This design comes from an exercise in tuning for small area on the open sky130 flow, not from production work. RTL that was checked went through simulation tests only; none was proved equivalent to the original. The series may have gaps, and a smaller design here may also do less where the tests do not look. Function not checked in runs 2, 3, 6 and 7: the RTL went through the layout flow alone. The clock port is modelled as an ideal driver; clocking choices that lean on that would not hold on a real chip.

===== design/flow/constraint.sdc =====
create_clock -name core_clock -period 7.5 [get_ports {clk}]
set_input_delay 1.5000 -clock core_clock [delete_from_list [all_inputs] [get_ports {clk}]]
set_output_delay 1.5000 -clock core_clock [all_outputs]
set_load 0.01 [all_outputs]

===== design/flow/config.mk =====
export PLATFORM = sky130hd
export DESIGN_NAME = multiplier
export DESIGN_NICKNAME = multiplier
export VERILOG_FILES = /design/flow/design.v
export SDC_FILE = /design/flow/constraint.sdc
export NUM_CORES = 4
export LEC_CHECK = 0
export CAP_MARGIN = 20
export CORE_MARGIN = 2
export CORE_UTILIZATION = 40
export SLEW_MARGIN = 20

===== design/flow/design.v =====
module multiplier(
  input wire clk,
  input wire rst_n,
  input wire [15:0]a,
  input wire [15:0]b,
  output reg [31:0] res);
  always @(posedge clk or negedge rst_n) begin
    if(!rst_n) begin
      res<=0;
    end
    else begin
      res<=a*b;
    end
  end
endmodule

===== design/flow/run.sh =====
#!/bin/bash
# synth_recipe.tcl (not shown) runs the flow's synth.tcl, then flattens the netlist and writes it again
# the make line also repeats each setting of config.mk as NAME=value (left out here)
make -C /OpenROAD-flow-scripts/flow DESIGN_CONFIG=/design/flow/config.mk WORK_HOME=/design/flow/orfs CLKGATE_MAP_FILE= SYNTH_SCRIPT=/design/flow/synth_recipe.tcl finish

==> flow_summary.toml, run 1 <==
[yosys]
synth_edf_count = 0
syn_inst = 1036
synth_ff_type = "dfrtp_1"
syn-num-nets = 1368
synthArstFlopShare_pct = 100
ys.warnings.count = 1
synth-seq-cells = 32
yosysUniqueCellTypes = 47
synth_area_sq_um = 9460
yosysSeqAreaShare_pct = 8.46
synth.avg_cell_area_sq_um = 9.13

[cells_and_area]
fill_cells = 2267
n_antenna_cell = 0
nets = 1453
top_regs = "res: 32 flops"
syn_to_final_growth_pct = 15.5
largest_reg_flops = 32
final_cell_mix = "224 x inv_1, 194 x fa_1, 151 x nand2_1"
top_register = "res"
fin_area_sq_um = 10900
drive_gt1_share_pct = 6.42
final_common_cell = "inv_1"

[route]
ant_nets = 0
drcViolationCount = 0
drtIter0Drc = 324
dr.pass1.iters = 5
via_per_inst = 4.88

[place]
place_area_sq_um = 10800
dpl.hpwl_um = 19400
portBuffers = 65
pre_cts_ws_ns = 0.134
gp_congestion = 0.858

[clock_network]
htreeDepth = 2
cts_resized = 0
tritoncts = "yes"
ctsHoldBuffers = 0
clk_pin_slew_ns = 0.06
clockBufferDepth = 2
cts_setup_buffers = 0
cts_root_buffer = "clkbuf_16"
cts.sinks = 32
cts_buffers = 5

[grt]
met3_usage_pct = 1.78
grt_overflow_total = 0
grt_util_met2_pct = 35.4
met1_usage_pct = 24.0
grt_pass1_vias = 7484
grt_pass1_wl_um = 36900
grt_max_degree = 33
grt_antenna_before_repair = 0
grt_busiest_layer = "met2"

[run]
maxCapViolations = 0

[run_status]
run_status = "no timing/DRC/antenna violations"

[die]
dieArea_sq_um = 24900
coreArea_sq_um = 23300
die-width_um = 158
die_h_um = 158
fp-row-count = 56
start_util_pct = 40.6
io_pins = 66

[sta]
drv_slew = 0
setup_viol_count_final = 0
period_needed_ns = 7.11
tightest_slew_ns = 0.583
relSlewSlack_pct = 61.0
rsz0062_at_grt = "false"
layout_setup_ws_ns = 0.395
hold_violations = 0
fmax_ghz = 0.141
timing.final.crit_share_pct = 94.7
setup-tns-final_ns = 0

[setup_path]
startpoint_type = "input pin"
cpPeakStageDelay_ns = 0.70
path_common_cell = "fa_1"
critical_path_arrival_ns = 7.26
critPathSlowestCell = "clkdlybuf4s50_1"
end_kind = "register"
cp.required_ns = 7.66
worst-setup-path-type = "in -> reg"
worstPathMaxFanout = 10
path_cells = "clkdlybuf4s50_1 > and2_1 > fa_1 > inv_1 > fa_1 > inv_1 > fa_1 > fa_1 > fa_1 > inv_1 > fa_1 > inv_1 > ha_1 > a21oi_2 > o21bai_1 > a221o_1 > a31oi_4 > a31oi_1 > xor2_1"

[min_path]
hold_path.class = "in -> async"
[run 1: layout make-up]
type	count	area, sq um	share of cell area (%)
repair buffers	119	1090	10.0
flip-flops and latches	32	801	7.33
clock buffers	6	139	1.27
multi-input cells	739	7640	69.9
inverters	224	841	7.70
clock inverters	2	15.0	0.137
well taps	319	399	3.65
[run 1: worst max-delay path by stage]
stage | start | to | depth (start not counted)
final | a[11] | res[27] | 19
after global routing | a[12] | res[31] | 19
after CTS | a[12] | res[27] | 19
after detailed placement | a[12] | res[27] | 19
after global placement | a[11] | res[31] | 19
after floorplan | a[14] | res[27] | 20
[run 1: cells by family (layout without fill, tap and decap cells)]
| family | count (synthesis) | after routing | share of synthesized area, % |
|---|---|---|---|
| and+or+nand+nor | 330 | 330 | 17.3 |
| adders and majority gates | 298 | 298 | 54.8 |
| buffers and inverters | 265 | 351 | 10.8 |
| AOI/OAI and AO/OA | 84 | 84 | 6.06 |
| DFF | 32 | 32 | 8.46 |
| xor gates and xnor gates | 27 | 27 | 2.50 |
[run 1: synth_stat cells (4+ instances only)]
library cell	instances	area share, %
inv_1	224	8.9
fa_1	194	41
nand2_1	151	6.0
and2_1	126	8.3
ha_1	104	14
clkbuf_1	34	1.3
dfrtp_1	32	8.5
a21oi_1	21	1.1
xnor2_1	19	1.8
nor2_1	15	0.60
a21o_1	10	0.79
nand3_1	9	0.48
nand4_1	9	0.60
o21ai_1	9	0.48
nor3_1	8	0.42
o21ai_0	8	0.42
xor2_1	8	0.74
a31oi_1	6	0.40
nor2b_1	4	0.26
o21bai_1	4	0.32
[run 1: critical path: cells and delay by family]
kind                       cells  cell delay (ns)
and+or+nand+nor                1             0.34
xor gates and xnor gates       1             0.16
buffers and inverters          5             0.91
AOI/OAI and AO/OA              5             1.04
adders and majority gates      7             3.32
[run 1: per-layer routing]
layer	share of wire [%]	vias to the layer above
met4	0.99	0
met3	3.1	16
met5	0	-
met1	42	3609
li1	-	3289
met2	54	123
[run 1: per-stage QoR]
stage	std cells	hold WS [ns]	utilization [%]
2_1_floorplan	1036	1.20	-
3_3_place_gp	1433	1.93	46.2
3_5_place_dp	1433	1.94	46.2
4_1_cts	1441	1.63	46.8
5_1_grt	1441	1.65	46.8
6_report	1441	1.61	46.8
Figure 1. Local utilization (run 1).
Bar = 50 um. The die is cut into 16 by 16 equal tiles; dark blue is low, red is high, 0 to 100% covered.
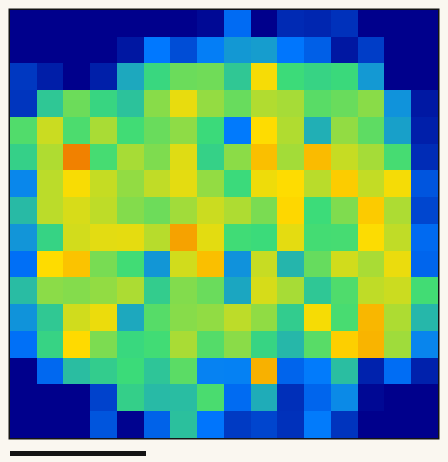
fullest tile = 85%
nearly empty tiles = 14%
mean over tiles = 42%

Figure 2. Routed metal per tile (run 1).
Bar = 50 um. The die is cut into 32 by 32 equal tiles; dark blue is low, red is high, scaled to the fullest tile. Values are wire area over tile area, all layers added.
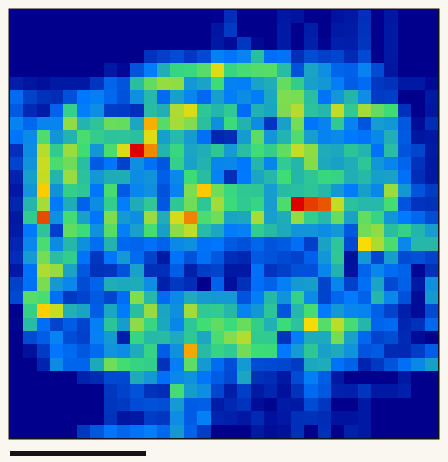
nearly empty tiles = 17%
fullest tile = 0.55
tiles over half the peak = 12%
drt total wl: 22100 um
total number of vias: 7037
WL per Instance: 15.3 um

Figure 3. The routed nets (run 1).
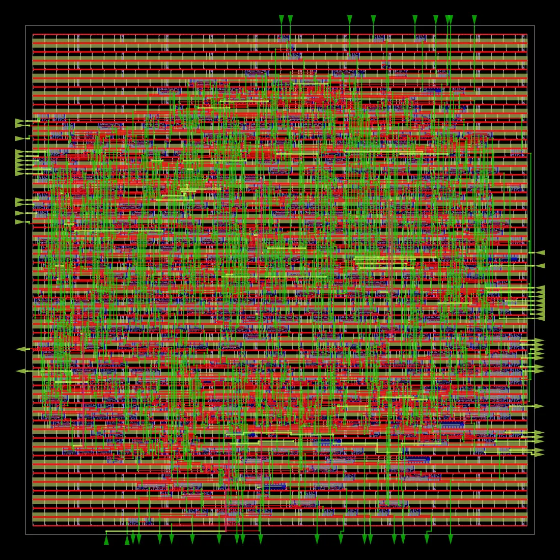
GRT Total Usage: 18.8%
met3 wire len: 693 um
metal2 WL: 11900 um
Metal-1 WL: 9330 um

--- run 2 (changed files replaced; the others as in run 1) ---
removed: design/flow/run.sh
==> design/flow/design.v <==
module multiplier(
  input wire clk,
  input wire rst_n,
  input wire [15:0] a,
  input wire [15:0] b,
  output reg [31:0] res);
  wire w1;
  wire w2;
  wire w3;
  wire w4;
  wire w5;
  wire w6;
  wire w7;
  wire w8;
  wire w9;
  wire w10;
  wire w11;
  wire w12;
  wire w13;
  wire w14;
  wire w15;
  wire w16;
  wire w17;
  wire w18;
  wire w19;
  wire w20;
  wire w21;
  wire w22;
  wire w23;
  wire w24;
  wire w25;
  wire w26;
  wire w27;
  wire w28;
  wire w29;
  wire w30;
  wire w31;
  wire w32;
  wire w33;
  wire w34;
  wire w35;
  wire w36;
  wire w37;
  wire w38;
  wire w39;
  wire w40;
  wire w41;
  wire w42;
  wire w43;
  wire w44;
  wire w45;
  wire w46;
  wire w47;
  wire w48;
  wire w49;
  wire w50;
  wire w51;
  wire w52;
  wire w53;
  wire w54;
  wire w55;
  wire w56;
  wire w57;
  wire w58;
  wire w59;
  wire w60;
  wire w61;
  wire w62;
  wire w63;
  wire w64;
  wire w65;
  wire w66;
  wire w67;
  wire w68;
  wire w69;
  wire w70;
  wire w71;
  wire w72;
  wire w73;
  wire w74;
  wire w75;
  wire w76;
  wire w77;
  wire w78;
  wire w79;
  wire w80;
  wire w81;
  wire w82;
  wire w83;
  wire w84;
  wire w85;
  wire w86;
  wire w87;
  wire w88;
  wire w89;
  wire w90;
  wire w91;
  wire w92;
  wire w93;
  wire w94;
  wire w95;
  wire w96;
  wire w97;
  wire w98;
  wire w99;
  wire w100;
  wire w101;
  wire w102;
  wire w103;
  wire w104;
  wire w105;
  wire w106;
  wire w107;
  wire w108;
  wire w109;
  wire w110;
  wire w111;
  wire w112;
  wire w113;
  wire w114;
  wire w115;
  wire w116;
  wire w117;
  wire w118;
  wire w119;
  wire w120;
  wire w121;
  wire w122;
  wire w123;
  wire w124;
  wire w125;
  wire w126;
  wire w127;
  wire w128;
  wire w129;
  wire w130;
  wire w131;
  wire w132;
  wire w133;
  wire w134;
  wire w135;
  wire w136;
  wire w137;
  wire w138;
  wire w139;
  wire w140;
  wire w141;
  wire w142;
  wire w143;
  wire w144;
  wire w145;
  wire w146;
  wire w147;
  wire w148;
  wire w149;
  wire w150;
  wire w151;
  wire w152;
  wire w153;
  wire w154;
  wire w155;
  wire w156;
  wire w157;
  wire w158;
  wire w159;
  wire w160;
  wire w161;
  wire w162;
  wire w163;
  wire w164;
  wire w165;
  wire w166;
  wire w167;
  wire w168;
  wire w169;
  wire w170;
  wire w171;
  wire w172;
  wire w173;
  wire w174;
  wire w175;
  wire w176;
  wire w177;
  wire w178;
  wire w179;
  wire w180;
  wire w181;
  wire w182;
  wire w183;
  wire w184;
  wire w185;
  wire w186;
  wire w187;
  wire w188;
  wire w189;
  wire w190;
  wire w191;
  wire w192;
  wire w193;
  wire w194;
  wire w195;
  wire w196;
  wire w197;
  wire w198;
  wire w199;
  wire w200;
  wire w201;
  wire w202;
  wire w203;
  wire w204;
  wire w205;
  wire w206;
  wire w207;
  wire w208;
  wire w209;
  wire w210;
  wire w211;
  wire w212;
  wire w213;
  wire w214;
  wire w215;
  wire w216;
  wire w217;
  wire w218;
  wire w219;
  wire w220;
  wire w221;
  wire w222;
  wire w223;
  wire w224;
  wire w225;
  wire w226;
  wire w227;
  wire w228;
  wire w229;
  wire w230;
  wire w231;
  wire w232;
  wire w233;
  wire w234;
  wire w235;
  wire w236;
  wire w237;
  wire w238;
  wire w239;
  wire w240;
  wire w241;
  wire w242;
  wire w243;
  wire w244;
  wire w245;
  wire w246;
  wire w247;
  wire w248;
  wire w249;
  wire w250;
  wire w251;
  wire w252;
  wire w253;
  wire w254;
  wire w255;
  wire w256;
  wire w257;
  wire w258;
  wire w259;
  wire w260;
  wire w261;
  wire w262;
  wire w263;
  wire w264;
  wire w265;
  wire w266;
  wire w267;
  wire w268;
  wire w269;
  wire w270;
  wire w271;
  wire w272;
  wire w273;
  wire w274;
  wire w275;
  wire w276;
  wire w277;
  wire w278;
  wire w279;
  wire w280;
  wire w281;
  wire w282;
  wire w283;
  wire w284;
  wire w285;
  wire w286;
  wire w287;
  wire w288;
  wire w289;
  wire w290;
  wire w291;
  wire w292;
  wire w293;
  wire w294;
  wire w295;
  wire w296;
  wire w297;
  wire w298;
  wire w299;
  wire w300;
  wire w301;
  wire w302;
  wire w303;
  wire w304;
  wire w305;
  wire w306;
  wire w307;
  wire w308;
  wire w309;
  wire w310;
  wire w311;
  wire w312;
  wire w313;
  wire w314;
  wire w315;
  wire w316;
  wire w317;
  wire w318;
  wire w319;
  wire w320;
  wire w321;
  wire w322;
  wire w323;
  wire w324;
  wire w325;
  wire w326;
  wire w327;
  wire w328;
  wire w329;
  wire w330;
  wire w331;
  wire w332;
  wire w333;
  wire w334;
  wire w335;
  wire w336;
  wire w337;
  wire w338;
  wire w339;
  wire w340;
  wire w341;
  wire w342;
  wire w343;
  wire w344;
  wire w345;
  wire w346;
  wire w347;
  wire w348;
  wire w349;
  wire w350;
  wire w351;
  wire w352;
  wire w353;
  wire w354;
  wire w355;
  wire w356;
  wire w357;
  wire w358;
  wire w359;
  wire w360;
  wire w361;
  wire w362;
  wire w363;
  wire w364;
  wire w365;
  wire w366;
  wire w367;
  wire w368;
  wire w369;
  wire w370;
  wire w371;
  wire w372;
  wire w373;
  wire w374;
  wire w375;
  wire w376;
  wire w377;
  wire w378;
  wire w379;
  wire w380;
  wire w381;
  wire w382;
  wire w383;
  wire w384;
  wire w385;
  wire w386;
  wire w387;
  wire w388;
  wire w389;
  wire w390;
  wire w391;
  wire w392;
  wire w393;
  wire w394;
  wire w395;
  wire w396;
  wire w397;
  wire w398;
  wire w399;
  wire w400;
  wire w401;
  wire w402;
  wire w403;
  wire w404;
  wire w405;
  wire w406;
  wire w407;
  wire w408;
  wire w409;
  wire w410;
  wire w411;
  wire w412;
  wire w413;
  wire w414;
  wire w415;
  wire w416;
  wire w417;
  wire w418;
  wire w419;
  wire w420;
  wire w421;
  wire w422;
  wire w423;
  wire w424;
  wire w425;
  wire w426;
  wire w427;
  wire w428;
  wire w429;
  wire w430;
  wire w431;
  wire w432;
  wire w433;
  wire w434;
  wire w435;
  wire w436;
  wire w437;
  wire w438;
  wire w439;
  wire w440;
  wire w441;
  wire w442;
  wire w443;
  wire w444;
  wire w445;
  wire w446;
  wire w447;
  wire w448;
  wire w449;
  wire w450;
  wire w451;
  wire w452;
  wire w453;
  wire w454;
  wire w455;
  wire w456;
  wire w457;
  wire w458;
  wire w459;
  wire w460;
  wire w461;
  wire w462;
  wire w463;
  wire w464;
  wire w465;
  wire w466;
  wire w467;
  wire w468;
  wire w469;
  wire w470;
  wire w471;
  wire w472;
  wire w473;
  wire w474;
  wire w475;
  wire w476;
  wire w477;
  wire w478;
  wire w479;
  wire w480;
  wire w481;
  wire w482;
  wire w483;
  wire w484;
  wire w485;
  wire w486;
  wire w487;
  wire w488;
  wire w489;
  wire w490;
  wire w491;
  wire w492;
  wire w493;
  wire w494;
  wire w495;
  wire w496;
  wire w497;
  wire w498;
  wire w499;
  wire w500;
  wire w501;
  wire w502;
  wire w503;
  wire w504;
  wire w505;
  wire w506;
  wire w507;
  wire w508;
  wire w509;
  wire w510;
  wire w511;
  wire w512;
  wire w513;
  wire w514;
  wire w515;
  wire w516;
  wire w517;
  wire w518;
  wire w519;
  wire w520;
  wire w521;
  wire w522;
  wire w523;
  wire w524;
  wire w525;
  wire w526;
  wire w527;
  wire w528;
  wire w529;
  wire w530;
  wire w531;
  wire w532;
  wire w533;
  wire w534;
  wire w535;
  wire w536;
  wire w537;
  wire w538;
  wire w539;
  wire w540;
  wire w541;
  wire w542;
  wire w543;
  wire w544;
  wire w545;
  wire w546;
  wire w547;
  wire w548;
  wire w549;
  wire w550;
  wire w551;
  wire w552;
  wire w553;
  wire w554;
  wire w555;
  wire w556;
  wire w557;
  wire w558;
  wire w559;
  wire w560;
  wire w561;
  wire w562;
  wire w563;
  wire w564;
  wire w565;
  wire w566;
  wire w567;
  wire w568;
  wire w569;
  wire w570;
  wire w571;
  wire w572;
  wire w573;
  wire w574;
  wire w575;
  wire w576;
  wire w577;
  wire w578;
  wire w579;
  wire w580;
  wire w581;
  wire w582;
  wire w583;
  wire w584;
  wire w585;
  wire w586;
  wire w587;
  wire w588;
  wire w589;
  wire w590;
  wire [31:0] p;
  c_xor u0 (a[1], a[0], w1);
  c_nand u1 (a[1], a[0], w2);
  c_xor u2 (a[2], a[1], w3);
  c_nor u3 (a[2], a[1], w4);
  c_xnor u4 (w3, w2, w5);
  c_a21oi u5 (w3, w2, w4, w6);
  c_inv u6 (w6, w7);
  c_xor u7 (a[3], a[2], w8);
  c_nand u8 (a[3], a[2], w9);
  c_nor u9 (a[3], a[2], w10);
  c_xor u10 (a[4], a[3], w11);
  c_nor u11 (a[4], a[3], w12);
  c_a21oi u12 (w11, w9, w12, w13);
  c_a21oi u13 (w11, w10, w12, w14);
  c_xor u14 (w8, w6, w15);
  c_o21ai u15 (w7, w10, w9, w16);
  c_xor u16 (w11, w16, w17);
  c_a21oi u17 (w6, w14, w13, w18);
  c_inv u18 (w18, w19);
  c_xor u19 (a[5], a[4], w20);
  c_nand u20 (a[5], a[4], w21);
  c_nor u21 (a[5], a[4], w22);
  c_xor u22 (a[6], a[5], w23);
  c_nor u23 (a[6], a[5], w24);
  c_a21oi u24 (w23, w21, w24, w25);
  c_a21oi u25 (w23, w22, w24, w26);
  c_ha u26 (a[7], a[6], w27, w28);
  c_a21oi u27 (w27, w25, w28, w29);
  c_a21oi u28 (w27, w26, w28, w30);
  c_xor u29 (w20, w19, w31);
  c_o21ai u30 (w18, w22, w21, w32);
  c_xor u31 (w23, w32, w33);
  c_a21oi u32 (w19, w26, w25, w34);
  c_xnor u33 (w27, w34, w35);
  c_o21ai u34 (w18, w30, w29, w36);
  c_inv u35 (w36, w37);
  c_xor u36 (a[8], a[7], w38);
  c_nand u37 (a[8], a[7], w39);
  c_nor u38 (a[8], a[7], w40);
  c_xor u39 (a[9], a[8], w41);
  c_nor u40 (a[9], a[8], w42);
  c_a21oi u41 (w41, w39, w42, w43);
  c_a21oi u42 (w41, w40, w42, w44);
  c_ha u43 (a[10], a[9], w45, w46);
  c_a21oi u44 (w45, w43, w46, w47);
  c_a21oi u45 (w45, w44, w46, w48);
  c_xor u46 (a[11], a[10], w49);
  c_nor u47 (a[11], a[10], w50);
  c_a21oi u48 (w49, w47, w50, w51);
  c_a21oi u49 (w49, w48, w50, w52);
  c_xor u50 (w38, w36, w53);
  c_o21ai u51 (w37, w40, w39, w54);
  c_xor u52 (w41, w54, w55);
  c_a21oi u53 (w36, w44, w43, w56);
  c_xnor u54 (w45, w56, w57);
  c_o21ai u55 (w37, w48, w47, w58);
  c_xor u56 (w49, w58, w59);
  c_a21oi u57 (w36, w52, w51, w60);
  c_inv u58 (w60, w61);
  c_xor u59 (a[12], a[11], w62);
  c_nand u60 (a[12], a[11], w63);
  c_nor u61 (a[12], a[11], w64);
  c_xor u62 (a[13], a[12], w65);
  c_nor u63 (a[13], a[12], w66);
  c_a21oi u64 (w65, w63, w66, w67);
  c_a21oi u65 (w65, w64, w66, w68);
  c_ha u66 (a[14], a[13], w69, w70);
  c_a21oi u67 (w69, w67, w70, w71);
  c_a21oi u68 (w69, w68, w70, w72);
  c_xor u69 (a[15], a[14], w73);
  c_nor u70 (a[15], a[14], w74);
  c_a21oi u71 (w73, w71, w74, w75);
  c_a21oi u72 (w73, w72, w74, w76);
  c_xor u73 (w62, w61, w77);
  c_o21ai u74 (w60, w64, w63, w78);
  c_xor u75 (w65, w78, w79);
  c_a21oi u76 (w61, w68, w67, w80);
  c_xnor u77 (w69, w80, w81);
  c_o21ai u78 (w60, w72, w71, w82);
  c_xor u79 (w73, w82, w83);
  c_a21oi u80 (w61, w76, w75, w84);
  c_xnor u81 (a[15], w84, w85);
  c_nor2b u82 (w84, a[15], w86);
  c_nor2b u83 (b[1], b[0], w87);
  c_nor2b u84 (b[0], b[1], w88);
  c_and2 u85 (b[0], b[1], w89);
  c_nand u86 (b[0], a[0], w90);
  c_a222oi u87 (w87, a[1], w88, a[0], w89, w1, w91);
  c_a222oi u88 (w87, a[2], w88, a[1], w89, w5, w92);
  c_a222oi u89 (w87, a[3], w88, a[2], w89, w15, w93);
  c_a222oi u90 (w87, a[4], w88, a[3], w89, w17, w94);
  c_a222oi u91 (w87, a[5], w88, a[4], w89, w31, w95);
  c_a222oi u92 (w87, a[6], w88, a[5], w89, w33, w96);
  c_a222oi u93 (w87, a[7], w88, a[6], w89, w35, w97);
  c_a222oi u94 (w87, a[8], w88, a[7], w89, w53, w98);
  c_a222oi u95 (w87, a[9], w88, a[8], w89, w55, w99);
  c_a222oi u96 (w87, a[10], w88, a[9], w89, w57, w100);
  c_a222oi u97 (w87, a[11], w88, a[10], w89, w59, w101);
  c_a222oi u98 (w87, a[12], w88, a[11], w89, w77, w102);
  c_a222oi u99 (w87, a[13], w88, a[12], w89, w79, w103);
  c_a222oi u100 (w87, a[14], w88, a[13], w89, w81, w104);
  c_a222oi u101 (w87, a[15], w88, a[14], w89, w83, w105);
  c_a22oi u102 (w88, a[15], w89, w85, w106);
  c_nand u103 (w89, w86, w107);
  c_nor2b u104 (b[3], b[2], w108);
  c_nor2b u105 (b[2], b[3], w109);
  c_and2 u106 (b[2], b[3], w110);
  c_nand u107 (b[2], a[0], w111);
  c_a222oi u108 (w108, a[1], w109, a[0], w110, w1, w112);
  c_a222oi u109 (w108, a[2], w109, a[1], w110, w5, w113);
  c_a222oi u110 (w108, a[3], w109, a[2], w110, w15, w114);
  c_a222oi u111 (w108, a[4], w109, a[3], w110, w17, w115);
  c_a222oi u112 (w108, a[5], w109, a[4], w110, w31, w116);
  c_a222oi u113 (w108, a[6], w109, a[5], w110, w33, w117);
  c_a222oi u114 (w108, a[7], w109, a[6], w110, w35, w118);
  c_a222oi u115 (w108, a[8], w109, a[7], w110, w53, w119);
  c_a222oi u116 (w108, a[9], w109, a[8], w110, w55, w120);
  c_a222oi u117 (w108, a[10], w109, a[9], w110, w57, w121);
  c_a222oi u118 (w108, a[11], w109, a[10], w110, w59, w122);
  c_a222oi u119 (w108, a[12], w109, a[11], w110, w77, w123);
  c_a222oi u120 (w108, a[13], w109, a[12], w110, w79, w124);
  c_a222oi u121 (w108, a[14], w109, a[13], w110, w81, w125);
  c_a222oi u122 (w108, a[15], w109, a[14], w110, w83, w126);
  c_a22oi u123 (w109, a[15], w110, w85, w127);
  c_nand u124 (w110, w86, w128);
  c_nor2b u125 (b[5], b[4], w129);
  c_nor2b u126 (b[4], b[5], w130);
  c_and2 u127 (b[4], b[5], w131);
  c_nand u128 (b[4], a[0], w132);
  c_a222oi u129 (w129, a[1], w130, a[0], w131, w1, w133);
  c_a222oi u130 (w129, a[2], w130, a[1], w131, w5, w134);
  c_a222oi u131 (w129, a[3], w130, a[2], w131, w15, w135);
  c_a222oi u132 (w129, a[4], w130, a[3], w131, w17, w136);
  c_a222oi u133 (w129, a[5], w130, a[4], w131, w31, w137);
  c_a222oi u134 (w129, a[6], w130, a[5], w131, w33, w138);
  c_a222oi u135 (w129, a[7], w130, a[6], w131, w35, w139);
  c_a222oi u136 (w129, a[8], w130, a[7], w131, w53, w140);
  c_a222oi u137 (w129, a[9], w130, a[8], w131, w55, w141);
  c_a222oi u138 (w129, a[10], w130, a[9], w131, w57, w142);
  c_a222oi u139 (w129, a[11], w130, a[10], w131, w59, w143);
  c_a222oi u140 (w129, a[12], w130, a[11], w131, w77, w144);
  c_a222oi u141 (w129, a[13], w130, a[12], w131, w79, w145);
  c_a222oi u142 (w129, a[14], w130, a[13], w131, w81, w146);
  c_a222oi u143 (w129, a[15], w130, a[14], w131, w83, w147);
  c_a22oi u144 (w130, a[15], w131, w85, w148);
  c_nand u145 (w131, w86, w149);
  c_nor2b u146 (b[7], b[6], w150);
  c_nor2b u147 (b[6], b[7], w151);
  c_and2 u148 (b[6], b[7], w152);
  c_nand u149 (b[6], a[0], w153);
  c_a222oi u150 (w150, a[1], w151, a[0], w152, w1, w154);
  c_a222oi u151 (w150, a[2], w151, a[1], w152, w5, w155);
  c_a222oi u152 (w150, a[3], w151, a[2], w152, w15, w156);
  c_a222oi u153 (w150, a[4], w151, a[3], w152, w17, w157);
  c_a222oi u154 (w150, a[5], w151, a[4], w152, w31, w158);
  c_a222oi u155 (w150, a[6], w151, a[5], w152, w33, w159);
  c_a222oi u156 (w150, a[7], w151, a[6], w152, w35, w160);
  c_a222oi u157 (w150, a[8], w151, a[7], w152, w53, w161);
  c_a222oi u158 (w150, a[9], w151, a[8], w152, w55, w162);
  c_a222oi u159 (w150, a[10], w151, a[9], w152, w57, w163);
  c_a222oi u160 (w150, a[11], w151, a[10], w152, w59, w164);
  c_a222oi u161 (w150, a[12], w151, a[11], w152, w77, w165);
  c_a222oi u162 (w150, a[13], w151, a[12], w152, w79, w166);
  c_a222oi u163 (w150, a[14], w151, a[13], w152, w81, w167);
  c_a222oi u164 (w150, a[15], w151, a[14], w152, w83, w168);
  c_a22oi u165 (w151, a[15], w152, w85, w169);
  c_nand u166 (w152, w86, w170);
  c_nor2b u167 (b[9], b[8], w171);
  c_nor2b u168 (b[8], b[9], w172);
  c_and2 u169 (b[8], b[9], w173);
  c_nand u170 (b[8], a[0], w174);
  c_a222oi u171 (w171, a[1], w172, a[0], w173, w1, w175);
  c_a222oi u172 (w171, a[2], w172, a[1], w173, w5, w176);
  c_a222oi u173 (w171, a[3], w172, a[2], w173, w15, w177);
  c_a222oi u174 (w171, a[4], w172, a[3], w173, w17, w178);
  c_a222oi u175 (w171, a[5], w172, a[4], w173, w31, w179);
  c_a222oi u176 (w171, a[6], w172, a[5], w173, w33, w180);
  c_a222oi u177 (w171, a[7], w172, a[6], w173, w35, w181);
  c_a222oi u178 (w171, a[8], w172, a[7], w173, w53, w182);
  c_a222oi u179 (w171, a[9], w172, a[8], w173, w55, w183);
  c_a222oi u180 (w171, a[10], w172, a[9], w173, w57, w184);
  c_a222oi u181 (w171, a[11], w172, a[10], w173, w59, w185);
  c_a222oi u182 (w171, a[12], w172, a[11], w173, w77, w186);
  c_a222oi u183 (w171, a[13], w172, a[12], w173, w79, w187);
  c_a222oi u184 (w171, a[14], w172, a[13], w173, w81, w188);
  c_a222oi u185 (w171, a[15], w172, a[14], w173, w83, w189);
  c_a22oi u186 (w172, a[15], w173, w85, w190);
  c_nand u187 (w173, w86, w191);
  c_nor2b u188 (b[11], b[10], w192);
  c_nor2b u189 (b[10], b[11], w193);
  c_and2 u190 (b[10], b[11], w194);
  c_nand u191 (b[10], a[0], w195);
  c_a222oi u192 (w192, a[1], w193, a[0], w194, w1, w196);
  c_a222oi u193 (w192, a[2], w193, a[1], w194, w5, w197);
  c_a222oi u194 (w192, a[3], w193, a[2], w194, w15, w198);
  c_a222oi u195 (w192, a[4], w193, a[3], w194, w17, w199);
  c_a222oi u196 (w192, a[5], w193, a[4], w194, w31, w200);
  c_a222oi u197 (w192, a[6], w193, a[5], w194, w33, w201);
  c_a222oi u198 (w192, a[7], w193, a[6], w194, w35, w202);
  c_a222oi u199 (w192, a[8], w193, a[7], w194, w53, w203);
  c_a222oi u200 (w192, a[9], w193, a[8], w194, w55, w204);
  c_a222oi u201 (w192, a[10], w193, a[9], w194, w57, w205);
  c_a222oi u202 (w192, a[11], w193, a[10], w194, w59, w206);
  c_a222oi u203 (w192, a[12], w193, a[11], w194, w77, w207);
  c_a222oi u204 (w192, a[13], w193, a[12], w194, w79, w208);
  c_a222oi u205 (w192, a[14], w193, a[13], w194, w81, w209);
  c_a222oi u206 (w192, a[15], w193, a[14], w194, w83, w210);
  c_a22oi u207 (w193, a[15], w194, w85, w211);
  c_nand u208 (w194, w86, w212);
  c_nor2b u209 (b[13], b[12], w213);
  c_nor2b u210 (b[12], b[13], w214);
  c_and2 u211 (b[12], b[13], w215);
  c_nand u212 (b[12], a[0], w216);
  c_a222oi u213 (w213, a[1], w214, a[0], w215, w1, w217);
  c_a222oi u214 (w213, a[2], w214, a[1], w215, w5, w218);
  c_a222oi u215 (w213, a[3], w214, a[2], w215, w15, w219);
  c_a222oi u216 (w213, a[4], w214, a[3], w215, w17, w220);
  c_a222oi u217 (w213, a[5], w214, a[4], w215, w31, w221);
  c_a222oi u218 (w213, a[6], w214, a[5], w215, w33, w222);
  c_a222oi u219 (w213, a[7], w214, a[6], w215, w35, w223);
  c_a222oi u220 (w213, a[8], w214, a[7], w215, w53, w224);
  c_a222oi u221 (w213, a[9], w214, a[8], w215, w55, w225);
  c_a222oi u222 (w213, a[10], w214, a[9], w215, w57, w226);
  c_a222oi u223 (w213, a[11], w214, a[10], w215, w59, w227);
  c_a222oi u224 (w213, a[12], w214, a[11], w215, w77, w228);
  c_a222oi u225 (w213, a[13], w214, a[12], w215, w79, w229);
  c_a222oi u226 (w213, a[14], w214, a[13], w215, w81, w230);
  c_a222oi u227 (w213, a[15], w214, a[14], w215, w83, w231);
  c_a22oi u228 (w214, a[15], w215, w85, w232);
  c_nand u229 (w215, w86, w233);
  c_nor2b u230 (b[15], b[14], w234);
  c_nor2b u231 (b[14], b[15], w235);
  c_and2 u232 (b[14], b[15], w236);
  c_nand u233 (b[14], a[0], w237);
  c_a222oi u234 (w234, a[1], w235, a[0], w236, w1, w238);
  c_a222oi u235 (w234, a[2], w235, a[1], w236, w5, w239);
  c_a222oi u236 (w234, a[3], w235, a[2], w236, w15, w240);
  c_a222oi u237 (w234, a[4], w235, a[3], w236, w17, w241);
  c_a222oi u238 (w234, a[5], w235, a[4], w236, w31, w242);
  c_a222oi u239 (w234, a[6], w235, a[5], w236, w33, w243);
  c_a222oi u240 (w234, a[7], w235, a[6], w236, w35, w244);
  c_a222oi u241 (w234, a[8], w235, a[7], w236, w53, w245);
  c_a222oi u242 (w234, a[9], w235, a[8], w236, w55, w246);
  c_a222oi u243 (w234, a[10], w235, a[9], w236, w57, w247);
  c_a222oi u244 (w234, a[11], w235, a[10], w236, w59, w248);
  c_a222oi u245 (w234, a[12], w235, a[11], w236, w77, w249);
  c_a222oi u246 (w234, a[13], w235, a[12], w236, w79, w250);
  c_a222oi u247 (w234, a[14], w235, a[13], w236, w81, w251);
  c_a222oi u248 (w234, a[15], w235, a[14], w236, w83, w252);
  c_a22oi u249 (w235, a[15], w236, w85, w253);
  c_nand u250 (w236, w86, w254);
  c_fa u251 (w216, w197, w178, w255, w256);
  c_fa u252 (w217, w198, w179, w257, w258);
  c_fa u253 (w237, w218, w199, w259, w260);
  c_fa u254 (w161, w180, w142, w261, w262);
  c_fa u255 (w238, w219, w200, w263, w264);
  c_fa u256 (w181, w143, w162, w265, w266);
  c_fa u257 (w239, w220, w182, w267, w268);
  c_fa u258 (w201, w163, w144, w269, w270);
  c_fa u259 (w240, w221, w107, w271, w272);
  c_fa u260 (w202, w164, w183, w273, w274);
  c_fa u261 (w241, w203, w222, w275, w276);
  c_fa u262 (w184, w165, w127, w277, w278);
  c_fa u263 (w242, w128, w223, w279, w280);
  c_fa u264 (w185, w204, w147, w281, w282);
  c_fa u265 (w224, w243, w205, w283, w284);
  c_fa u266 (w149, w244, w206, w285, w286);
  c_fa u267 (w174, w155, w136, w287, w288);
  c_fa u268 (w175, w156, w137, w289, w290);
  c_fa u269 (w195, w176, w157, w291, w292);
  c_fa u270 (w119, w138, w100, w293, w294);
  c_fa u271 (w196, w177, w158, w295, w296);
  c_fa u272 (w139, w101, w120, w297, w298);
  c_fa u273 (w140, w159, w121, w299, w300);
  c_xnor u274 (w102, w255, w301);
  c_or2 u275 (w102, w255, w302);
  c_fa u276 (w160, w122, w141, w303, w304);
  c_fa u277 (w256, w103, w257, w305, w306);
  c_fa u278 (w123, w258, w259, w307, w308);
  c_xnor u279 (w104, w261, w309);
  c_or2 u280 (w104, w261, w310);
  c_fa u281 (w260, w105, w124, w311, w312);
  c_fa u282 (w263, w262, w265, w313, w314);
  c_fa u283 (w106, w264, w125, w315, w316);
  c_fa u284 (w267, w266, w269, w317, w318);
  c_fa u285 (w126, w145, w268, w319, w320);
  c_fa u286 (w271, w270, w273, w321, w322);
  c_fa u287 (w272, w146, w275, w323, w324);
  c_xnor u288 (w274, w277, w325);
  c_or2 u289 (w274, w277, w326);
  c_fa u290 (w166, w276, w279, w327, w328);
  c_xnor u291 (w278, w281, w329);
  c_or2 u292 (w278, w281, w330);
  c_fa u293 (w186, w148, w167, w331, w332);
  c_fa u294 (w280, w283, w282, w333, w334);
  c_fa u295 (w225, w168, w187, w335, w336);
  c_xnor u296 (w284, w285, w337);
  c_or2 u297 (w284, w285, w338);
  c_fa u298 (w245, w226, w207, w339, w340);
  c_fa u299 (w169, w188, w286, w341, w342);
  c_fa u300 (w170, w227, w246, w343, w344);
  c_xnor u301 (w189, w208, w345);
  c_or2 u302 (w189, w208, w346);
  c_fa u303 (w247, w228, w190, w347, w348);
  c_fa u304 (w191, w248, w210, w349, w350);
  c_fa u305 (w153, w134, w115, w351, w352);
  c_fa u306 (w154, w135, w116, w353, w354);
  c_fa u307 (w98, w117, w287, w355, w356);
  c_fa u308 (w118, w99, w288, w357, w358);
  c_fa u309 (w290, w291, w293, w359, w360);
  c_fa u310 (w292, w295, w294, w361, w362);
  c_fa u311 (w296, w301, w299, w363, w364);
  c_fa u312 (w300, w302, w303, w365, w366);
  c_fa u313 (w304, w306, w309, w367, w368);
  c_fa u314 (w308, w310, w311, w369, w370);
  c_fa u315 (w312, w315, w314, w371, w372);
  c_fa u316 (w316, w319, w318, w373, w374);
  c_fa u317 (w320, w325, w323, w375, w376);
  c_fa u318 (w324, w326, w329, w377, w378);
  c_fa u319 (w331, w328, w330, w379, w380);
  c_fa u320 (w332, w335, w337, w381, w382);
  c_fa u321 (w339, w336, w338, w383, w384);
  c_fa u322 (w345, w340, w343, w385, w386);
  c_fa u323 (w209, w346, w344, w387, w388);
  c_fa u324 (w229, w348, w349, w389, w390);
  c_fa u325 (w249, w211, w230, w391, w392);
  c_fa u326 (w212, w231, w250, w393, w394);
  c_fa u327 (w132, w113, w94, w395, w396);
  c_fa u328 (w133, w114, w95, w397, w398);
  c_xnor u329 (w96, w351, w399);
  c_or2 u330 (w96, w351, w400);
  c_fa u331 (w97, w352, w353, w401, w402);
  c_xnor u332 (w354, w355, w403);
  c_or2 u333 (w354, w355, w404);
  c_fa u334 (w289, w356, w357, w405, w406);
  c_xnor u335 (w358, w359, w407);
  c_or2 u336 (w358, w359, w408);
  c_fa u337 (w297, w360, w361, w409, w410);
  c_fa u338 (w298, w362, w363, w411, w412);
  c_fa u339 (w305, w364, w365, w413, w414);
  c_fa u340 (w307, w366, w367, w415, w416);
  c_fa u341 (w368, w313, w369, w417, w418);
  c_fa u342 (w317, w370, w371, w419, w420);
  c_fa u343 (w321, w372, w373, w421, w422);
  c_fa u344 (w322, w374, w375, w423, w424);
  c_fa u345 (w327, w376, w377, w425, w426);
  c_fa u346 (w333, w378, w379, w427, w428);
  c_fa u347 (w334, w380, w381, w429, w430);
  c_fa u348 (w341, w382, w383, w431, w432);
  c_fa u349 (w342, w385, w384, w433, w434);
  c_fa u350 (w347, w386, w387, w435, w436);
  c_xnor u351 (w388, w389, w437);
  c_or2 u352 (w388, w389, w438);
  c_fa u353 (w350, w391, w390, w439, w440);
  c_xnor u354 (w392, w393, w441);
  c_or2 u355 (w392, w393, w442);
  c_fa u356 (w232, w251, w394, w443, w444);
  c_xnor u357 (w233, w252, w445);
  c_or2 u358 (w233, w252, w446);
  c_inv u359 (w90, w447);
  c_inv u360 (w91, w448);
  c_xor u361 (w111, w92, w449);
  c_nor u362 (w111, w92, w450);
  c_xor u363 (w112, w93, w451);
  c_nor u364 (w112, w93, w452);
  c_xor u365 (w451, w450, w453);
  c_a21oi u366 (w451, w450, w452, w454);
  c_xor u367 (w395, w454, w455);
  c_nor u368 (w395, w454, w456);
  c_xor u369 (w396, w397, w457);
  c_nor u370 (w396, w397, w458);
  c_xor u371 (w457, w456, w459);
  c_a21oi u372 (w457, w456, w458, w460);
  c_ha u373 (w398, w399, w461, w462);
  c_xnor u374 (w461, w460, w463);
  c_a21oi u375 (w461, w460, w462, w464);
  c_xor u376 (w400, w401, w465);
  c_nor u377 (w400, w401, w466);
  c_xor u378 (w465, w464, w467);
  c_a21oi u379 (w465, w464, w466, w468);
  c_ha u380 (w402, w403, w469, w470);
  c_xnor u381 (w469, w468, w471);
  c_a21oi u382 (w469, w468, w470, w472);
  c_xor u383 (w404, w405, w473);
  c_nor u384 (w404, w405, w474);
  c_xor u385 (w473, w472, w475);
  c_a21oi u386 (w473, w472, w474, w476);
  c_ha u387 (w406, w407, w477, w478);
  c_xnor u388 (w477, w476, w479);
  c_a21oi u389 (w477, w476, w478, w480);
  c_xor u390 (w408, w409, w481);
  c_nor u391 (w408, w409, w482);
  c_xor u392 (w481, w480, w483);
  c_a21oi u393 (w481, w480, w482, w484);
  c_ha u394 (w410, w411, w485, w486);
  c_xnor u395 (w485, w484, w487);
  c_a21oi u396 (w485, w484, w486, w488);
  c_xor u397 (w412, w413, w489);
  c_nor u398 (w412, w413, w490);
  c_xor u399 (w489, w488, w491);
  c_a21oi u400 (w489, w488, w490, w492);
  c_ha u401 (w414, w415, w493, w494);
  c_xnor u402 (w493, w492, w495);
  c_a21oi u403 (w493, w492, w494, w496);
  c_xor u404 (w416, w417, w497);
  c_nor u405 (w416, w417, w498);
  c_xor u406 (w497, w496, w499);
  c_a21oi u407 (w497, w496, w498, w500);
  c_ha u408 (w418, w419, w501, w502);
  c_xnor u409 (w501, w500, w503);
  c_a21oi u410 (w501, w500, w502, w504);
  c_inv u411 (w504, w505);
  c_xor u412 (w420, w421, w506);
  c_nor u413 (w420, w421, w507);
  c_nand u414 (w420, w421, w508);
  c_xor u415 (w422, w423, w509);
  c_nor u416 (w422, w423, w510);
  c_a21oi u417 (w509, w507, w510, w511);
  c_a21oi u418 (w509, w508, w510, w512);
  c_ha u419 (w424, w425, w513, w514);
  c_a21oi u420 (w513, w511, w514, w515);
  c_a21oi u421 (w513, w512, w514, w516);
  c_xor u422 (w506, w504, w517);
  c_a21oi u423 (w504, w508, w507, w518);
  c_xnor u424 (w509, w518, w519);
  c_o21ai u425 (w505, w512, w511, w520);
  c_xor u426 (w513, w520, w521);
  c_a21oi u427 (w504, w516, w515, w522);
  c_inv u428 (w522, w523);
  c_xor u429 (w426, w427, w524);
  c_nor u430 (w426, w427, w525);
  c_nand u431 (w426, w427, w526);
  c_xor u432 (w428, w429, w527);
  c_nor u433 (w428, w429, w528);
  c_a21oi u434 (w527, w525, w528, w529);
  c_a21oi u435 (w527, w526, w528, w530);
  c_ha u436 (w430, w431, w531, w532);
  c_a21oi u437 (w531, w529, w532, w533);
  c_a21oi u438 (w531, w530, w532, w534);
  c_xor u439 (w524, w523, w535);
  c_a21oi u440 (w523, w526, w525, w536);
  c_xnor u441 (w527, w536, w537);
  c_o21ai u442 (w522, w530, w529, w538);
  c_xor u443 (w531, w538, w539);
  c_a21oi u444 (w523, w534, w533, w540);
  c_inv u445 (w540, w541);
  c_xor u446 (w432, w433, w542);
  c_nor u447 (w432, w433, w543);
  c_nand u448 (w432, w433, w544);
  c_xor u449 (w434, w435, w545);
  c_nor u450 (w434, w435, w546);
  c_a21oi u451 (w545, w543, w546, w547);
  c_a21oi u452 (w545, w544, w546, w548);
  c_ha u453 (w437, w436, w549, w550);
  c_a21oi u454 (w549, w547, w550, w551);
  c_a21oi u455 (w549, w548, w550, w552);
  c_xor u456 (w438, w439, w553);
  c_nor u457 (w438, w439, w554);
  c_a21oi u458 (w553, w551, w554, w555);
  c_a21oi u459 (w553, w552, w554, w556);
  c_xor u460 (w542, w541, w557);
  c_a21oi u461 (w541, w544, w543, w558);
  c_xnor u462 (w545, w558, w559);
  c_o21ai u463 (w540, w548, w547, w560);
  c_xor u464 (w549, w560, w561);
  c_a21oi u465 (w541, w552, w551, w562);
  c_xnor u466 (w553, w562, w563);
  c_o21ai u467 (w540, w556, w555, w564);
  c_inv u468 (w564, w565);
  c_xor u469 (w441, w440, w566);
  c_nor u470 (w441, w440, w567);
  c_nand u471 (w441, w440, w568);
  c_xor u472 (w442, w443, w569);
  c_nor u473 (w442, w443, w570);
  c_a21oi u474 (w569, w567, w570, w571);
  c_a21oi u475 (w569, w568, w570, w572);
  c_ha u476 (w445, w444, w573, w574);
  c_a21oi u477 (w573, w571, w574, w575);
  c_a21oi u478 (w573, w572, w574, w576);
  c_xor u479 (w253, w446, w577);
  c_nor u480 (w253, w446, w578);
  c_a21oi u481 (w577, w575, w578, w579);
  c_a21oi u482 (w577, w576, w578, w580);
  c_xor u483 (w566, w564, w581);
  c_a21oi u484 (w564, w568, w567, w582);
  c_xnor u485 (w569, w582, w583);
  c_o21ai u486 (w565, w572, w571, w584);
  c_xor u487 (w573, w584, w585);
  c_a21oi u488 (w564, w576, w575, w586);
  c_xnor u489 (w577, w586, w587);
  c_o21ai u490 (w565, w580, w579, w588);
  c_xnor u491 (w254, w588, w589);
  c_nor2b u492 (w254, w588, w590);
  assign p[0] = w447;
  assign p[1] = w448;
  assign p[2] = w449;
  assign p[3] = w453;
  assign p[4] = w455;
  assign p[5] = w459;
  assign p[6] = w463;
  assign p[7] = w467;
  assign p[8] = w471;
  assign p[9] = w475;
  assign p[10] = w479;
  assign p[11] = w483;
  assign p[12] = w487;
  assign p[13] = w491;
  assign p[14] = w495;
  assign p[15] = w499;
  assign p[16] = w503;
  assign p[17] = w517;
  assign p[18] = w519;
  assign p[19] = w521;
  assign p[20] = w535;
  assign p[21] = w537;
  assign p[22] = w539;
  assign p[23] = w557;
  assign p[24] = w559;
  assign p[25] = w561;
  assign p[26] = w563;
  assign p[27] = w581;
  assign p[28] = w583;
  assign p[29] = w585;
  assign p[30] = w587;
  assign p[31] = w589;
  always @(posedge clk or negedge rst_n) begin
    if (!rst_n) res <= 32'd0;
    else res <= p;
  end
endmodule
module c_a21oi(input wire a1, input wire a2, input wire b1, output wire o);
  assign o = ~((a1 & a2) | b1);
endmodule
module c_a222oi(input wire a1, input wire a2, input wire b1, input wire b2, input wire c1, input wire c2, output wire o);
  assign o = ~((a1 & a2) | (b1 & b2) | (c1 & c2));
endmodule
module c_a22oi(input wire a1, input wire a2, input wire b1, input wire b2, output wire o);
  assign o = ~((a1 & a2) | (b1 & b2));
endmodule
module c_and2(input wire x, input wire y, output wire o);
  assign o = x & y;
endmodule
module c_fa(input wire x, input wire y, input wire z, output wire s, output wire c);
  assign s = x ^ y ^ z;
  assign c = (x & y) | (x & z) | (y & z);
endmodule
module c_ha(input wire x, input wire y, output wire s, output wire c);
  assign s = x ^ y;
  assign c = x & y;
endmodule
module c_inv(input wire x, output wire o);
  assign o = ~x;
endmodule
module c_nand(input wire x, input wire y, output wire o);
  assign o = ~(x & y);
endmodule
module c_nor(input wire x, input wire y, output wire o);
  assign o = ~(x | y);
endmodule
module c_nor2b(input wire a, input wire bn, output wire o);
  assign o = ~(a | ~bn);
endmodule
module c_o21ai(input wire a1, input wire a2, input wire b1, output wire o);
  assign o = ~((a1 | a2) & b1);
endmodule
module c_or2(input wire x, input wire y, output wire o);
  assign o = x | y;
endmodule
module c_xnor(input wire x, input wire y, output wire o);
  assign o = ~(x ^ y);
endmodule
module c_xor(input wire x, input wire y, output wire o);
  assign o = x ^ y;
endmodule
==> design/flow/flow/run.sh <==
#!/bin/bash
# Own layout flow: the standard flow (standard.sh), with
#  - port buffers of the smallest buffer cell (buf_1) instead of the default choice,
#  - the a21oi/o21ai cells that synthesis upsized put back to size 1 before floorplanning
#    (the resizer upsizes again wherever timing needs it),
#  - clock tree synthesis with small clock buffers and no dummy loads.
set -euo pipefail
here=$(pwd)
export BUFFER_PORTS_ARGS="-buffer_cell sky130_fd_sc_hd__buf_1"
export PRE_FLOORPLAN_TCL="$here/flow/pre_floorplan.tcl"
export CTS_ARGS="-sink_clustering_enable -repair_clock_nets -dont_use_dummy_load -buf_list sky130_fd_sc_hd__clkbuf_4 -root_buf sky130_fd_sc_hd__clkbuf_4 -sink_clustering_size 8 -sink_clustering_max_diameter 60"
bash standard.sh > "$here/standard_flow.log" 2>&1
==> design/flow/flow/pre_floorplan.tcl <==
# Put cells that synthesis upsized back to their smallest size; the resizer upsizes
# again where timing or slew needs it.
set db [ord::get_db]
set swaps {
  sky130_fd_sc_hd__a21oi_2 sky130_fd_sc_hd__a21oi_1
  sky130_fd_sc_hd__o21ai_2 sky130_fd_sc_hd__o21ai_1
  sky130_fd_sc_hd__nor2b_2 sky130_fd_sc_hd__nor2b_1
  sky130_fd_sc_hd__nor2b_4 sky130_fd_sc_hd__nor2b_1
  sky130_fd_sc_hd__a22oi_2 sky130_fd_sc_hd__a22oi_1
  sky130_fd_sc_hd__a222oi_2 sky130_fd_sc_hd__a222oi_1
}
set n 0
foreach inst [[ord::get_db_block] getInsts] {
  set m [[$inst getMaster] getName]
  if {[dict exists $swaps $m]} {
    $inst swapMaster [$db findMaster [dict get $swaps $m]]
    incr n
  }
}
puts "pre_floorplan: downsized $n cells"
==> design/flow/standard.sh <==
#!/bin/bash
# synth_recipe.tcl (not shown) runs the flow's synth.tcl, then flattens the netlist and writes it again
# the make line also repeats each setting of config.mk as NAME=value (left out here)
make -C /OpenROAD-flow-scripts/flow DESIGN_CONFIG=/design/flow/config.mk WORK_HOME=/design/flow/orfs CLKGATE_MAP_FILE= SYNTH_SCRIPT=/design/flow/synth_recipe.tcl "${@:-finish}"
==> design/flow/config.mk <==
export PLATFORM = sky130hd
export DESIGN_NAME = multiplier
export DESIGN_NICKNAME = multiplier
export VERILOG_FILES = /design/flow/design.v
export SDC_FILE = /design/flow/constraint.sdc
export NUM_CORES = 4
export LEC_CHECK = 0
export CAP_MARGIN = 10
export CELL_PAD_IN_SITES_DETAIL_PLACEMENT = 1
export CELL_PAD_IN_SITES_GLOBAL_PLACEMENT = 1
export CORE_MARGIN = 2
export CORE_UTILIZATION = 65
export GPL_TIMING_DRIVEN = 0
export SLEW_MARGIN = 10
export SYNTH_HIERARCHICAL = 1
export SYNTH_MINIMUM_KEEP_SIZE = 0
==> flow_summary.toml, run 2 <==
[clock_network]
cts_setup_buffers = 2
cts_buffers = 5
cts_resized = 97
cts_root_buffer = "clkbuf_4"
ctsHoldBuffers = 0
htreeDepth = 2
clockBufferDepth = 2

[die]
fp-row-count = 33
die_h_um = 96.2
io_pins = 66
die-width_um = 96.2
start_util_pct = 67.3

[run_status]
run_status = "aborted with a tool error"
error_line = "[ERROR DPL-0033] detailed placement checks failed during check placement."
haltStage = "clock tree synthesis"

[yosys]
syn_inst = 524
ys.warnings.count = 7
syn-num-nets = 655

[place]
gp_congestion = 0.980
pre_cts_ws_ns = -1.79
portBuffers = 65
dpl.hpwl_um = 17700
-- run 2: worst max-delay path by stage --
stage / startpoint / endpoint / slack [ns] / cells after the start
after floorplan: a[1] / res[29] / 0.81 / 24
after global placement: a[2] / res[29] / -1.01 / 27
after detailed placement: a[4] / res[31] / -1.79 / 27
-- run 2: metrics by stage --
step           cells  setup TNS [ns]  hold slack, ns  cell area [sq um]
2_1_floorplan    524               0            1.20               5530
3_3_place_gp     694           -9.01            1.74               5910
3_5_place_dp     694          -20.34            1.63               5910
--- run 3 (diff from run 2) ---
==> design/flow/flow/run.sh (replaced) <==
#!/bin/bash
# Own layout flow: the standard flow (standard.sh), with
#  - port buffers of the smallest buffer cell (buf_1) instead of the default choice,
#  - the cells that synthesis upsized put back to size 1 before floorplanning
#    (the resizer upsizes again wherever timing needs it),
#  - clock tree synthesis with small clock buffers and no dummy loads,
#  - a free site on each side of a222oi cells in detailed placement (pin access).
set -euo pipefail
here=$(pwd)
export BUFFER_PORTS_ARGS="-buffer_cell sky130_fd_sc_hd__buf_1"
export PRE_FLOORPLAN_TCL="$here/flow/pre_floorplan.tcl"
export PRE_DETAIL_PLACE_TCL="$here/flow/pad.tcl"
export PRE_CTS_TCL="$here/flow/pad.tcl"
export PRE_GLOBAL_ROUTE_TCL="$here/flow/pad.tcl"
export CTS_ARGS="-sink_clustering_enable -repair_clock_nets -dont_use_dummy_load -buf_list sky130_fd_sc_hd__clkbuf_4 -root_buf sky130_fd_sc_hd__clkbuf_4 -sink_clustering_size 8 -sink_clustering_max_diameter 60"
bash standard.sh > "$here/standard_flow.log" 2>&1
==> design/flow/flow/pad.tcl (new file) <==
# Keep a free site on each side of the six-input a222oi cells in detailed placement:
# their input pins sit in one dense row and need room for the router to reach them.
set_placement_padding -masters [get_lib_cells sky130_fd_sc_hd__a222oi_1] -left 1 -right 1
--- a/design/flow/config.mk
+++ b/design/flow/config.mk
@@ -6,10 +6,8 @@
 export NUM_CORES = 4
 export LEC_CHECK = 0
 export CAP_MARGIN = 10
-export CELL_PAD_IN_SITES_DETAIL_PLACEMENT = 1
-export CELL_PAD_IN_SITES_GLOBAL_PLACEMENT = 1
 export CORE_MARGIN = 2
-export CORE_UTILIZATION = 65
+export CORE_UTILIZATION = 55
 export GPL_TIMING_DRIVEN = 0
 export SLEW_MARGIN = 10
 export SYNTH_HIERARCHICAL = 1
==> flow_summary.toml, run 3 <==
[run_status]
run_status = "aborted with a tool error"
haltStage = "detailed placement"
error_line = "[ERROR DPL-0039] \"_0037f94a937f0000_p_LibertyCell\" did not match any masters."

[yosys]
syn_inst = 524
syn-num-nets = 655
ys.warnings.count = 7

[die]
start_util_pct = 56.6
die-width_um = 104
fp-row-count = 36
die_h_um = 104
io_pins = 66

[place]
gp_congestion = 0.936
portBuffers = 65
[run 3: worst max-delay path by stage]
stage / end / slack [ns] / cells after the start / start
2_1_floorplan: res[29] / 0.81 / 24 / a[1]
3_3_place_gp: res[29] / -1.16 / 27 / a[2]
[run 3: metrics by stage]
step	TNS (ns)	setup slack, ns	std cells	hold slack, ns
floorplan	0	0.815	524	1.20
global placement	-11.17	-1.16	722	1.74
==> run 4: too many edits to list; what changed since run 3 <==
design/flow/design.v: 1171 -> 1546 lines; modules unchanged: 8
  multiplier: edited, 1127 -> 1520 lines
  removed: c_a222oi, c_a22oi, c_and2, c_nand, c_nor2b, c_or2
==> design/flow/flow/run.sh (replaced) <==
#!/bin/bash
# Own layout flow: the standard flow (standard.sh), with
#  - port buffers of the smallest buffer cell (buf_1) instead of the default choice,
#  - the a21oi cells that synthesis upsized put back to a21oi_1 before floorplanning
#    (the resizer upsizes again wherever timing needs it).
set -euo pipefail
here=$(pwd)
export BUFFER_PORTS_ARGS="-buffer_cell sky130_fd_sc_hd__buf_1"
export PRE_FLOORPLAN_TCL="$here/flow/pre_floorplan.tcl"
bash standard.sh > "$here/standard_flow.log" 2>&1
==> design/flow/flow/pre_floorplan.tcl (replaced) <==
# Put cells that synthesis upsized back to their smallest size; the resizer upsizes
# again where timing needs it.
set db [ord::get_db]
set swaps {sky130_fd_sc_hd__a21oi_2 sky130_fd_sc_hd__a21oi_1 sky130_fd_sc_hd__o21ai_2 sky130_fd_sc_hd__o21ai_1}
set n 0
foreach inst [[ord::get_db_block] getInsts] {
  set m [[$inst getMaster] getName]
  if {[dict exists $swaps $m]} {
    $inst swapMaster [$db findMaster [dict get $swaps $m]]
    incr n
  }
}
puts "pre_floorplan: downsized $n cells"
--- a/design/flow/config.mk
+++ b/design/flow/config.mk
@@ -6,9 +6,10 @@
 export NUM_CORES = 4
 export LEC_CHECK = 0
-export CAP_MARGIN = 10
+export CAP_MARGIN = 20
 export CORE_MARGIN = 2
-export CORE_UTILIZATION = 55
+export CORE_UTILIZATION = 70
+export CTS_BUF_LIST = sky130_fd_sc_hd__clkbuf_4 sky130_fd_sc_hd__clkbuf_8
 export GPL_TIMING_DRIVEN = 0
-export SLEW_MARGIN = 10
+export SLEW_MARGIN = 20
 export SYNTH_HIERARCHICAL = 1
 export SYNTH_MINIMUM_KEEP_SIZE = 0
removed: design/flow/flow/pad.tcl
Figure 4. Local utilization (run 4).
Bar = 20 um. The die is cut into 10 by 10 equal tiles; dark blue is low, red is high, 0 to 100% covered.
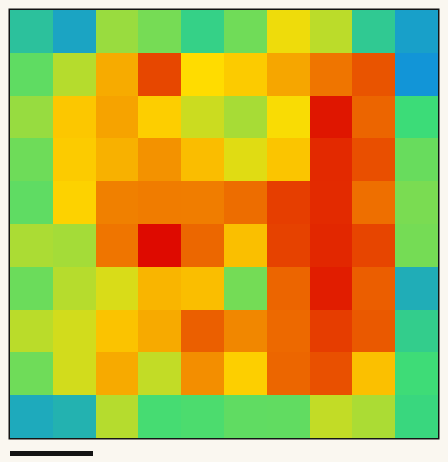
tiles over 75% full = 52%
fullest tile = 99%
mean over tiles = 72%
Post-Route Utilization: 80.8%
initial core utilization: 71.3%
Core Box Area: 9640 sq um

Figure 5. Met2 routing (run 4).
Bar = 20 um.
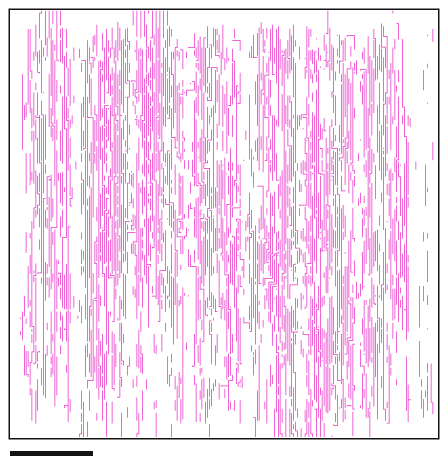
share of all routed wire = 52%
longest straight run = 52.2 um
GR Util met2: 60.4%
total number of vias: 5459

Figure 6. Wiring by layer (run 4).
Bar = 20 um. Only two layers are drawn.
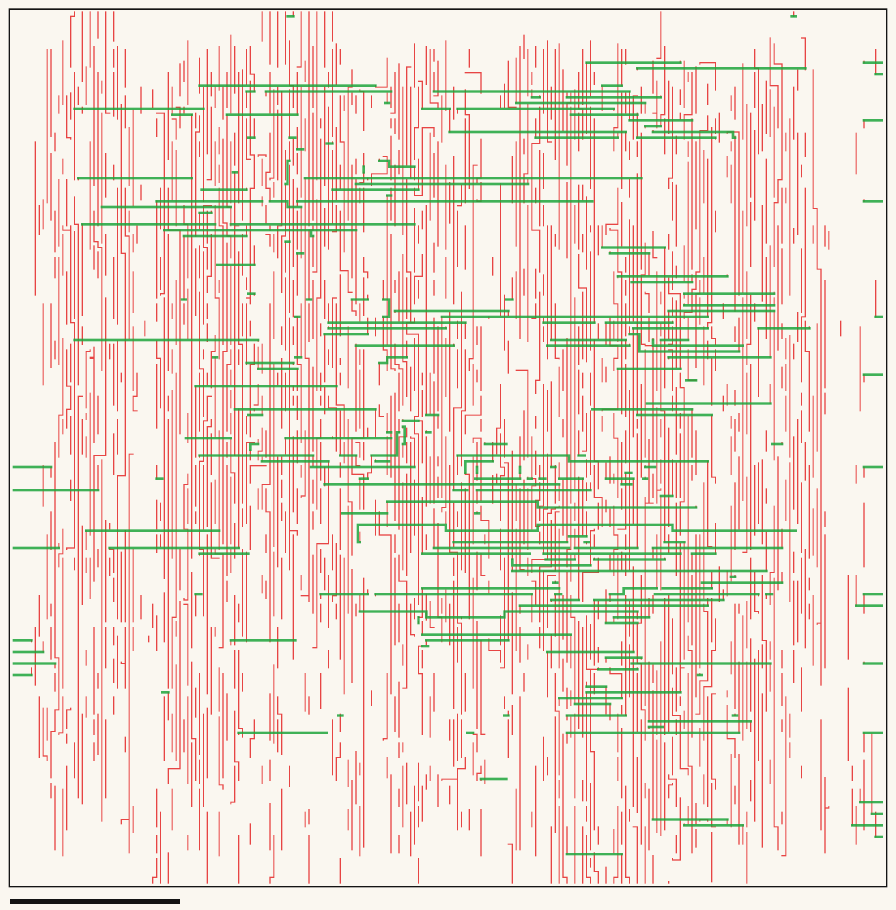
met3 -> green  # wire length 1680 um
met2 -> red  # wire length 9380 um

==> flow_summary.toml, run 4 <==
[setup_path]
end_kind = "register"
critical_path_arrival_ns = 7.45
cp.required_ns = 7.67
worstPathMaxFanout = 16
startpoint_type = "input pin"
worst-setup-path-type = "in -> reg"

[cells_and_area]
top_register = "res"
n_antenna_cell = 0
largest_reg_flops = 32
fill_cells = 600
nets = 1031
top_regs = "res: 32 flops"
final_cell_mix = "272 x nor2_1, 198 x fa_1, 64 x buf_1"
final_common_cell = "nor2_1"
drive_gt1_share_pct = 8.70

[clock_network]
cts_root_buffer = "clkbuf_8"
clockBufferDepth = 2
ctsHoldBuffers = 0
tritoncts = "yes"
cts_buffers = 5
clk_pin_slew_ns = 0.07
htreeDepth = 2

[grt]
grt_pass1_vias = 5606
grt_pass1_wl_um = 27200
grt_overflow_total = 0
grt_max_degree = 33
grt_antenna_before_repair = 0
gr-usage-all-layers_pct = 34.9

[run]
maxCapViolations = 0

[run_status]
run_status = "no timing/DRC/antenna violations"

[yosys]
syn-num-nets = 918
ys.warnings.count = 7
syn_inst = 656

[route]
ant_nets = 0
dr.pass1.iters = 7
drcViolationCount = 0
via_per_inst = 6.05
drtIter0Drc = 490
wire_per_inst_um = 19.9
wirelength_um = 18000

[sta]
hold_violations = 0
drv_slew = 0
timing.final.crit_share_pct = 97.1
setup_viol_count_final = 0
period_needed_ns = 7.28
relSlewSlack_pct = 50.6
setup-tns-final_ns = 0
fmax_ghz = 0.137
holdWs_ns = 1.27

[die]
io_pins = 66
die_h_um = 103
fp-row-count = 36
die-width_um = 103
dieArea_sq_um = 10600

[place]
portBuffers = 65
gp_congestion = 0.893
[run 4: area by class of cell]
cell class              count  area, sq um  area share (%)
well taps                 133          166            2.14
flip-flops and latches     32          801            10.3
repair buffers            106          578            7.42
clock buffers               8         97.6            1.25
multi-input cells         584         5940            76.3
inverters                  40          203            2.60
[run 4: through the flow]
stage / worst slack, ns / cell area, sq um / std cells
global placement: -0.164 / 7280 / 854
floorplan: 0.871 / 6870 / 656
CTS: 0.00369 / 7430 / 866
detailed placement: -0.379 / 7290 / 854
finish: 0.221 / 7790 / 903
global route: -0.0436 / 7790 / 903
[run 4: critical path, cell delays in order]
cell	delay, ns
buf_1	0.16
clkinvlp_4	0.37
nor2_1	0.29
fa_1	0.45
fa_1	0.51
fa_1	0.43
fa_1	0.54
fa_1	0.42
ha_1	0.34
a21oi_1	0.24
a21oi_1	0.14
a21oi_1	0.25
a21oi_1	0.17
a21oi_1	0.36
a21oi_4	0.15
a21oi_2	0.24
inv_1	0.12
a21oi_2	0.26
o21ai_1	0.17
inv_1	0.10
o21ai_1	0.07
xor2_1	0.16
[run 4: path summary, 6_finish.rpt]
| check | slack, ns | start | end | cells past startpoint |
|---|---|---|---|---|
| max in group asynchronous | 5.77 | rst_n | res[22] | 1 |
| max | 0.22 | b[9] | res[29] | 22 |
| min in group core_clock | 1.72 | a[0] | res[0] | 4 |
| min | 1.27 | rst_n | res[9] | 1 |
[run 4: repair_timing]
action                                  in CTS  in global routing
gates resized for setup                      5                 13
gates cloned                                 0                  0
endpoints found under the setup margin       2                  7
hold endpoints to repair                     0                  0
buffers inserted                             4                 37
[run 4: routing by layer]
layer	track usage (%)	wire [um]	share of wire, %
met5	3.85	0	0
met3	6.31	1680	9.3
met4	15.9	870	4.8
met1	42.7	6080	34
met2	60.4	9380	52
Figure 7. The routed nets (run 4).
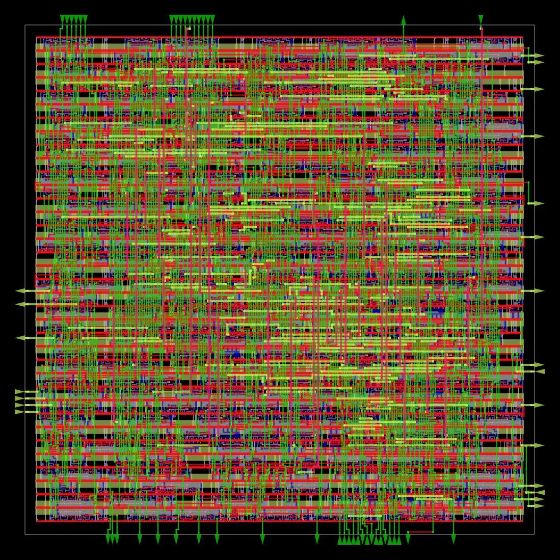

--- run 5 (diff from run 4) ---
==> design/flow/run.sh (new file) <==
#!/bin/bash
# synth_recipe.tcl (not shown) runs the flow's synth.tcl, then flattens the netlist and writes it again
# the make line also repeats each setting of config.mk as NAME=value (left out here)
make -C /OpenROAD-flow-scripts/flow DESIGN_CONFIG=/design/flow/config.mk WORK_HOME=/design/flow/orfs CLKGATE_MAP_FILE= SYNTH_SCRIPT=/design/flow/synth_recipe.tcl finish
==> design/flow/config.mk (replaced) <==
export PLATFORM = sky130hd
export DESIGN_NAME = multiplier
export DESIGN_NICKNAME = multiplier
export VERILOG_FILES = /design/flow/design.v
export SDC_FILE = /design/flow/constraint.sdc
export NUM_CORES = 4
export LEC_CHECK = 0
export CAP_MARGIN = 20
export CORE_MARGIN = 2
export CORE_UTILIZATION = 40
export SLEW_MARGIN = 20
export SYNTH_HIERARCHICAL = 1
export SYNTH_MINIMUM_KEEP_SIZE = 0
removed: design/flow/flow/run.sh
removed: design/flow/flow/pre_floorplan.tcl
removed: design/flow/standard.sh
Figure 8. The routed nets (run 5).
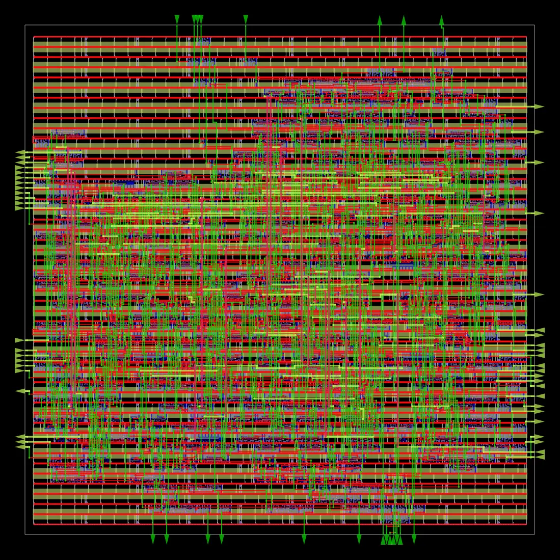
WL per Instance: 19.1 um
GRT Total Usage: 22.8%
met3 wire len: 1410 um
Metal-1 WL: 7090 um

Figure 9. Local utilization (run 5).
Bar = 50 um. The die is cut into 14 by 14 equal tiles; dark blue is low, red is high, 0 to 100% covered.
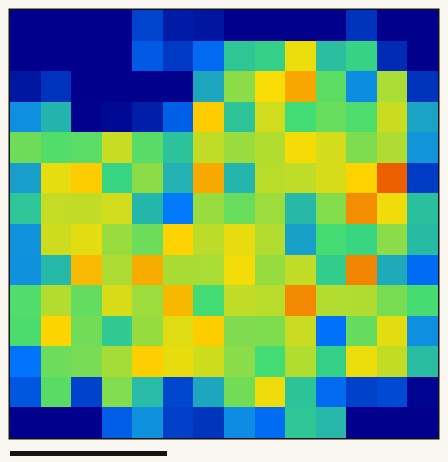
nearly empty tiles = 14%
tiles over 75% full = 8.2%
mean over tiles = 44%
emptiest ninth of the die = top left

Figure 10. Met2 routing (run 5).
Bar = 50 um.
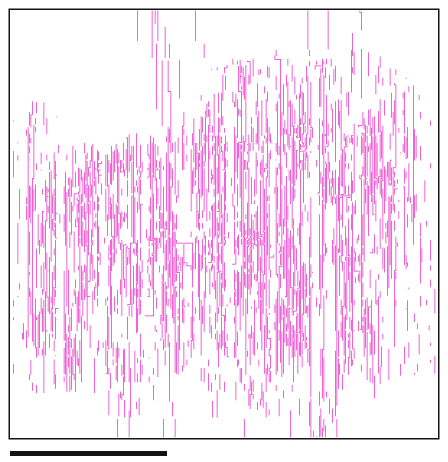
main direction = vertical
nets with wire on the layer = 955

==> flow_summary.toml, run 5 <==
[sta]
setup_viol_count_final = 0
period_needed_ns = 6.98
setup-tns-final_ns = 0
rsz0062_at_grt = "false"
relSlewSlack_pct = 47.3
fmax_ghz = 0.143
holdWs_ns = 1.29
tightest_slew_ns = 0.790
hold_violations = 0

[run]
maxCapViolations = 0

[yosys]
synth.avg_cell_area_sq_um = 10.7
yosysTopAreaCell = "fa_1"
synth_top_area_share_pct = 56.5
yosysMostFrequentCell = "nor2_1"
synth.top_cells.by_area = "fa_1 56%, nor2_1 15%, dfrtp_1 11%"
yosysSeqAreaShare_pct = 11.4
synth_edf_count = 0
synth-seq-cells = 32

[cells_and_area]
final_core_util_pct = 49.0
nets = 1036
largest_reg_flops = 32
top_register = "res"
top_regs = "res: 32 flops"
fin_cells = 1000
syn_to_final_growth_pct = 20.4
final_cell_mix = "272 x nor2_1, 198 x fa_1, 64 x clkdlybuf4s50_1"

[route]
dr.pass1.iters = 4
via_per_inst = 5.22
drtIter0Drc = 349
drcViolationCount = 0
via_count = 5221

[setup_path]
crit_family = "compound AO/OA/AOI/OAI gates"
critical_path_arrival_ns = 7.14
cp.required_ns = 7.66
cp-startpoint = "b[5]"
worstPathMaxFanout = 11
startpoint_type = "input pin"
cp.depth = 24
cpPeakStageDelay_ns = 0.56

[clock_network]
tritoncts = "yes"
cts.sinks = 32
ctsHoldBuffers = 0
clockBufferDepth = 2
cts_buffers = 5
cts_resized = 0
clk_pin_slew_ns = 0.06
cts_setup_buffers = 0

[grt]
grt_antenna_before_repair = 0
grt_max_degree = 33
grt_pass1_vias = 6137
grt_pass1_wl_um = 31600
grt_overflow_total = 0

[die]
start_util_pct = 40.7
io_pins = 66
die_h_um = 136
coreArea_sq_um = 17200
die-width_um = 136
fp-row-count = 48
dieArea_sq_um = 18600

[run_status]
run_status = "no timing/DRC/antenna violations"

[place]
gp_congestion = 0.920
dpl.hpwl_um = 16000
dp_cells = 992
run 5: cell types whose count changed in the layout (fill, tap and decap cells not counted), sizes merged:
cell,before,now
clkbuf,8,5
clkdlybuf4s50,0,64
inv,26,40
clkinvlp,14,0
clkinv,0,3
buf,106,47
run 5: area by class of cell:
cell class,instances,area [sq um],area share (%)
Tap cell,225,282,3.33
Clock buffer,5,125,1.48
Inverter,40,150,1.78
Sequential cell,32,801,9.48
Timing Repair Buffer,111,1000,11.9
Clock inverter,3,18.8,0.222
Multi-Input combinational cell,584,6070,71.8
run 5: cell families (layout without fill, tap and decap cells):
group | after synthesis | count (layout) | share of synthesized area, %
simple gates | 272 | 272 | 14.6
xor+xnor | 38 | 38 | 4.74
compound gates | 46 | 46 | 5.31
flops | 32 | 32 | 11.4
buf+inv | 40 | 159 | 2.14
fa+ha+maj | 228 | 228 | 61.8
run 5: worst max path at each step:
| stage | end | slack (ns) |
|---|---|---|
| 3_3_place_gp | res[29] | 0.26 |
| 2_1_floorplan | res[29] | 1.06 |
| 6_report | res[29] | 0.52 |
| 4_1_cts | res[29] | 0.50 |
| 5_1_grt | res[29] | 0.06 |
| 3_5_place_dp | res[29] | 0.21 |
run 5: Yosys stat by module (local to each module, per instance):
module,cells,flops+latches,area (sq um),times used
multiplier,32,32,801,1
c_fa,1,0,20.0,198
c_ha,1,0,12.5,30
c_a21oi,1,0,8.76,38
c_xnor,1,0,8.76,10
c_xor,1,0,8.76,28
c_o21ai,1,0,5.00,8
c_inv,1,0,3.75,40
c_nor,1,0,3.75,272
run 5: layer usage:
layer	up-vias	GRT usage (%)	routed length, um
met1	2745	27.7	7090
met2	191	39.2	9920
met5	-	0	0
li1	2246	-	-
met3	39	5.59	1410
met4	0	9.03	728
run 5: through the flow:
step	setup WS (ns)	instance area, sq um
3_3_place_gp	0.256	8300
2_1_floorplan	1.06	7020
3_5_place_dp	0.210	8300
5_1_grt	0.0563	8450
4_1_cts	0.499	8450
6_report	0.519	8450
--- run 6 (diff from run 5) ---
--- a/design/flow/design.v
+++ b/design/flow/design.v
@@ -771,6 +771,7 @@
   wire w765;
   wire w766;
   wire w767;
+  wire w768;
   wire w769;
   wire w770;
   wire w771;
@@ -796,6 +797,7 @@
   wire w791;
   wire w792;
   wire w793;
+  wire w794;
   wire w795;
   wire w796;
   wire w797;
@@ -821,41 +823,7 @@
   wire w817;
   wire w818;
   wire w819;
-  wire w821;
-  wire w822;
-  wire w823;
-  wire w824;
-  wire w825;
-  wire w826;
-  wire w827;
-  wire w828;
-  wire w829;
-  wire w830;
-  wire w831;
-  wire w832;
-  wire w833;
-  wire w834;
-  wire w835;
-  wire w836;
-  wire w837;
-  wire w838;
-  wire w839;
-  wire w841;
-  wire w842;
-  wire w843;
-  wire w844;
-  wire w845;
-  wire w846;
-  wire w847;
-  wire w848;
-  wire w849;
-  wire w850;
-  wire w851;
-  wire w852;
-  wire w853;
-  wire w854;
-  wire w855;
-  wire w856;
+  wire w820;
   wire [31:0] p;
   c_inv u0 (a[0], w1);
   c_inv u1 (a[1], w2);
@@ -1401,86 +1369,55 @@
   c_nor u541 (w680, w681, w762);
   c_xnor u542 (w761, w760, w763);
   c_a21oi u543 (w761, w760, w762, w764);
-  c_inv u544 (w764, w765);
-  c_ha u545 (w682, w683, w766, w767);
-  c_nor u546 (w682, w683, w769);
-  c_inv u547 (w767, w770);
-  c_xor u548 (w684, w685, w771);
-  c_nor u549 (w684, w685, w772);
-  c_a21oi u550 (w771, w770, w772, w773);
-  c_a21oi u551 (w771, w769, w772, w774);
-  c_ha u552 (w686, w687, w775, w776);
-  c_a21oi u553 (w775, w773, w776, w777);
-  c_a21oi u554 (w775, w774, w776, w778);
-  c_xor u555 (w688, w689, w779);
-  c_nor u556 (w688, w689, w780);
-  c_a21oi u557 (w779, w777, w780, w781);
-  c_a21oi u558 (w779, w778, w780, w782);
-  c_xor u559 (w766, w764, w783);
-  c_o21ai u560 (w765, w769, w770, w784);
-  c_xor u561 (w771, w784, w785);
-  c_a21oi u562 (w764, w774, w773, w786);
-  c_xnor u563 (w775, w786, w787);
-  c_o21ai u564 (w765, w778, w777, w788);
-  c_xor u565 (w779, w788, w789);
-  c_a21oi u566 (w764, w782, w781, w790);
-  c_inv u567 (w790, w791);
-  c_ha u568 (w690, w691, w792, w793);
-  c_nor u569 (w690, w691, w795);
-  c_inv u570 (w793, w796);
-  c_xor u571 (w692, w693, w797);
-  c_nor u572 (w692, w693, w798);
-  c_a21oi u573 (w797, w796, w798, w799);
-  c_a21oi u574 (w797, w795, w798, w800);
-  c_ha u575 (w694, w695, w801, w802);
-  c_a21oi u576 (w801, w799, w802, w803);
-  c_a21oi u577 (w801, w800, w802, w804);
-  c_xor u578 (w696, w697, w805);
-  c_nor u579 (w696, w697, w806);
-  c_a21oi u580 (w805, w803, w806, w807);
+  c_ha u544 (w682, w683, w765, w766);
+  c_xor u545 (w765, w764, w767);
+  c_a21oi u546 (w765, w764, w766, w768);
+  c_xor u547 (w684, w685, w769);
+  c_nor u548 (w684, w685, w770);
+  c_xnor u549 (w769, w768, w771);
+  c_a21oi u550 (w769, w768, w770, w772);
+  c_ha u551 (w686, w687, w773, w774);
+  c_xor u552 (w773, w772, w775);
+  c_a21oi u553 (w773, w772, w774, w776);
+  c_xor u554 (w688, w689, w777);
+  c_nor u555 (w688, w689, w778);
+  c_xnor u556 (w777, w776, w779);
+  c_a21oi u557 (w777, w776, w778, w780);
+  c_ha u558 (w690, w691, w781, w782);
+  c_xor u559 (w781, w780, w783);
+  c_a21oi u560 (w781, w780, w782, w784);
+  c_xor u561 (w692, w693, w785);
+  c_nor u562 (w692, w693, w786);
+  c_xnor u563 (w785, w784, w787);
+  c_a21oi u564 (w785, w784, w786, w788);
+  c_ha u565 (w694, w695, w789, w790);
+  c_xor u566 (w789, w788, w791);
+  c_a21oi u567 (w789, w788, w790, w792);
+  c_xor u568 (w696, w697, w793);
+  c_nor u569 (w696, w697, w794);
+  c_xnor u570 (w793, w792, w795);
+  c_a21oi u571 (w793, w792, w794, w796);
+  c_ha u572 (w698, w699, w797, w798);
+  c_xor u573 (w797, w796, w799);
+  c_a21oi u574 (w797, w796, w798, w800);
+  c_xor u575 (w700, w701, w801);
+  c_nor u576 (w700, w701, w802);
+  c_xnor u577 (w801, w800, w803);
+  c_a21oi u578 (w801, w800, w802, w804);
+  c_ha u579 (w702, w703, w805, w806);
+  c_xor u580 (w805, w804, w807);
   c_a21oi u581 (w805, w804, w806, w808);
-  c_xor u582 (w792, w791, w809);
-  c_o21ai u583 (w790, w795, w796, w810);
-  c_xor u584 (w797, w810, w811);
-  c_a21oi u585 (w791, w800, w799, w812);
-  c_xnor u586 (w801, w812, w813);
-  c_o21ai u587 (w790, w804, w803, w814);
-  c_xor u588 (w805, w814, w815);
-  c_a21oi u589 (w791, w808, w807, w816);
-  c_inv u590 (w816, w817);
-  c_ha u591 (w698, w699, w818, w819);
-  c_nor u592 (w698, w699, w821);
-  c_inv u593 (w819, w822);
-  c_xor u594 (w700, w701, w823);
-  c_nor u595 (w700, w701, w824);
-  c_a21oi u596 (w823, w822, w824, w825);
-  c_a21oi u597 (w823, w821, w824, w826);
-  c_ha u598 (w702, w703, w827, w828);
-  c_a21oi u599 (w827, w825, w828, w829);
-  c_a21oi u600 (w827, w826, w828, w830);
-  c_xor u601 (w818, w817, w831);
-  c_o21ai u602 (w816, w821, w822, w832);
-  c_xor u603 (w823, w832, w833);
-  c_a21oi u604 (w817, w826, w825, w834);
-  c_xnor u605 (w827, w834, w835);
-  c_o21ai u606 (w816, w830, w829, w836);
-  c_inv u607 (w836, w837);
-  c_ha u608 (w704, w705, w838, w839);
-  c_nor u609 (w704, w705, w841);
-  c_inv u610 (w839, w842);
-  c_xor u611 (w706, w707, w843);
-  c_nor u612 (w706, w707, w844);
-  c_a21oi u613 (w843, w842, w844, w845);
-  c_a21oi u614 (w843, w841, w844, w846);
-  c_ha u615 (w708, w288, w847, w848);
-  c_a21oi u616 (w847, w845, w848, w849);
-  c_a21oi u617 (w847, w846, w848, w850);
-  c_xor u618 (w838, w836, w851);
-  c_o21ai u619 (w837, w841, w842, w852);
-  c_xor u620 (w843, w852, w853);
-  c_a21oi u621 (w836, w846, w845, w854);
-  c_xnor u622 (w847, w854, w855);
-  c_o21ai u623 (w837, w850, w849, w856);
+  c_xor u582 (w704, w705, w809);
+  c_nor u583 (w704, w705, w810);
+  c_xnor u584 (w809, w808, w811);
+  c_a21oi u585 (w809, w808, w810, w812);
+  c_ha u586 (w706, w707, w813, w814);
+  c_xor u587 (w813, w812, w815);
+  c_a21oi u588 (w813, w812, w814, w816);
+  c_xor u589 (w708, w288, w817);
+  c_nor u590 (w708, w288, w818);
+  c_xnor u591 (w817, w816, w819);
+  c_a21oi u592 (w817, w816, w818, w820);
   assign p[0] = w33;
   assign p[1] = w709;
   assign p[2] = w711;
@@ -1498,21 +1435,21 @@
   assign p[14] = w755;
   assign p[15] = w759;
   assign p[16] = w763;
-  assign p[17] = w783;
-  assign p[18] = w785;
-  assign p[19] = w787;
-  assign p[20] = w789;
-  assign p[21] = w809;
-  assign p[22] = w811;
-  assign p[23] = w813;
-  assign p[24] = w815;
-  assign p[25] = w831;
-  assign p[26] = w833;
-  assign p[27] = w835;
-  assign p[28] = w851;
-  assign p[29] = w853;
-  assign p[30] = w855;
-  assign p[31] = w856;
+  assign p[17] = w767;
+  assign p[18] = w771;
+  assign p[19] = w775;
+  assign p[20] = w779;
+  assign p[21] = w783;
+  assign p[22] = w787;
+  assign p[23] = w791;
+  assign p[24] = w795;
+  assign p[25] = w799;
+  assign p[26] = w803;
+  assign p[27] = w807;
+  assign p[28] = w811;
+  assign p[29] = w815;
+  assign p[30] = w819;
+  assign p[31] = w820;
   always @(posedge clk or negedge rst_n) begin
     if (!rst_n) res <= 32'd0;
     else res <= p;
@@ -1535,9 +1472,6 @@
 module c_nor(input wire x, input wire y, output wire o);
   assign o = ~(x | y);
 endmodule
-module c_o21ai(input wire a1, input wire a2, input wire b1, output wire o);
-  assign o = ~((a1 | a2) & b1);
-endmodule
 module c_xnor(input wire x, input wire y, output wire o);
   assign o = ~(x ^ y);
 endmodule
==> design/flow/flow/run.sh (new file) <==
#!/bin/bash
# Own layout flow: the standard flow (standard.sh), with
#  - port buffers of the smallest buffer cell (buf_1) instead of the default choice,
#  - the a21oi cells that synthesis upsized put back to a21oi_1 before floorplanning
#    (the resizer upsizes again wherever timing needs it).
set -euo pipefail
here=$(pwd)
export BUFFER_PORTS_ARGS="-buffer_cell sky130_fd_sc_hd__buf_1"
export PRE_FLOORPLAN_TCL="$here/flow/pre_floorplan.tcl"
bash standard.sh > "$here/standard_flow.log" 2>&1
==> design/flow/flow/pre_floorplan.tcl (new file) <==
# Put cells that synthesis upsized back to their smallest size; the resizer upsizes
# again where timing needs it.
set db [ord::get_db]
set swaps {sky130_fd_sc_hd__a21oi_2 sky130_fd_sc_hd__a21oi_1 sky130_fd_sc_hd__o21ai_2 sky130_fd_sc_hd__o21ai_1}
set n 0
foreach inst [[ord::get_db_block] getInsts] {
  set m [[$inst getMaster] getName]
  if {[dict exists $swaps $m]} {
    $inst swapMaster [$db findMaster [dict get $swaps $m]]
    incr n
  }
}
puts "pre_floorplan: downsized $n cells"
==> design/flow/standard.sh (new file) <==
#!/bin/bash
# synth_recipe.tcl (not shown) runs the flow's synth.tcl, then flattens the netlist and writes it again
# the make line also repeats each setting of config.mk as NAME=value (left out here)
make -C /OpenROAD-flow-scripts/flow DESIGN_CONFIG=/design/flow/config.mk WORK_HOME=/design/flow/orfs CLKGATE_MAP_FILE= SYNTH_SCRIPT=/design/flow/synth_recipe.tcl "${@:-finish}"
--- a/design/flow/config.mk
+++ b/design/flow/config.mk
@@ -7,7 +7,9 @@
 export LEC_CHECK = 0
 export CAP_MARGIN = 20
 export CORE_MARGIN = 2
-export CORE_UTILIZATION = 40
+export CORE_UTILIZATION = 70
+export CTS_BUF_LIST = sky130_fd_sc_hd__clkbuf_4 sky130_fd_sc_hd__clkbuf_8
+export GPL_TIMING_DRIVEN = 0
 export SLEW_MARGIN = 20
 export SYNTH_HIERARCHICAL = 1
 export SYNTH_MINIMUM_KEEP_SIZE = 0
removed: design/flow/run.sh
==> flow_summary.toml, run 6 <==
[clock_network]
clockBufferDepth = 2
cts_root_buffer = "clkbuf_8"
cts_buffers = 5
htreeDepth = 2

[die]
start_util_pct = 72.5
die_h_um = 102
die-width_um = 102
fp-row-count = 35
io_pins = 66

[place]
portBuffers = 65
dpl.hpwl_um = 12300
place_area_sq_um = 7330
gp_congestion = 0.886

[run_status]
haltStage = "global routing"
run_status = "aborted with a tool error"
error_line = "[ERROR GRT-0232] Routing congestion too high. Check the congestion heatmap in the GUI."

[sta]
worst-ep-kind = "register data pin"
worstEndpointGrtRepair = "res[30]$_DFF_PN0_/D"

[yosys]
syn_inst = 625
syn-num-nets = 886
ys.warnings.count = 7

[grt]
grt_max_degree = 18
gr-usage-all-layers_pct = 90.1
grt_overflow_total = 392
-- run 6: repair_timing --
| action | 4_1_cts |
|---|---|
| gates cloned | 1 |
| gates resized for setup | 24 |
| pin swaps | 14 |
| hold buffers | 0 |
| buffers inserted | 76 |
| setup endpoints to repair | 7 |
-- run 6: metal layers --
layer | GRT usage, % | overflow
met1 | 84.6 | 2
met5 | 22.6 | 0
met3 | 71.8 | 4
met4 | 108 | 172
met2 | 107 | 214
-- run 6: metrics by stage --
stage	setup TNS, ns	instances	setup slack (ns)
after floorplan	0	625	0.0182
after global placement	-5.25	819	-1.19
after detailed placement	-6.69	820	-1.43
after CTS	0	905	0.00889
-- run 6: worst min path at each step --
stage / startpoint / to / depth (start not counted)
2_1_floorplan: rst_n / res[0] / 0
3_3_place_gp: res[20] / res[20] / 1
3_5_place_dp: rst_n / res[3] / 1
4_1_cts: rst_n / res[18] / 1
## Run 7: large edit since run 6, in outline
design/flow/design.v: 1480 -> 1530 lines; modules unchanged: 7
  multiplier: edited, 1457 -> 1495 lines
  c_nand: new, 3 lines
  c_nor2b: new, 3 lines
  c_o21ai: new, 3 lines
  c_or2: new, 3 lines
==> module c_nor2b as of run 7 <==
module c_nor2b(input wire a, input wire bn, output wire o);
  assign o = ~(a | ~bn);
endmodule
==> module c_nand as of run 7 <==
module c_nand(input wire x, input wire y, output wire o);
  assign o = ~(x & y);
endmodule
==> module c_o21ai as of run 7 <==
module c_o21ai(input wire a1, input wire a2, input wire b1, output wire o);
  assign o = ~((a1 | a2) & b1);
endmodule
==> module c_or2 as of run 7 <==
module c_or2(input wire x, input wire y, output wire o);
  assign o = x | y;
endmodule
--- a/design/flow/config.mk
+++ b/design/flow/config.mk
@@ -8,5 +8,5 @@
 export CAP_MARGIN = 20
 export CORE_MARGIN = 2
-export CORE_UTILIZATION = 70
+export CORE_UTILIZATION = 65
 export CTS_BUF_LIST = sky130_fd_sc_hd__clkbuf_4 sky130_fd_sc_hd__clkbuf_8
 export GPL_TIMING_DRIVEN = 0
Figure 11. Local utilization (run 7).
Bar = 20 um. The die is cut into 11 by 11 equal tiles; dark blue is low, red is high, 0 to 100% covered.
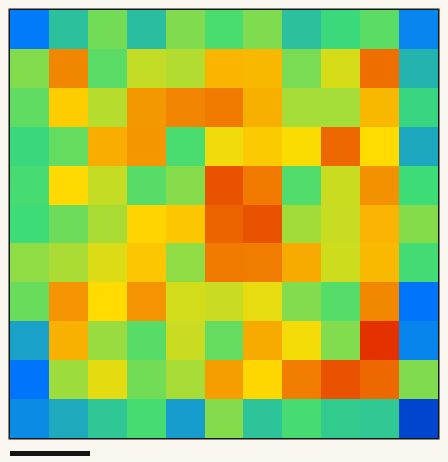
tiles over 75% full = 34%
fullest tile = 94%
densest ninth of the die = middle
mean over tiles = 64%
initial core utilization: 66.6%
Core Box Area: 10300 sq um
Post-Route Utilization: 72.1%

Figure 12. The routed nets (run 7).
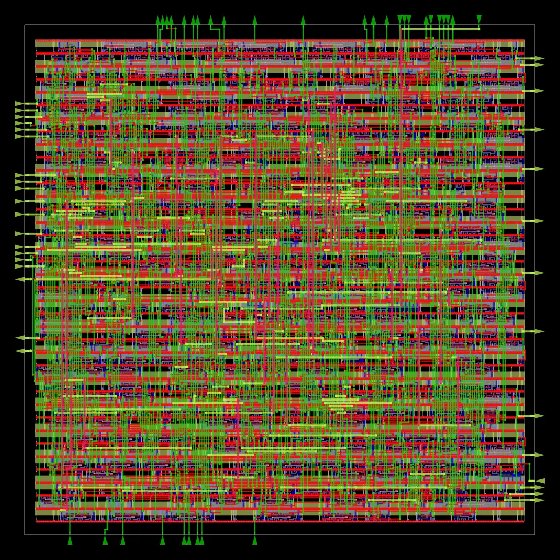
metal2 WL: 9600 um
WL per Instance: 20.8 um
top layer in use: met4
met3 wire len: 1080 um

Figure 13. Wiring by layer (run 7).
Bar = 20 um. Only two layers are drawn.
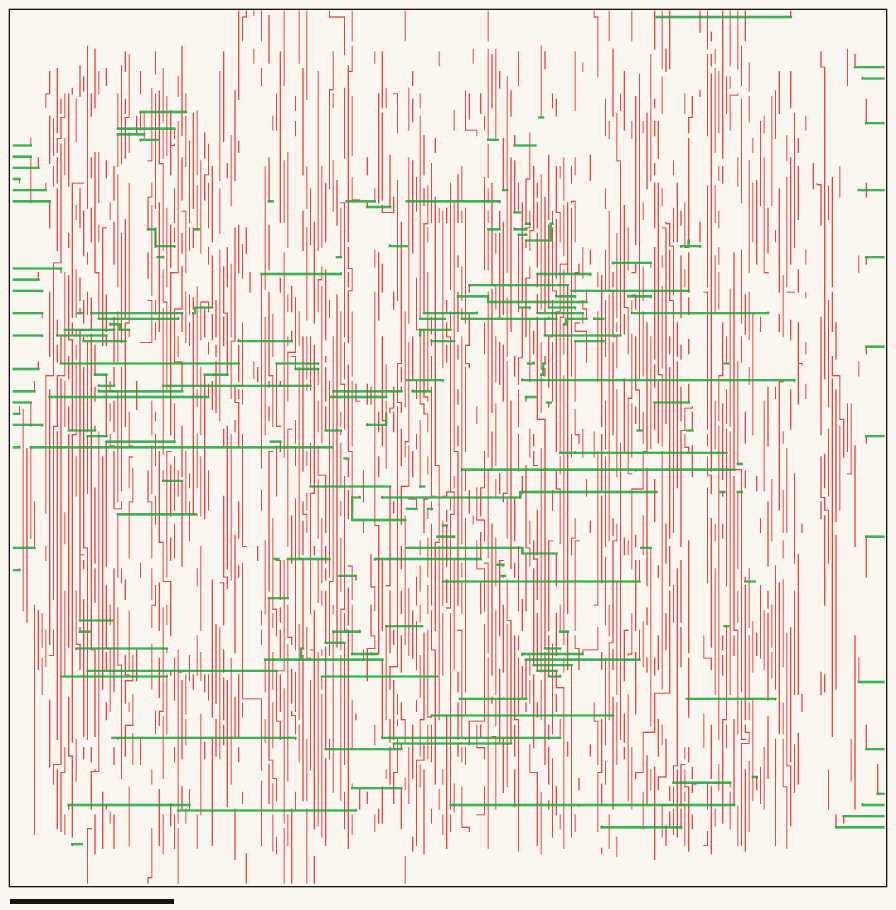
met3 -> green  # wire length 1080 um
met2 -> red  # wire length 9600 um
total number of vias: 5244
GRT Total Usage: 34.9%
drt total wl: 17900 um

==> flow_summary.toml, run 7 <==
[run_status]
run_status = "no timing/DRC/antenna violations"

[place]
dpl.hpwl_um = 13100
dp_cells = 856
gp_congestion = 0.899
portBuffers = 65

[setup_path]
critical_path_arrival_ns = 7.52
end_kind = "register"
startpoint_type = "input pin"
cp.required_ns = 7.72
worstPathMaxFanout = 16

[cells_and_area]
n_antenna_cell = 0
top_regs = "res: 32 flops"
drive_gt1_share_pct = 2.20
largest_reg_flops = 32
final_common_cell = "nand2_1"
nets = 968
fin_cells = 864
final_cell_mix = "260 x nand2_1, 196 x fa_1, 56 x buf_1"
top_register = "res"

[clock_network]
ctsHoldBuffers = 0
cts_root_buffer = "clkbuf_8"
cts_setup_buffers = 0
cts_buffers = 5
htreeDepth = 2
cts.sinks = 32
cts_resized = 0
clk_pin_slew_ns = 0.08
tritoncts = "yes"

[die]
die-width_um = 107
io_pins = 66
dieArea_sq_um = 11400

[sta]
setup_viol_count_final = 0
tightest_slew_ns = 1.06
fmax_ghz = 0.137
relSlewSlack_pct = 29.0
holdWs_ns = 1.01
hold_violations = 0
drv_slew = 0
timing.final.crit_share_pct = 97.3
period_needed_ns = 7.30

[grt]
grt_max_degree = 30
grt_pass1_vias = 5965
grt_pass1_wl_um = 29400
grt_overflow_total = 0

[route]
drcViolationCount = 0
dr.pass1.iters = 5
drtIter0Drc = 332
via_per_inst = 6.07
ant_nets = 0

[yosys]
ys.warnings.count = 7

[run]
maxCapViolations = 0

[min_path]
hold_path.class = "in -> async"
[run 7: final timing paths]
path | depth (start not counted) | slack (ns) | end | startpoint
worst max-delay path | 17 | 0.20 | res[28] | b[12]
min in group core_clock | 3 | 1.73 | res[0] | a[0]
max in group asynchronous | 2 | 6.12 | res[17] | rst_n
worst min-delay path | 1 | 1.01 | res[15] | rst_n
[run 7: worst max-delay path, cell delays in order]
cell and delay [ns]:
buf_1 0.71, nand2_1 0.21, fa_1 0.62, fa_1 0.47, xnor2_1 0.18, fa_1 0.44
fa_1 0.57, fa_1 0.46, xor2_1 0.22, a21oi_1 0.22, a21oi_1 0.10, a21oi_1 0.52
o21ai_1 0.32, a21oi_1 0.45, inv_1 0.17, a21oi_1 0.21, xnor2_1 0.14
[run 7: per-stage QoR]
stage               area, sq um  utilization, %  setup WS (ns)  TNS, ns
floorplan                  6840               -           1.58        0
detailed placement         7280            70.8        -0.0112  -0.0112
global placement           7250            70.6         0.0393        0
finish                     7410            72.1          0.200        0
CTS                        7390            71.9          0.306        0
global route               7410            72.1        0.00318        0
[run 7: layout make-up]
class                      instances  area (sq um)
sequential                        32           801
inverter                           5          18.8
timing repair buffer              66           290
tap                              136           170
clock inverter                     3          42.5
multi-input combinational        617          6020
clock buffer                       5          68.8
fill                             775          2870
[run 7: layer usage]
layer | GRT usage, % | part of all wire, % | wire length, um | vias to the layer above
met5 | 0 | 0 | 0 | -
met4 | 16.5 | 4.6 | 825 | 0
met3 | 3.89 | 6.0 | 1080 | 68
met2 | 62.6 | 54 | 9600 | 281
met1 | 42.3 | 36 | 6420 | 2717
li1 | - | - | - | 2178
Figure 14. Met2 routing (run 7).
Bar = 20 um.
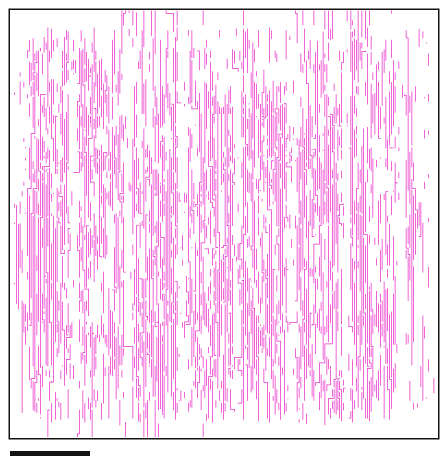

--- run 8 (diff from run 7) ---
--- a/design/flow/design.v
+++ b/design/flow/design.v
@@ -825,14 +825,6 @@
   wire w819;
   wire w820;
   wire w821;
-  wire w822;
-  wire w823;
-  wire w824;
-  wire w825;
-  wire w826;
-  wire w827;
-  wire w828;
-  wire w829;
   wire [31:0] p;
   c_nand u0 (a[0], b[0], w1);
   c_nand u1 (a[0], b[1], w2);
@@ -1354,108 +1346,100 @@
   c_ha u517 (w640, w641, w718, w719);
   c_xnor u518 (w718, w717, w720);
   c_a21oi u519 (w718, w717, w719, w721);
-  c_inv u520 (w721, w722);
-  c_xor u521 (w642, w643, w723);
-  c_nor u522 (w642, w643, w724);
-  c_nand u523 (w642, w643, w725);
-  c_xor u524 (w644, w645, w726);
-  c_nor u525 (w644, w645, w727);
-  c_a21oi u526 (w726, w724, w727, w728);
-  c_a21oi u527 (w726, w725, w727, w729);
-  c_ha u528 (w646, w647, w730, w731);
-  c_a21oi u529 (w730, w728, w731, w732);
+  c_xor u520 (w642, w643, w722);
+  c_nor u521 (w642, w643, w723);
+  c_xor u522 (w722, w721, w724);
+  c_a21oi u523 (w722, w721, w723, w725);
+  c_ha u524 (w644, w645, w726, w727);
+  c_xnor u525 (w726, w725, w728);
+  c_a21oi u526 (w726, w725, w727, w729);
+  c_xor u527 (w646, w647, w730);
+  c_nor u528 (w646, w647, w731);
+  c_xor u529 (w730, w729, w732);
   c_a21oi u530 (w730, w729, w731, w733);
-  c_xor u531 (w723, w721, w734);
-  c_a21oi u532 (w721, w725, w724, w735);
-  c_xnor u533 (w726, w735, w736);
-  c_o21ai u534 (w722, w729, w728, w737);
-  c_xor u535 (w730, w737, w738);
-  c_a21oi u536 (w721, w733, w732, w739);
-  c_inv u537 (w739, w740);
-  c_xor u538 (w648, w649, w741);
-  c_nor u539 (w648, w649, w742);
-  c_nand u540 (w648, w649, w743);
-  c_xor u541 (w650, w651, w744);
-  c_nor u542 (w650, w651, w745);
-  c_a21oi u543 (w744, w742, w745, w746);
-  c_a21oi u544 (w744, w743, w745, w747);
-  c_ha u545 (w652, w653, w748, w749);
-  c_a21oi u546 (w748, w746, w749, w750);
-  c_a21oi u547 (w748, w747, w749, w751);
-  c_xor u548 (w654, w655, w752);
-  c_nor u549 (w654, w655, w753);
-  c_a21oi u550 (w752, w750, w753, w754);
-  c_a21oi u551 (w752, w751, w753, w755);
-  c_xor u552 (w741, w740, w756);
-  c_a21oi u553 (w740, w743, w742, w757);
-  c_xnor u554 (w744, w757, w758);
-  c_o21ai u555 (w739, w747, w746, w759);
-  c_xor u556 (w748, w759, w760);
-  c_a21oi u557 (w740, w751, w750, w761);
-  c_xnor u558 (w752, w761, w762);
-  c_o21ai u559 (w739, w755, w754, w763);
-  c_inv u560 (w763, w764);
-  c_xor u561 (w656, w657, w765);
-  c_nor u562 (w656, w657, w766);
-  c_nand u563 (w656, w657, w767);
-  c_xor u564 (w658, w659, w768);
-  c_nor u565 (w658, w659, w769);
-  c_a21oi u566 (w768, w766, w769, w770);
-  c_a21oi u567 (w768, w767, w769, w771);
-  c_ha u568 (w660, w661, w772, w773);
-  c_a21oi u569 (w772, w770, w773, w774);
-  c_a21oi u570 (w772, w771, w773, w775);
-  c_xor u571 (w662, w663, w776);
-  c_nor u572 (w662, w663, w777);
-  c_a21oi u573 (w776, w774, w777, w778);
-  c_a21oi u574 (w776, w775, w777, w779);
-  c_ha u575 (w664, w665, w780, w781);
-  c_a21oi u576 (w780, w778, w781, w782);
-  c_a21oi u577 (w780, w779, w781, w783);
-  c_xor u578 (w765, w763, w784);
-  c_a21oi u579 (w763, w767, w766, w785);
-  c_xnor u580 (w768, w785, w786);
-  c_o21ai u581 (w764, w771, w770, w787);
-  c_xor u582 (w772, w787, w788);
-  c_a21oi u583 (w763, w775, w774, w789);
-  c_xnor u584 (w776, w789, w790);
-  c_o21ai u585 (w764, w779, w778, w791);
-  c_xor u586 (w780, w791, w792);
-  c_a21oi u587 (w763, w783, w782, w793);
-  c_inv u588 (w793, w794);
-  c_xor u589 (w666, w667, w795);
-  c_nor u590 (w666, w667, w796);
-  c_nand u591 (w666, w667, w797);
-  c_xor u592 (w668, w669, w798);
-  c_nor u593 (w668, w669, w799);
-  c_a21oi u594 (w798, w796, w799, w800);
-  c_a21oi u595 (w798, w797, w799, w801);
-  c_ha u596 (w670, w671, w802, w803);
+  c_ha u531 (w648, w649, w734, w735);
+  c_xnor u532 (w734, w733, w736);
+  c_a21oi u533 (w734, w733, w735, w737);
+  c_inv u534 (w737, w738);
+  c_xor u535 (w650, w651, w739);
+  c_nor u536 (w650, w651, w740);
+  c_nand u537 (w650, w651, w741);
+  c_xor u538 (w652, w653, w742);
+  c_nor u539 (w652, w653, w743);
+  c_a21oi u540 (w742, w740, w743, w744);
+  c_a21oi u541 (w742, w741, w743, w745);
+  c_ha u542 (w654, w655, w746, w747);
+  c_a21oi u543 (w746, w744, w747, w748);
+  c_a21oi u544 (w746, w745, w747, w749);
+  c_xor u545 (w739, w737, w750);
+  c_a21oi u546 (w737, w741, w740, w751);
+  c_xnor u547 (w742, w751, w752);
+  c_o21ai u548 (w738, w745, w744, w753);
+  c_xor u549 (w746, w753, w754);
+  c_a21oi u550 (w737, w749, w748, w755);
+  c_inv u551 (w755, w756);
+  c_xor u552 (w656, w657, w757);
+  c_nor u553 (w656, w657, w758);
+  c_nand u554 (w656, w657, w759);
+  c_xor u555 (w658, w659, w760);
+  c_nor u556 (w658, w659, w761);
+  c_a21oi u557 (w760, w758, w761, w762);
+  c_a21oi u558 (w760, w759, w761, w763);
+  c_ha u559 (w660, w661, w764, w765);
+  c_a21oi u560 (w764, w762, w765, w766);
+  c_a21oi u561 (w764, w763, w765, w767);
+  c_xor u562 (w757, w756, w768);
+  c_a21oi u563 (w756, w759, w758, w769);
+  c_xnor u564 (w760, w769, w770);
+  c_o21ai u565 (w755, w763, w762, w771);
+  c_xor u566 (w764, w771, w772);
+  c_a21oi u567 (w756, w767, w766, w773);
+  c_inv u568 (w773, w774);
+  c_xor u569 (w662, w663, w775);
+  c_nor u570 (w662, w663, w776);
+  c_nand u571 (w662, w663, w777);
+  c_xor u572 (w664, w665, w778);
+  c_nor u573 (w664, w665, w779);
+  c_a21oi u574 (w778, w776, w779, w780);
+  c_a21oi u575 (w778, w777, w779, w781);
+  c_ha u576 (w666, w667, w782, w783);
+  c_a21oi u577 (w782, w780, w783, w784);
+  c_a21oi u578 (w782, w781, w783, w785);
+  c_xor u579 (w668, w669, w786);
+  c_nor u580 (w668, w669, w787);
+  c_a21oi u581 (w786, w784, w787, w788);
+  c_a21oi u582 (w786, w785, w787, w789);
+  c_xor u583 (w775, w774, w790);
+  c_a21oi u584 (w774, w777, w776, w791);
+  c_xnor u585 (w778, w791, w792);
+  c_o21ai u586 (w773, w781, w780, w793);
+  c_xor u587 (w782, w793, w794);
+  c_a21oi u588 (w774, w785, w784, w795);
+  c_xnor u589 (w786, w795, w796);
+  c_o21ai u590 (w773, w789, w788, w797);
+  c_inv u591 (w797, w798);
+  c_xor u592 (w670, w671, w799);
+  c_nor u593 (w670, w671, w800);
+  c_nand u594 (w670, w671, w801);
+  c_xor u595 (w672, w673, w802);
+  c_nor u596 (w672, w673, w803);
   c_a21oi u597 (w802, w800, w803, w804);
   c_a21oi u598 (w802, w801, w803, w805);
-  c_xor u599 (w672, w673, w806);
-  c_nor u600 (w672, w673, w807);
-  c_a21oi u601 (w806, w804, w807, w808);
-  c_a21oi u602 (w806, w805, w807, w809);
-  c_ha u603 (w674, w675, w810, w811);
+  c_ha u599 (w674, w675, w806, w807);
+  c_a21oi u600 (w806, w804, w807, w808);
+  c_a21oi u601 (w806, w805, w807, w809);
+  c_xor u602 (w676, w256, w810);
+  c_nor u603 (w676, w256, w811);
   c_a21oi u604 (w810, w808, w811, w812);
   c_a21oi u605 (w810, w809, w811, w813);
-  c_xor u606 (w676, w256, w814);
-  c_nor u607 (w676, w256, w815);
-  c_a21oi u608 (w814, w812, w815, w816);
-  c_a21oi u609 (w814, w813, w815, w817);
-  c_xor u610 (w795, w794, w818);
-  c_a21oi u611 (w794, w797, w796, w819);
-  c_xnor u612 (w798, w819, w820);
-  c_o21ai u613 (w793, w801, w800, w821);
-  c_xor u614 (w802, w821, w822);
-  c_a21oi u615 (w794, w805, w804, w823);
-  c_xnor u616 (w806, w823, w824);
-  c_o21ai u617 (w793, w809, w808, w825);
-  c_xor u618 (w810, w825, w826);
-  c_a21oi u619 (w794, w813, w812, w827);
-  c_xnor u620 (w814, w827, w828);
-  c_o21ai u621 (w793, w817, w816, w829);
+  c_xor u606 (w799, w797, w814);
+  c_a21oi u607 (w797, w801, w800, w815);
+  c_xnor u608 (w802, w815, w816);
+  c_o21ai u609 (w798, w805, w804, w817);
+  c_xor u610 (w806, w817, w818);
+  c_a21oi u611 (w797, w809, w808, w819);
+  c_xnor u612 (w810, w819, w820);
+  c_o21ai u613 (w798, w813, w812, w821);
   assign p[0] = w677;
   assign p[1] = w678;
   assign p[2] = w680;
@@ -1469,25 +1453,25 @@
   assign p[10] = w712;
   assign p[11] = w716;
   assign p[12] = w720;
-  assign p[13] = w734;
-  assign p[14] = w736;
-  assign p[15] = w738;
-  assign p[16] = w756;
-  assign p[17] = w758;
-  assign p[18] = w760;
-  assign p[19] = w762;
-  assign p[20] = w784;
-  assign p[21] = w786;
-  assign p[22] = w788;
+  assign p[13] = w724;
+  assign p[14] = w728;
+  assign p[15] = w732;
+  assign p[16] = w736;
+  assign p[17] = w750;
+  assign p[18] = w752;
+  assign p[19] = w754;
+  assign p[20] = w768;
+  assign p[21] = w770;
+  assign p[22] = w772;
   assign p[23] = w790;
   assign p[24] = w792;
-  assign p[25] = w818;
-  assign p[26] = w820;
-  assign p[27] = w822;
-  assign p[28] = w824;
-  assign p[29] = w826;
-  assign p[30] = w828;
-  assign p[31] = w829;
+  assign p[25] = w794;
+  assign p[26] = w796;
+  assign p[27] = w814;
+  assign p[28] = w816;
+  assign p[29] = w818;
+  assign p[30] = w820;
+  assign p[31] = w821;
   always @(posedge clk or negedge rst_n) begin
     if (!rst_n) res <= 32'd0;
     else res <= p;
Figure 15. Met2 routing (run 8).
Bar = 20 um.
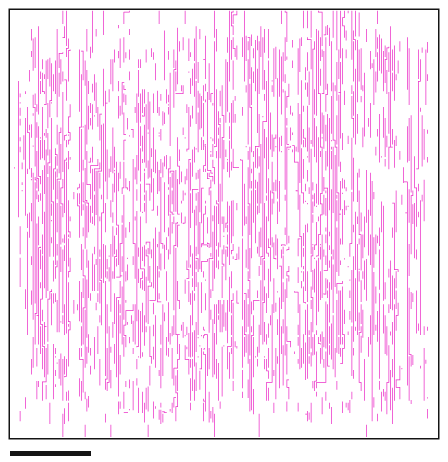
main direction = vertical
wire length on this layer = 8760 um
nets with wire on the layer = 874
longest straight run = 59.5 um

Figure 16. The routed nets (run 8).
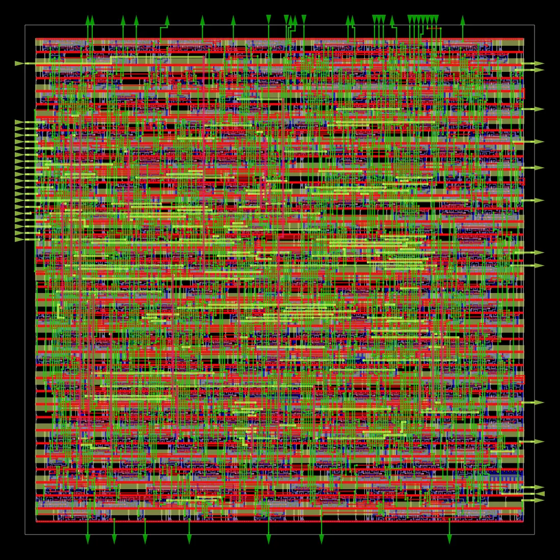
met3 wire len: 1360 um
GRT Total Usage: 33.2%
drt total wl: 17100 um

Figure 17. Wiring by layer (run 8).
Bar = 20 um. Only two layers are drawn.
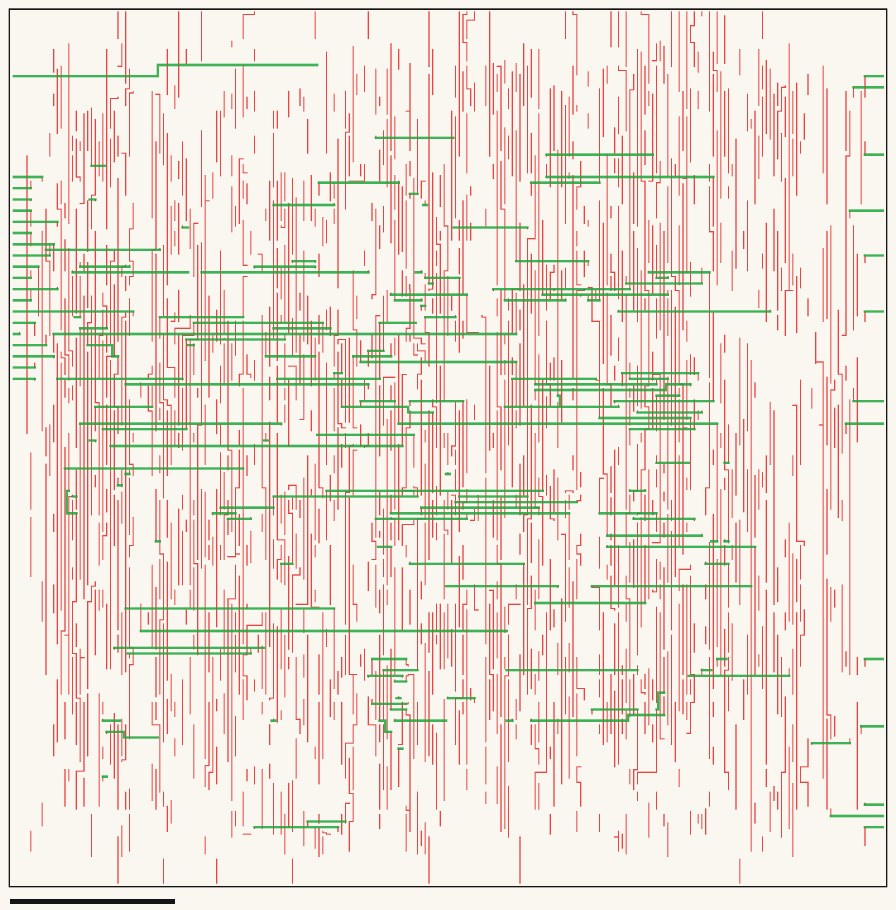
met3 -> green  # wire length 1360 um
met2 -> red  # wire length 8760 um
WL per Instance: 20.0 um
total number of vias: 5139

==> flow_summary.toml, run 8 <==
[grt]
grt_pass1_wl_um = 28200
grt_pass1_vias = 5938
grt_max_degree = 25
grt_antenna_before_repair = 0
grt_overflow_total = 0

[clock_network]
clockBufferDepth = 2
tritoncts = "yes"
clk_pin_slew_ns = 0.08
ctsHoldBuffers = 0
cts.sinks = 32
cts_resized = 16
cts_root_buffer = "clkbuf_8"
cts_setup_buffers = 0
cts_buffers = 5
htreeDepth = 2

[cells_and_area]
fill_cells = 777
largest_reg_flops = 32
nets = 960
fin_cells = 856
top_register = "res"
final_cell_mix = "260 x nand2_1, 196 x fa_1, 46 x buf_1"
top_regs = "res: 32 flops"
n_antenna_cell = 0
fin_area_sq_um = 7420
final_common_cell = "nand2_1"
drive_gt1_share_pct = 4.31
final_core_util_pct = 72.5

[die]
die-width_um = 106
dieArea_sq_um = 11300
coreArea_sq_um = 10200
fp-row-count = 37
io_pins = 66
start_util_pct = 66.5
die_h_um = 106

[run_status]
run_status = "no timing/DRC/antenna violations"

[setup_path]
worstPathMaxFanout = 16
worst-setup-path-type = "in -> reg"
cp.required_ns = 7.68
critical_path_arrival_ns = 7.36
end_kind = "register"
startpoint_type = "input pin"

[yosys]
syn_inst = 646
ys.warnings.count = 7
syn-num-nets = 887

[sta]
relSlewSlack_pct = 29.7
drv_slew = 0
layout_setup_ws_ns = 0.322
setup_viol_count_final = 0
rsz0062_at_grt = "false"
hold_violations = 0
timing.final.crit_share_pct = 95.7
tightest_slew_ns = 1.05
holdWs_ns = 1.06
fmax_ghz = 0.139
period_needed_ns = 7.18

[route]
dr.pass1.iters = 5
via_per_inst = 6.00
ant_nets = 0
drtIter0Drc = 288
drcViolationCount = 0

[run]
maxCapViolations = 0

[place]
dp_cells = 848
gp_congestion = 0.829
dpl.hpwl_um = 12700
portBuffers = 65
pre_cts_ws_ns = -0.558
place_area_sq_um = 7240

[min_path]
hold_path.class = "in -> async"
[run 8: cell type report]
type	count	area, sq um	area share [%]
Timing Repair Buffer	66	324	4.37
Inverter	5	18.8	0.253
Sequential cell	32	801	10.8
Clock buffer	6	76.3	1.03
Clock inverter	2	35.0	0.472
Tap cell	136	170	2.29
Multi-Input combinational cell	609	5990	80.8
[run 8: metal layers]
metal | vias up | part of all wire (%) | track usage (%) | routed length, um
li1 | 2141 | - | - | -
met1 | 2667 | 38 | 42.0 | 6480
met2 | 285 | 51 | 56.9 | 8760
met3 | 46 | 7.9 | 6.38 | 1360
met4 | 0 | 2.8 | 13.0 | 483
met5 | - | 0 | 0 | 0
[run 8: worst max-delay path, stage by stage]
cell	delay, ns
buf_1	0.67
nand2_1	0.19
fa_1	0.56
or2_1	0.25
fa_1	0.51
fa_1	0.59
fa_1	0.47
xor2_1	0.20
a21oi_1	0.27
a21oi_1	0.16
a21oi_1	0.24
a21oi_1	0.14
a21oi_1	0.26
a21oi_2	0.15
a21oi_1	0.27
inv_1	0.13
a21oi_2	0.32
o21ai_2	0.14
inv_1	0.09
o21ai_1	0.07
xor2_1	0.16
[run 8: worst max path at each step]
stage          slack [ns]      end  start  depth (start not counted)
2_1_floorplan        1.30  res[29]   a[1]                         22
3_3_place_gp        -0.33  res[29]   b[5]                         24
3_5_place_dp        -0.56  res[29]   b[5]                         24
4_1_cts             0.002  res[29]   b[7]                         21
5_1_grt              0.05  res[29]   b[9]                         21
6_report             0.32  res[29]   b[9]                         21
[run 8: stage by stage]
step	TNS [ns]
2_1_floorplan	0
3_3_place_gp	-1.80
3_5_place_dp	-3.86
4_1_cts	0
5_1_grt	0
6_report	0
Figure 18. Local utilization (run 8).
Bar = 20 um. The die is cut into 11 by 11 equal tiles; dark blue is low, red is high, 0 to 100% covered.
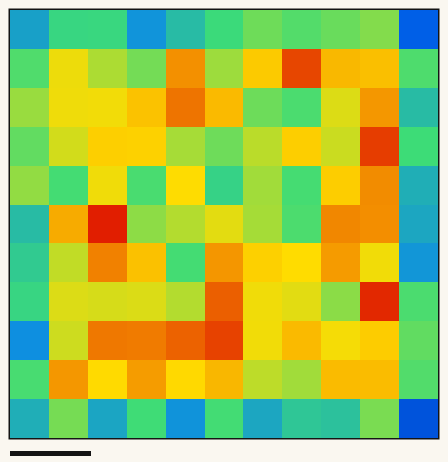

--- run 9 (diff from run 8) ---
==> design/flow/flow/run.sh (replaced) <==
#!/bin/bash
# Own layout flow: the standard flow (standard.sh), with
#  - port buffers of the smallest buffer cell (buf_1) instead of the default choice,
#  - the a21oi/o21ai cells that synthesis upsized put back to size 1 before floorplanning
#    (the resizer upsizes again wherever timing needs it),
#  - clock tree synthesis with small clock buffers and no dummy loads.
set -euo pipefail
here=$(pwd)
export BUFFER_PORTS_ARGS="-buffer_cell sky130_fd_sc_hd__buf_1"
export PRE_FLOORPLAN_TCL="$here/flow/pre_floorplan.tcl"
export CTS_ARGS="-sink_clustering_enable -repair_clock_nets -dont_use_dummy_load -buf_list sky130_fd_sc_hd__clkbuf_4 -root_buf sky130_fd_sc_hd__clkbuf_4 -sink_clustering_size 8 -sink_clustering_max_diameter 60"
bash standard.sh > "$here/standard_flow.log" 2>&1
--- a/design/flow/config.mk
+++ b/design/flow/config.mk
@@ -7,8 +7,7 @@
 export LEC_CHECK = 0
 export CAP_MARGIN = 20
 export CORE_MARGIN = 2
-export CORE_UTILIZATION = 65
-export CTS_BUF_LIST = sky130_fd_sc_hd__clkbuf_4 sky130_fd_sc_hd__clkbuf_8
+export CORE_UTILIZATION = 70
 export GPL_TIMING_DRIVEN = 0
 export SLEW_MARGIN = 20
 export SYNTH_HIERARCHICAL = 1
Figure 19. Local utilization (run 9).
Bar = 20 um. The die is cut into 10 by 10 equal tiles; dark blue is low, red is high, 0 to 100% covered.
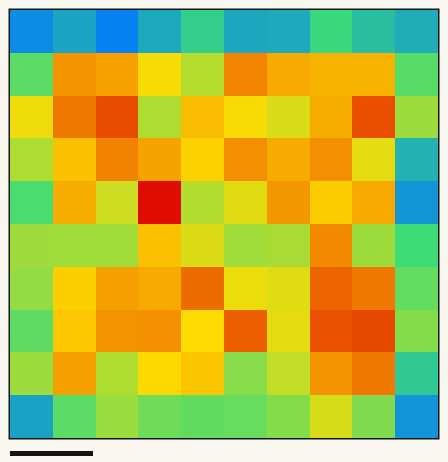
fullest tile = 99%
mean over tiles = 68%
tiles over 75% full = 42%
Post-Route Utilization: 78.2%
Core Box Area: 9330 sq um

Figure 20. Met2 routing (run 9).
Bar = 20 um.
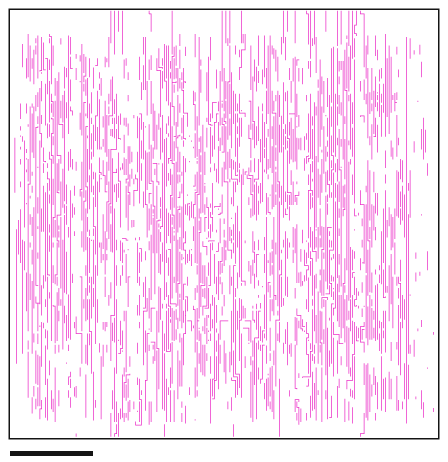
main direction = vertical
share of all routed wire = 50%
nets with wire on the layer = 866
wire length on this layer = 8590 um
total number of vias: 5236
GR Util met2: 59.2%
drt total wl: 17100 um

==> flow_summary.toml, run 9 <==
[run_status]
run_status = "no timing/DRC/antenna violations"

[die]
dieArea_sq_um = 10500
start_util_pct = 72.9
die_h_um = 103
fp-row-count = 35
io_pins = 66
die-width_um = 103

[clock_network]
cts_buffers = 5
tritoncts = "yes"
cts.sinks = 32
cts_setup_buffers = 0
htreeDepth = 2
clockBufferDepth = 2
cts_root_buffer = "clkbuf_4"
clk_pin_slew_ns = 0.12

[cells_and_area]
fin_cells = 845
final_cell_mix = "260 x nand2_1, 196 x fa_1, 47 x buf_1"
final_common_cell = "nand2_1"
drive_gt1_share_pct = 3.63
ff_latch_area_sq_um = 801
multi_input_comb_area_sq_um = 5990
nets = 959
top_regs = "res: 32 flops"
largest_reg_flops = 32
fill_cells = 632

[setup_path]
end_kind = "register"
worstPathMaxFanout = 16
critical_path_arrival_ns = 7.44
startpoint_type = "input pin"
worst-setup-path-type = "in -> reg"

[route]
wire_per_inst_um = 20.3
ant_nets = 0
dr.pass1.iters = 6
drcViolationCount = 0
drtIter0Drc = 275

[sta]
relSlewSlack_pct = 31.0
hold_violations = 0
setup_viol_count_final = 0
setup-tns-final_ns = 0
timing.final.crit_share_pct = 96.0
holdWs_ns = 1.20
rsz0062_at_grt = "false"
period_needed_ns = 7.20
tightest_slew_ns = 1.03

[place]
gp_congestion = 0.860
dp_cells = 840
portBuffers = 65

[grt]
grt_pass1_wl_um = 27900
grt_pass1_vias = 5876
grt_overflow_total = 0
gr-usage-all-layers_pct = 35.8
grt_antenna_before_repair = 0

[min_path]
hold_path.class = "in -> async"
Figure 21. Routed metal per tile (run 9).
Bar = 20 um. The die is cut into 21 by 21 equal tiles; dark blue is low, red is high, scaled to the fullest tile. Values are wire area over tile area, all layers added.
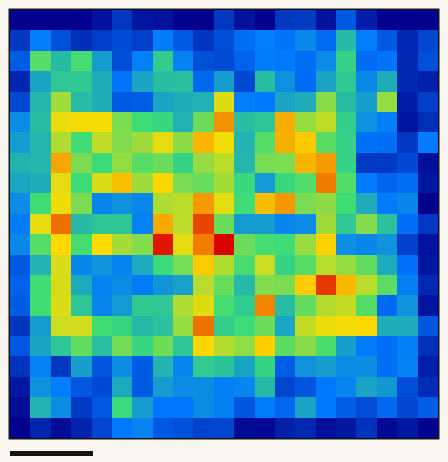
fullest tile = 0.72
nearly empty tiles = 3.4%
densest ninth of the die = middle
mean over tiles = 0.28

## run 9: routing by layer
metal,vias up,wire [um],track usage [%]
met3,64,1640,6.10
met1,2662,6240,48.5
met5,-,0,0
met2,368,8590,59.2
met4,0,644,14.1
li1,2142,-,-
## run 9: final cells by class
type,instances,share of cell area (%)
clock buffer,5,0.514
inverter,5,0.257
multi-input combinational,609,82.1
sequential,32,11.0
tap,129,2.21
timing repair buffer,65,3.94
## run 9: final timing paths
check | from | endpoint | depth (start not counted)
setup / recovery | b[9] | res[29] | 21
hold / removal | rst_n | res[15] | 1
max in group asynchronous | rst_n | res[2] | 1
min in group core_clock | a[0] | res[0] | 3
## run 9: critical path: stages
cell,delay [ns]
clkdlybuf4s15_1,0.65
nand2_1,0.16
fa_1,0.44
fa_1,0.50
fa_1,0.44
fa_1,0.49
fa_1,0.52
xor2_1,0.21
a21oi_1,0.29
a21oi_1,0.17
a21oi_1,0.23
a21oi_1,0.13
a21oi_1,0.29
a21oi_2,0.16
a21oi_1,0.28
inv_1,0.14
a21oi_2,0.31
o21ai_2,0.15
inv_1,0.10
o21ai_1,0.08
xor2_1,0.18
## run 9: timing repair
item,CTS,global route
resized for setup,13,20
hold buffers,0,0
endpoints found under the setup margin,5,9
pin swaps,0,0
## run 9: metrics by stage
stage	cell area [sq um]	worst slack, ns
4_1_cts	7290	0.00222
6_report	7300	0.302
2_1_floorplan	6800	1.30
3_5_place_dp	7210	-0.571
5_1_grt	7300	0.0114
3_3_place_gp	7210	-0.280

==> gallery <==
Routed metal per tile.
(a)
Bar = 20 um. The die is cut into 21 by 21 equal tiles; dark blue is low, red is high, scaled to the fullest tile. Values are wire area over tile area, all layers added.
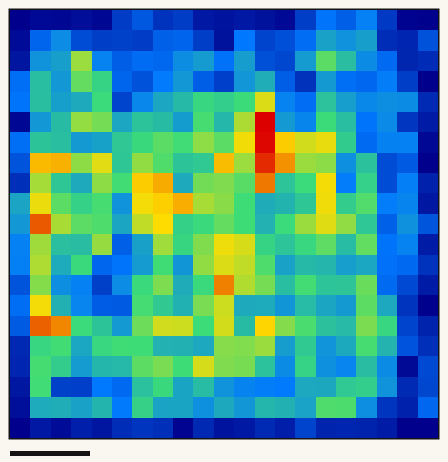
(b)
Bar = 20 um. The die is cut into 21 by 21 equal tiles; dark blue is low, red is high, scaled to the fullest tile. Values are wire area over tile area, all layers added.
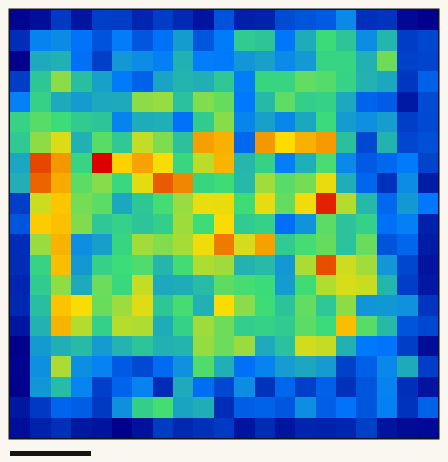
(c)
Bar = 20 um. The die is cut into 21 by 21 equal tiles; dark blue is low, red is high, scaled to the fullest tile. Values are wire area over tile area, all layers added.
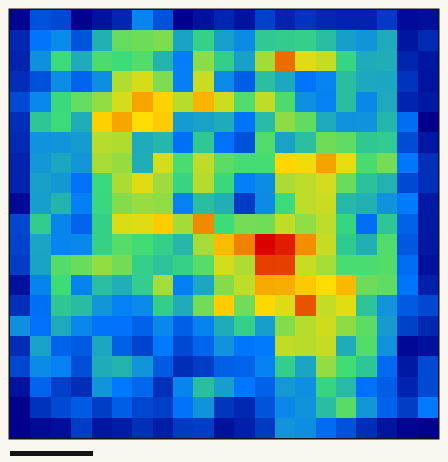
(d)
Bar = 50 um. The die is cut into 27 by 27 equal tiles; dark blue is low, red is high, scaled to the fullest tile. Values are wire area over tile area, all layers added.
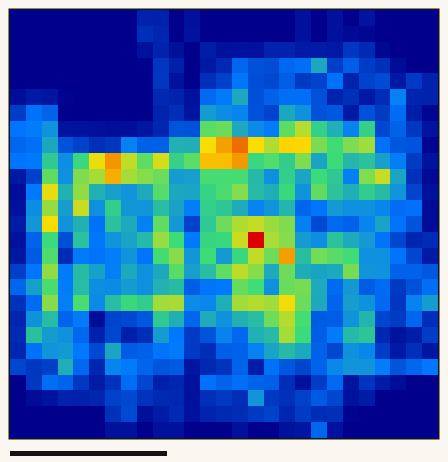
Of these, largest die: (d)
(a) -> run 7
(b) -> run 8
(c) -> run 4
(d) -> run 5


==> layout pictures side by side <==
Wiring by layer.
shot_01.png
Bar = 50 um. Only two layers are drawn.
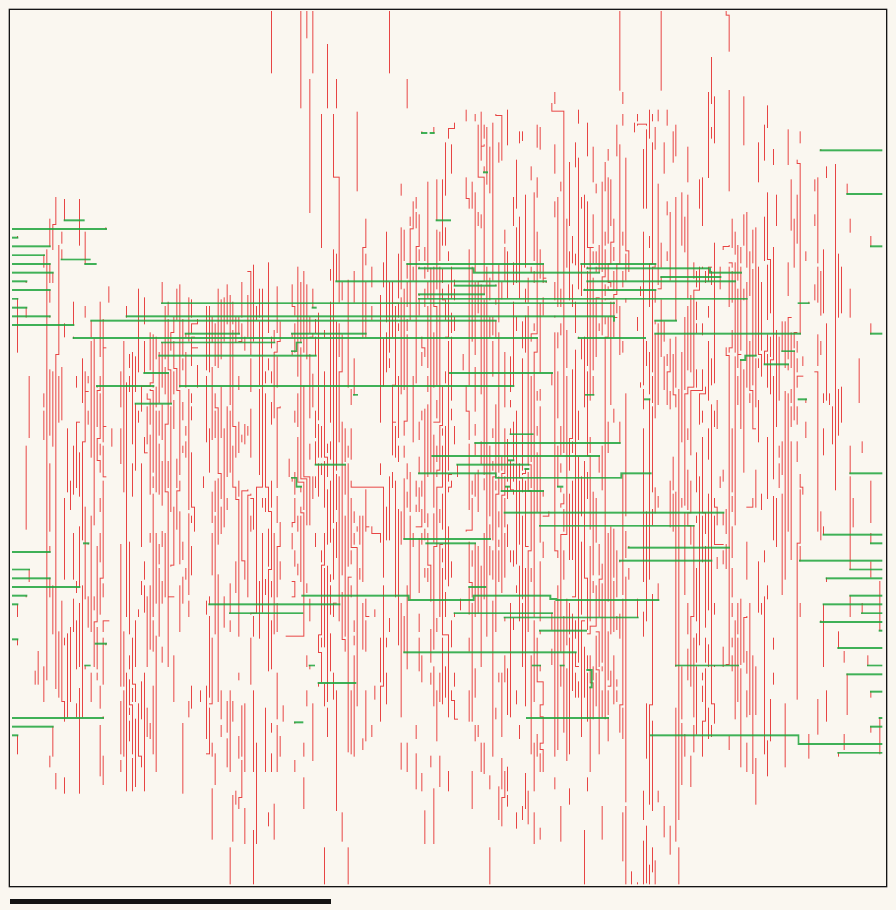
shot_02.png
Bar = 20 um. Only two layers are drawn.
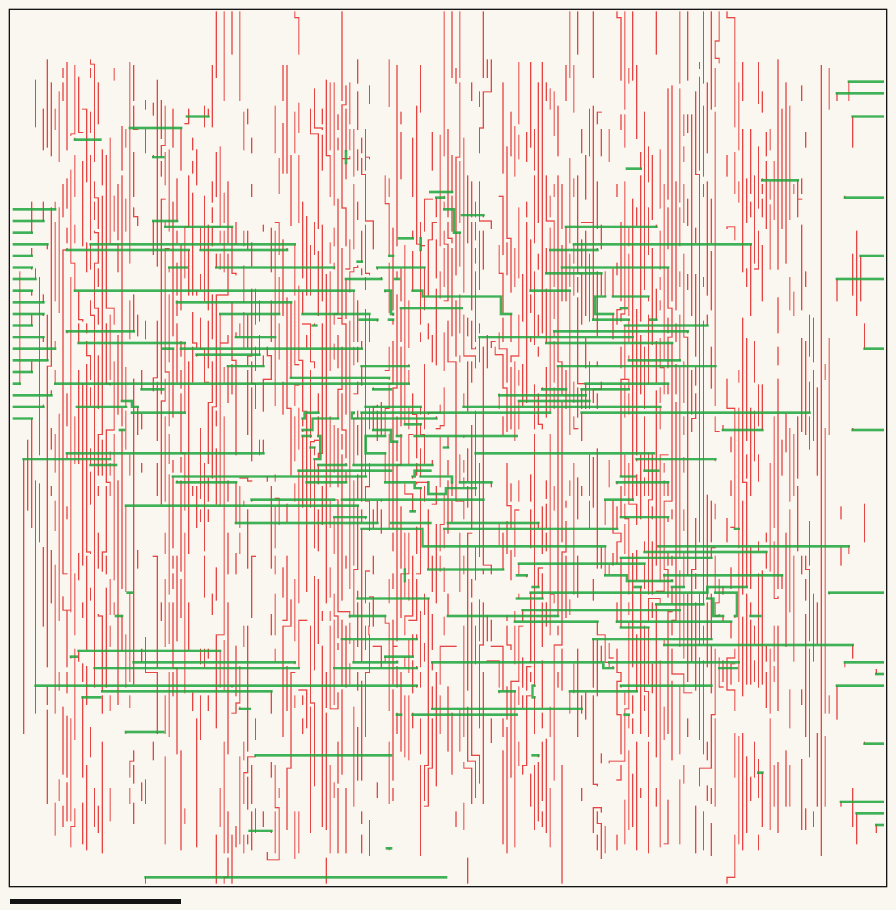
shot_03.png
Bar = 50 um. Only two layers are drawn.
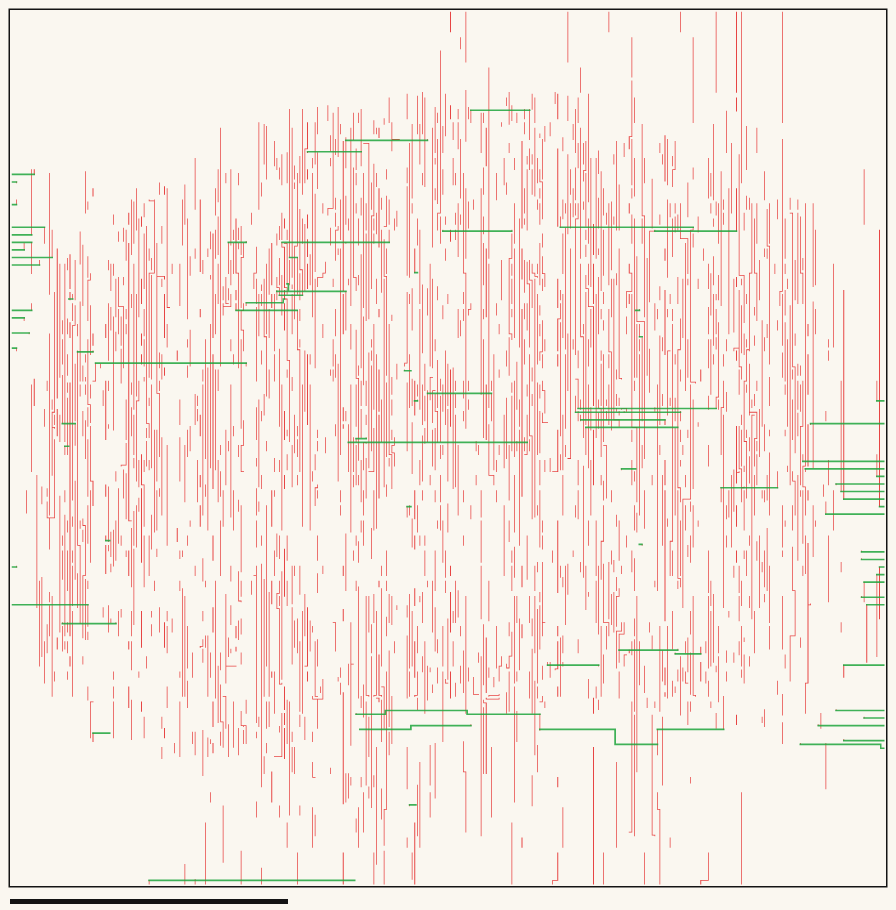
| picture | from |
|---|---|
| shot_01.png | run 5 |
| shot_03.png | run 1 |
| shot_02.png | run 9 |
Of these, largest die: shot_03.png

Key to shot_02.png:
met3 -> green  # wire length 1640 um
met2 -> red  # wire length 8590 um

## re-timing with driven ports
How much do the figures lean on ideal ports? The routed layouts below were timed once more, with nothing changed but the port constraints. Step 1 sets driving cells, clkbuf_16 on the clock port and buf_2 on the other inputs (assumed; they add their load-dependent delay and slew). Step 2 adds t to the input delays and takes it off the output delays; t is the mean of the earliest and latest rising clock arrival at the registers after step 1. Input paths then give back, and output paths get back, about the clock's delay inside the block. Slacks: ideal / step 1 / step 2; pairs: ideal / step 1.
run	t (ns)	slack for setup (ns)	worst setup path after step 2	clock arrival spread, ns	pins driven straight from the clock port
run 1	0.313	0.395 / 0.404 / 0.091	input to register	0.005 / 0.006	1
run 4	0.336	0.221 / 0.240 / -0.095	input to register	0.004 / 0.005	1
run 5	0.337	0.519 / 0.534 / 0.197	input to register	0.006 / 0.006	1
run 7	0.340	0.200 / 0.210 / -0.130	input to register	0.018 / 0.018	1
run 8	0.331	0.322 / 0.331 / 0.000	input to register	0.008 / 0.008	1
run 9	0.375	0.302 / 0.298 / -0.077	input to register	0.014 / 0.014	1
Met with ideal ports but missed after step 2: setup timing in run 4, run 7 and run 9. The setup slack of run 9, which loses most, moves by -0.004 ns with the drivers and by -0.379 ns with both steps.
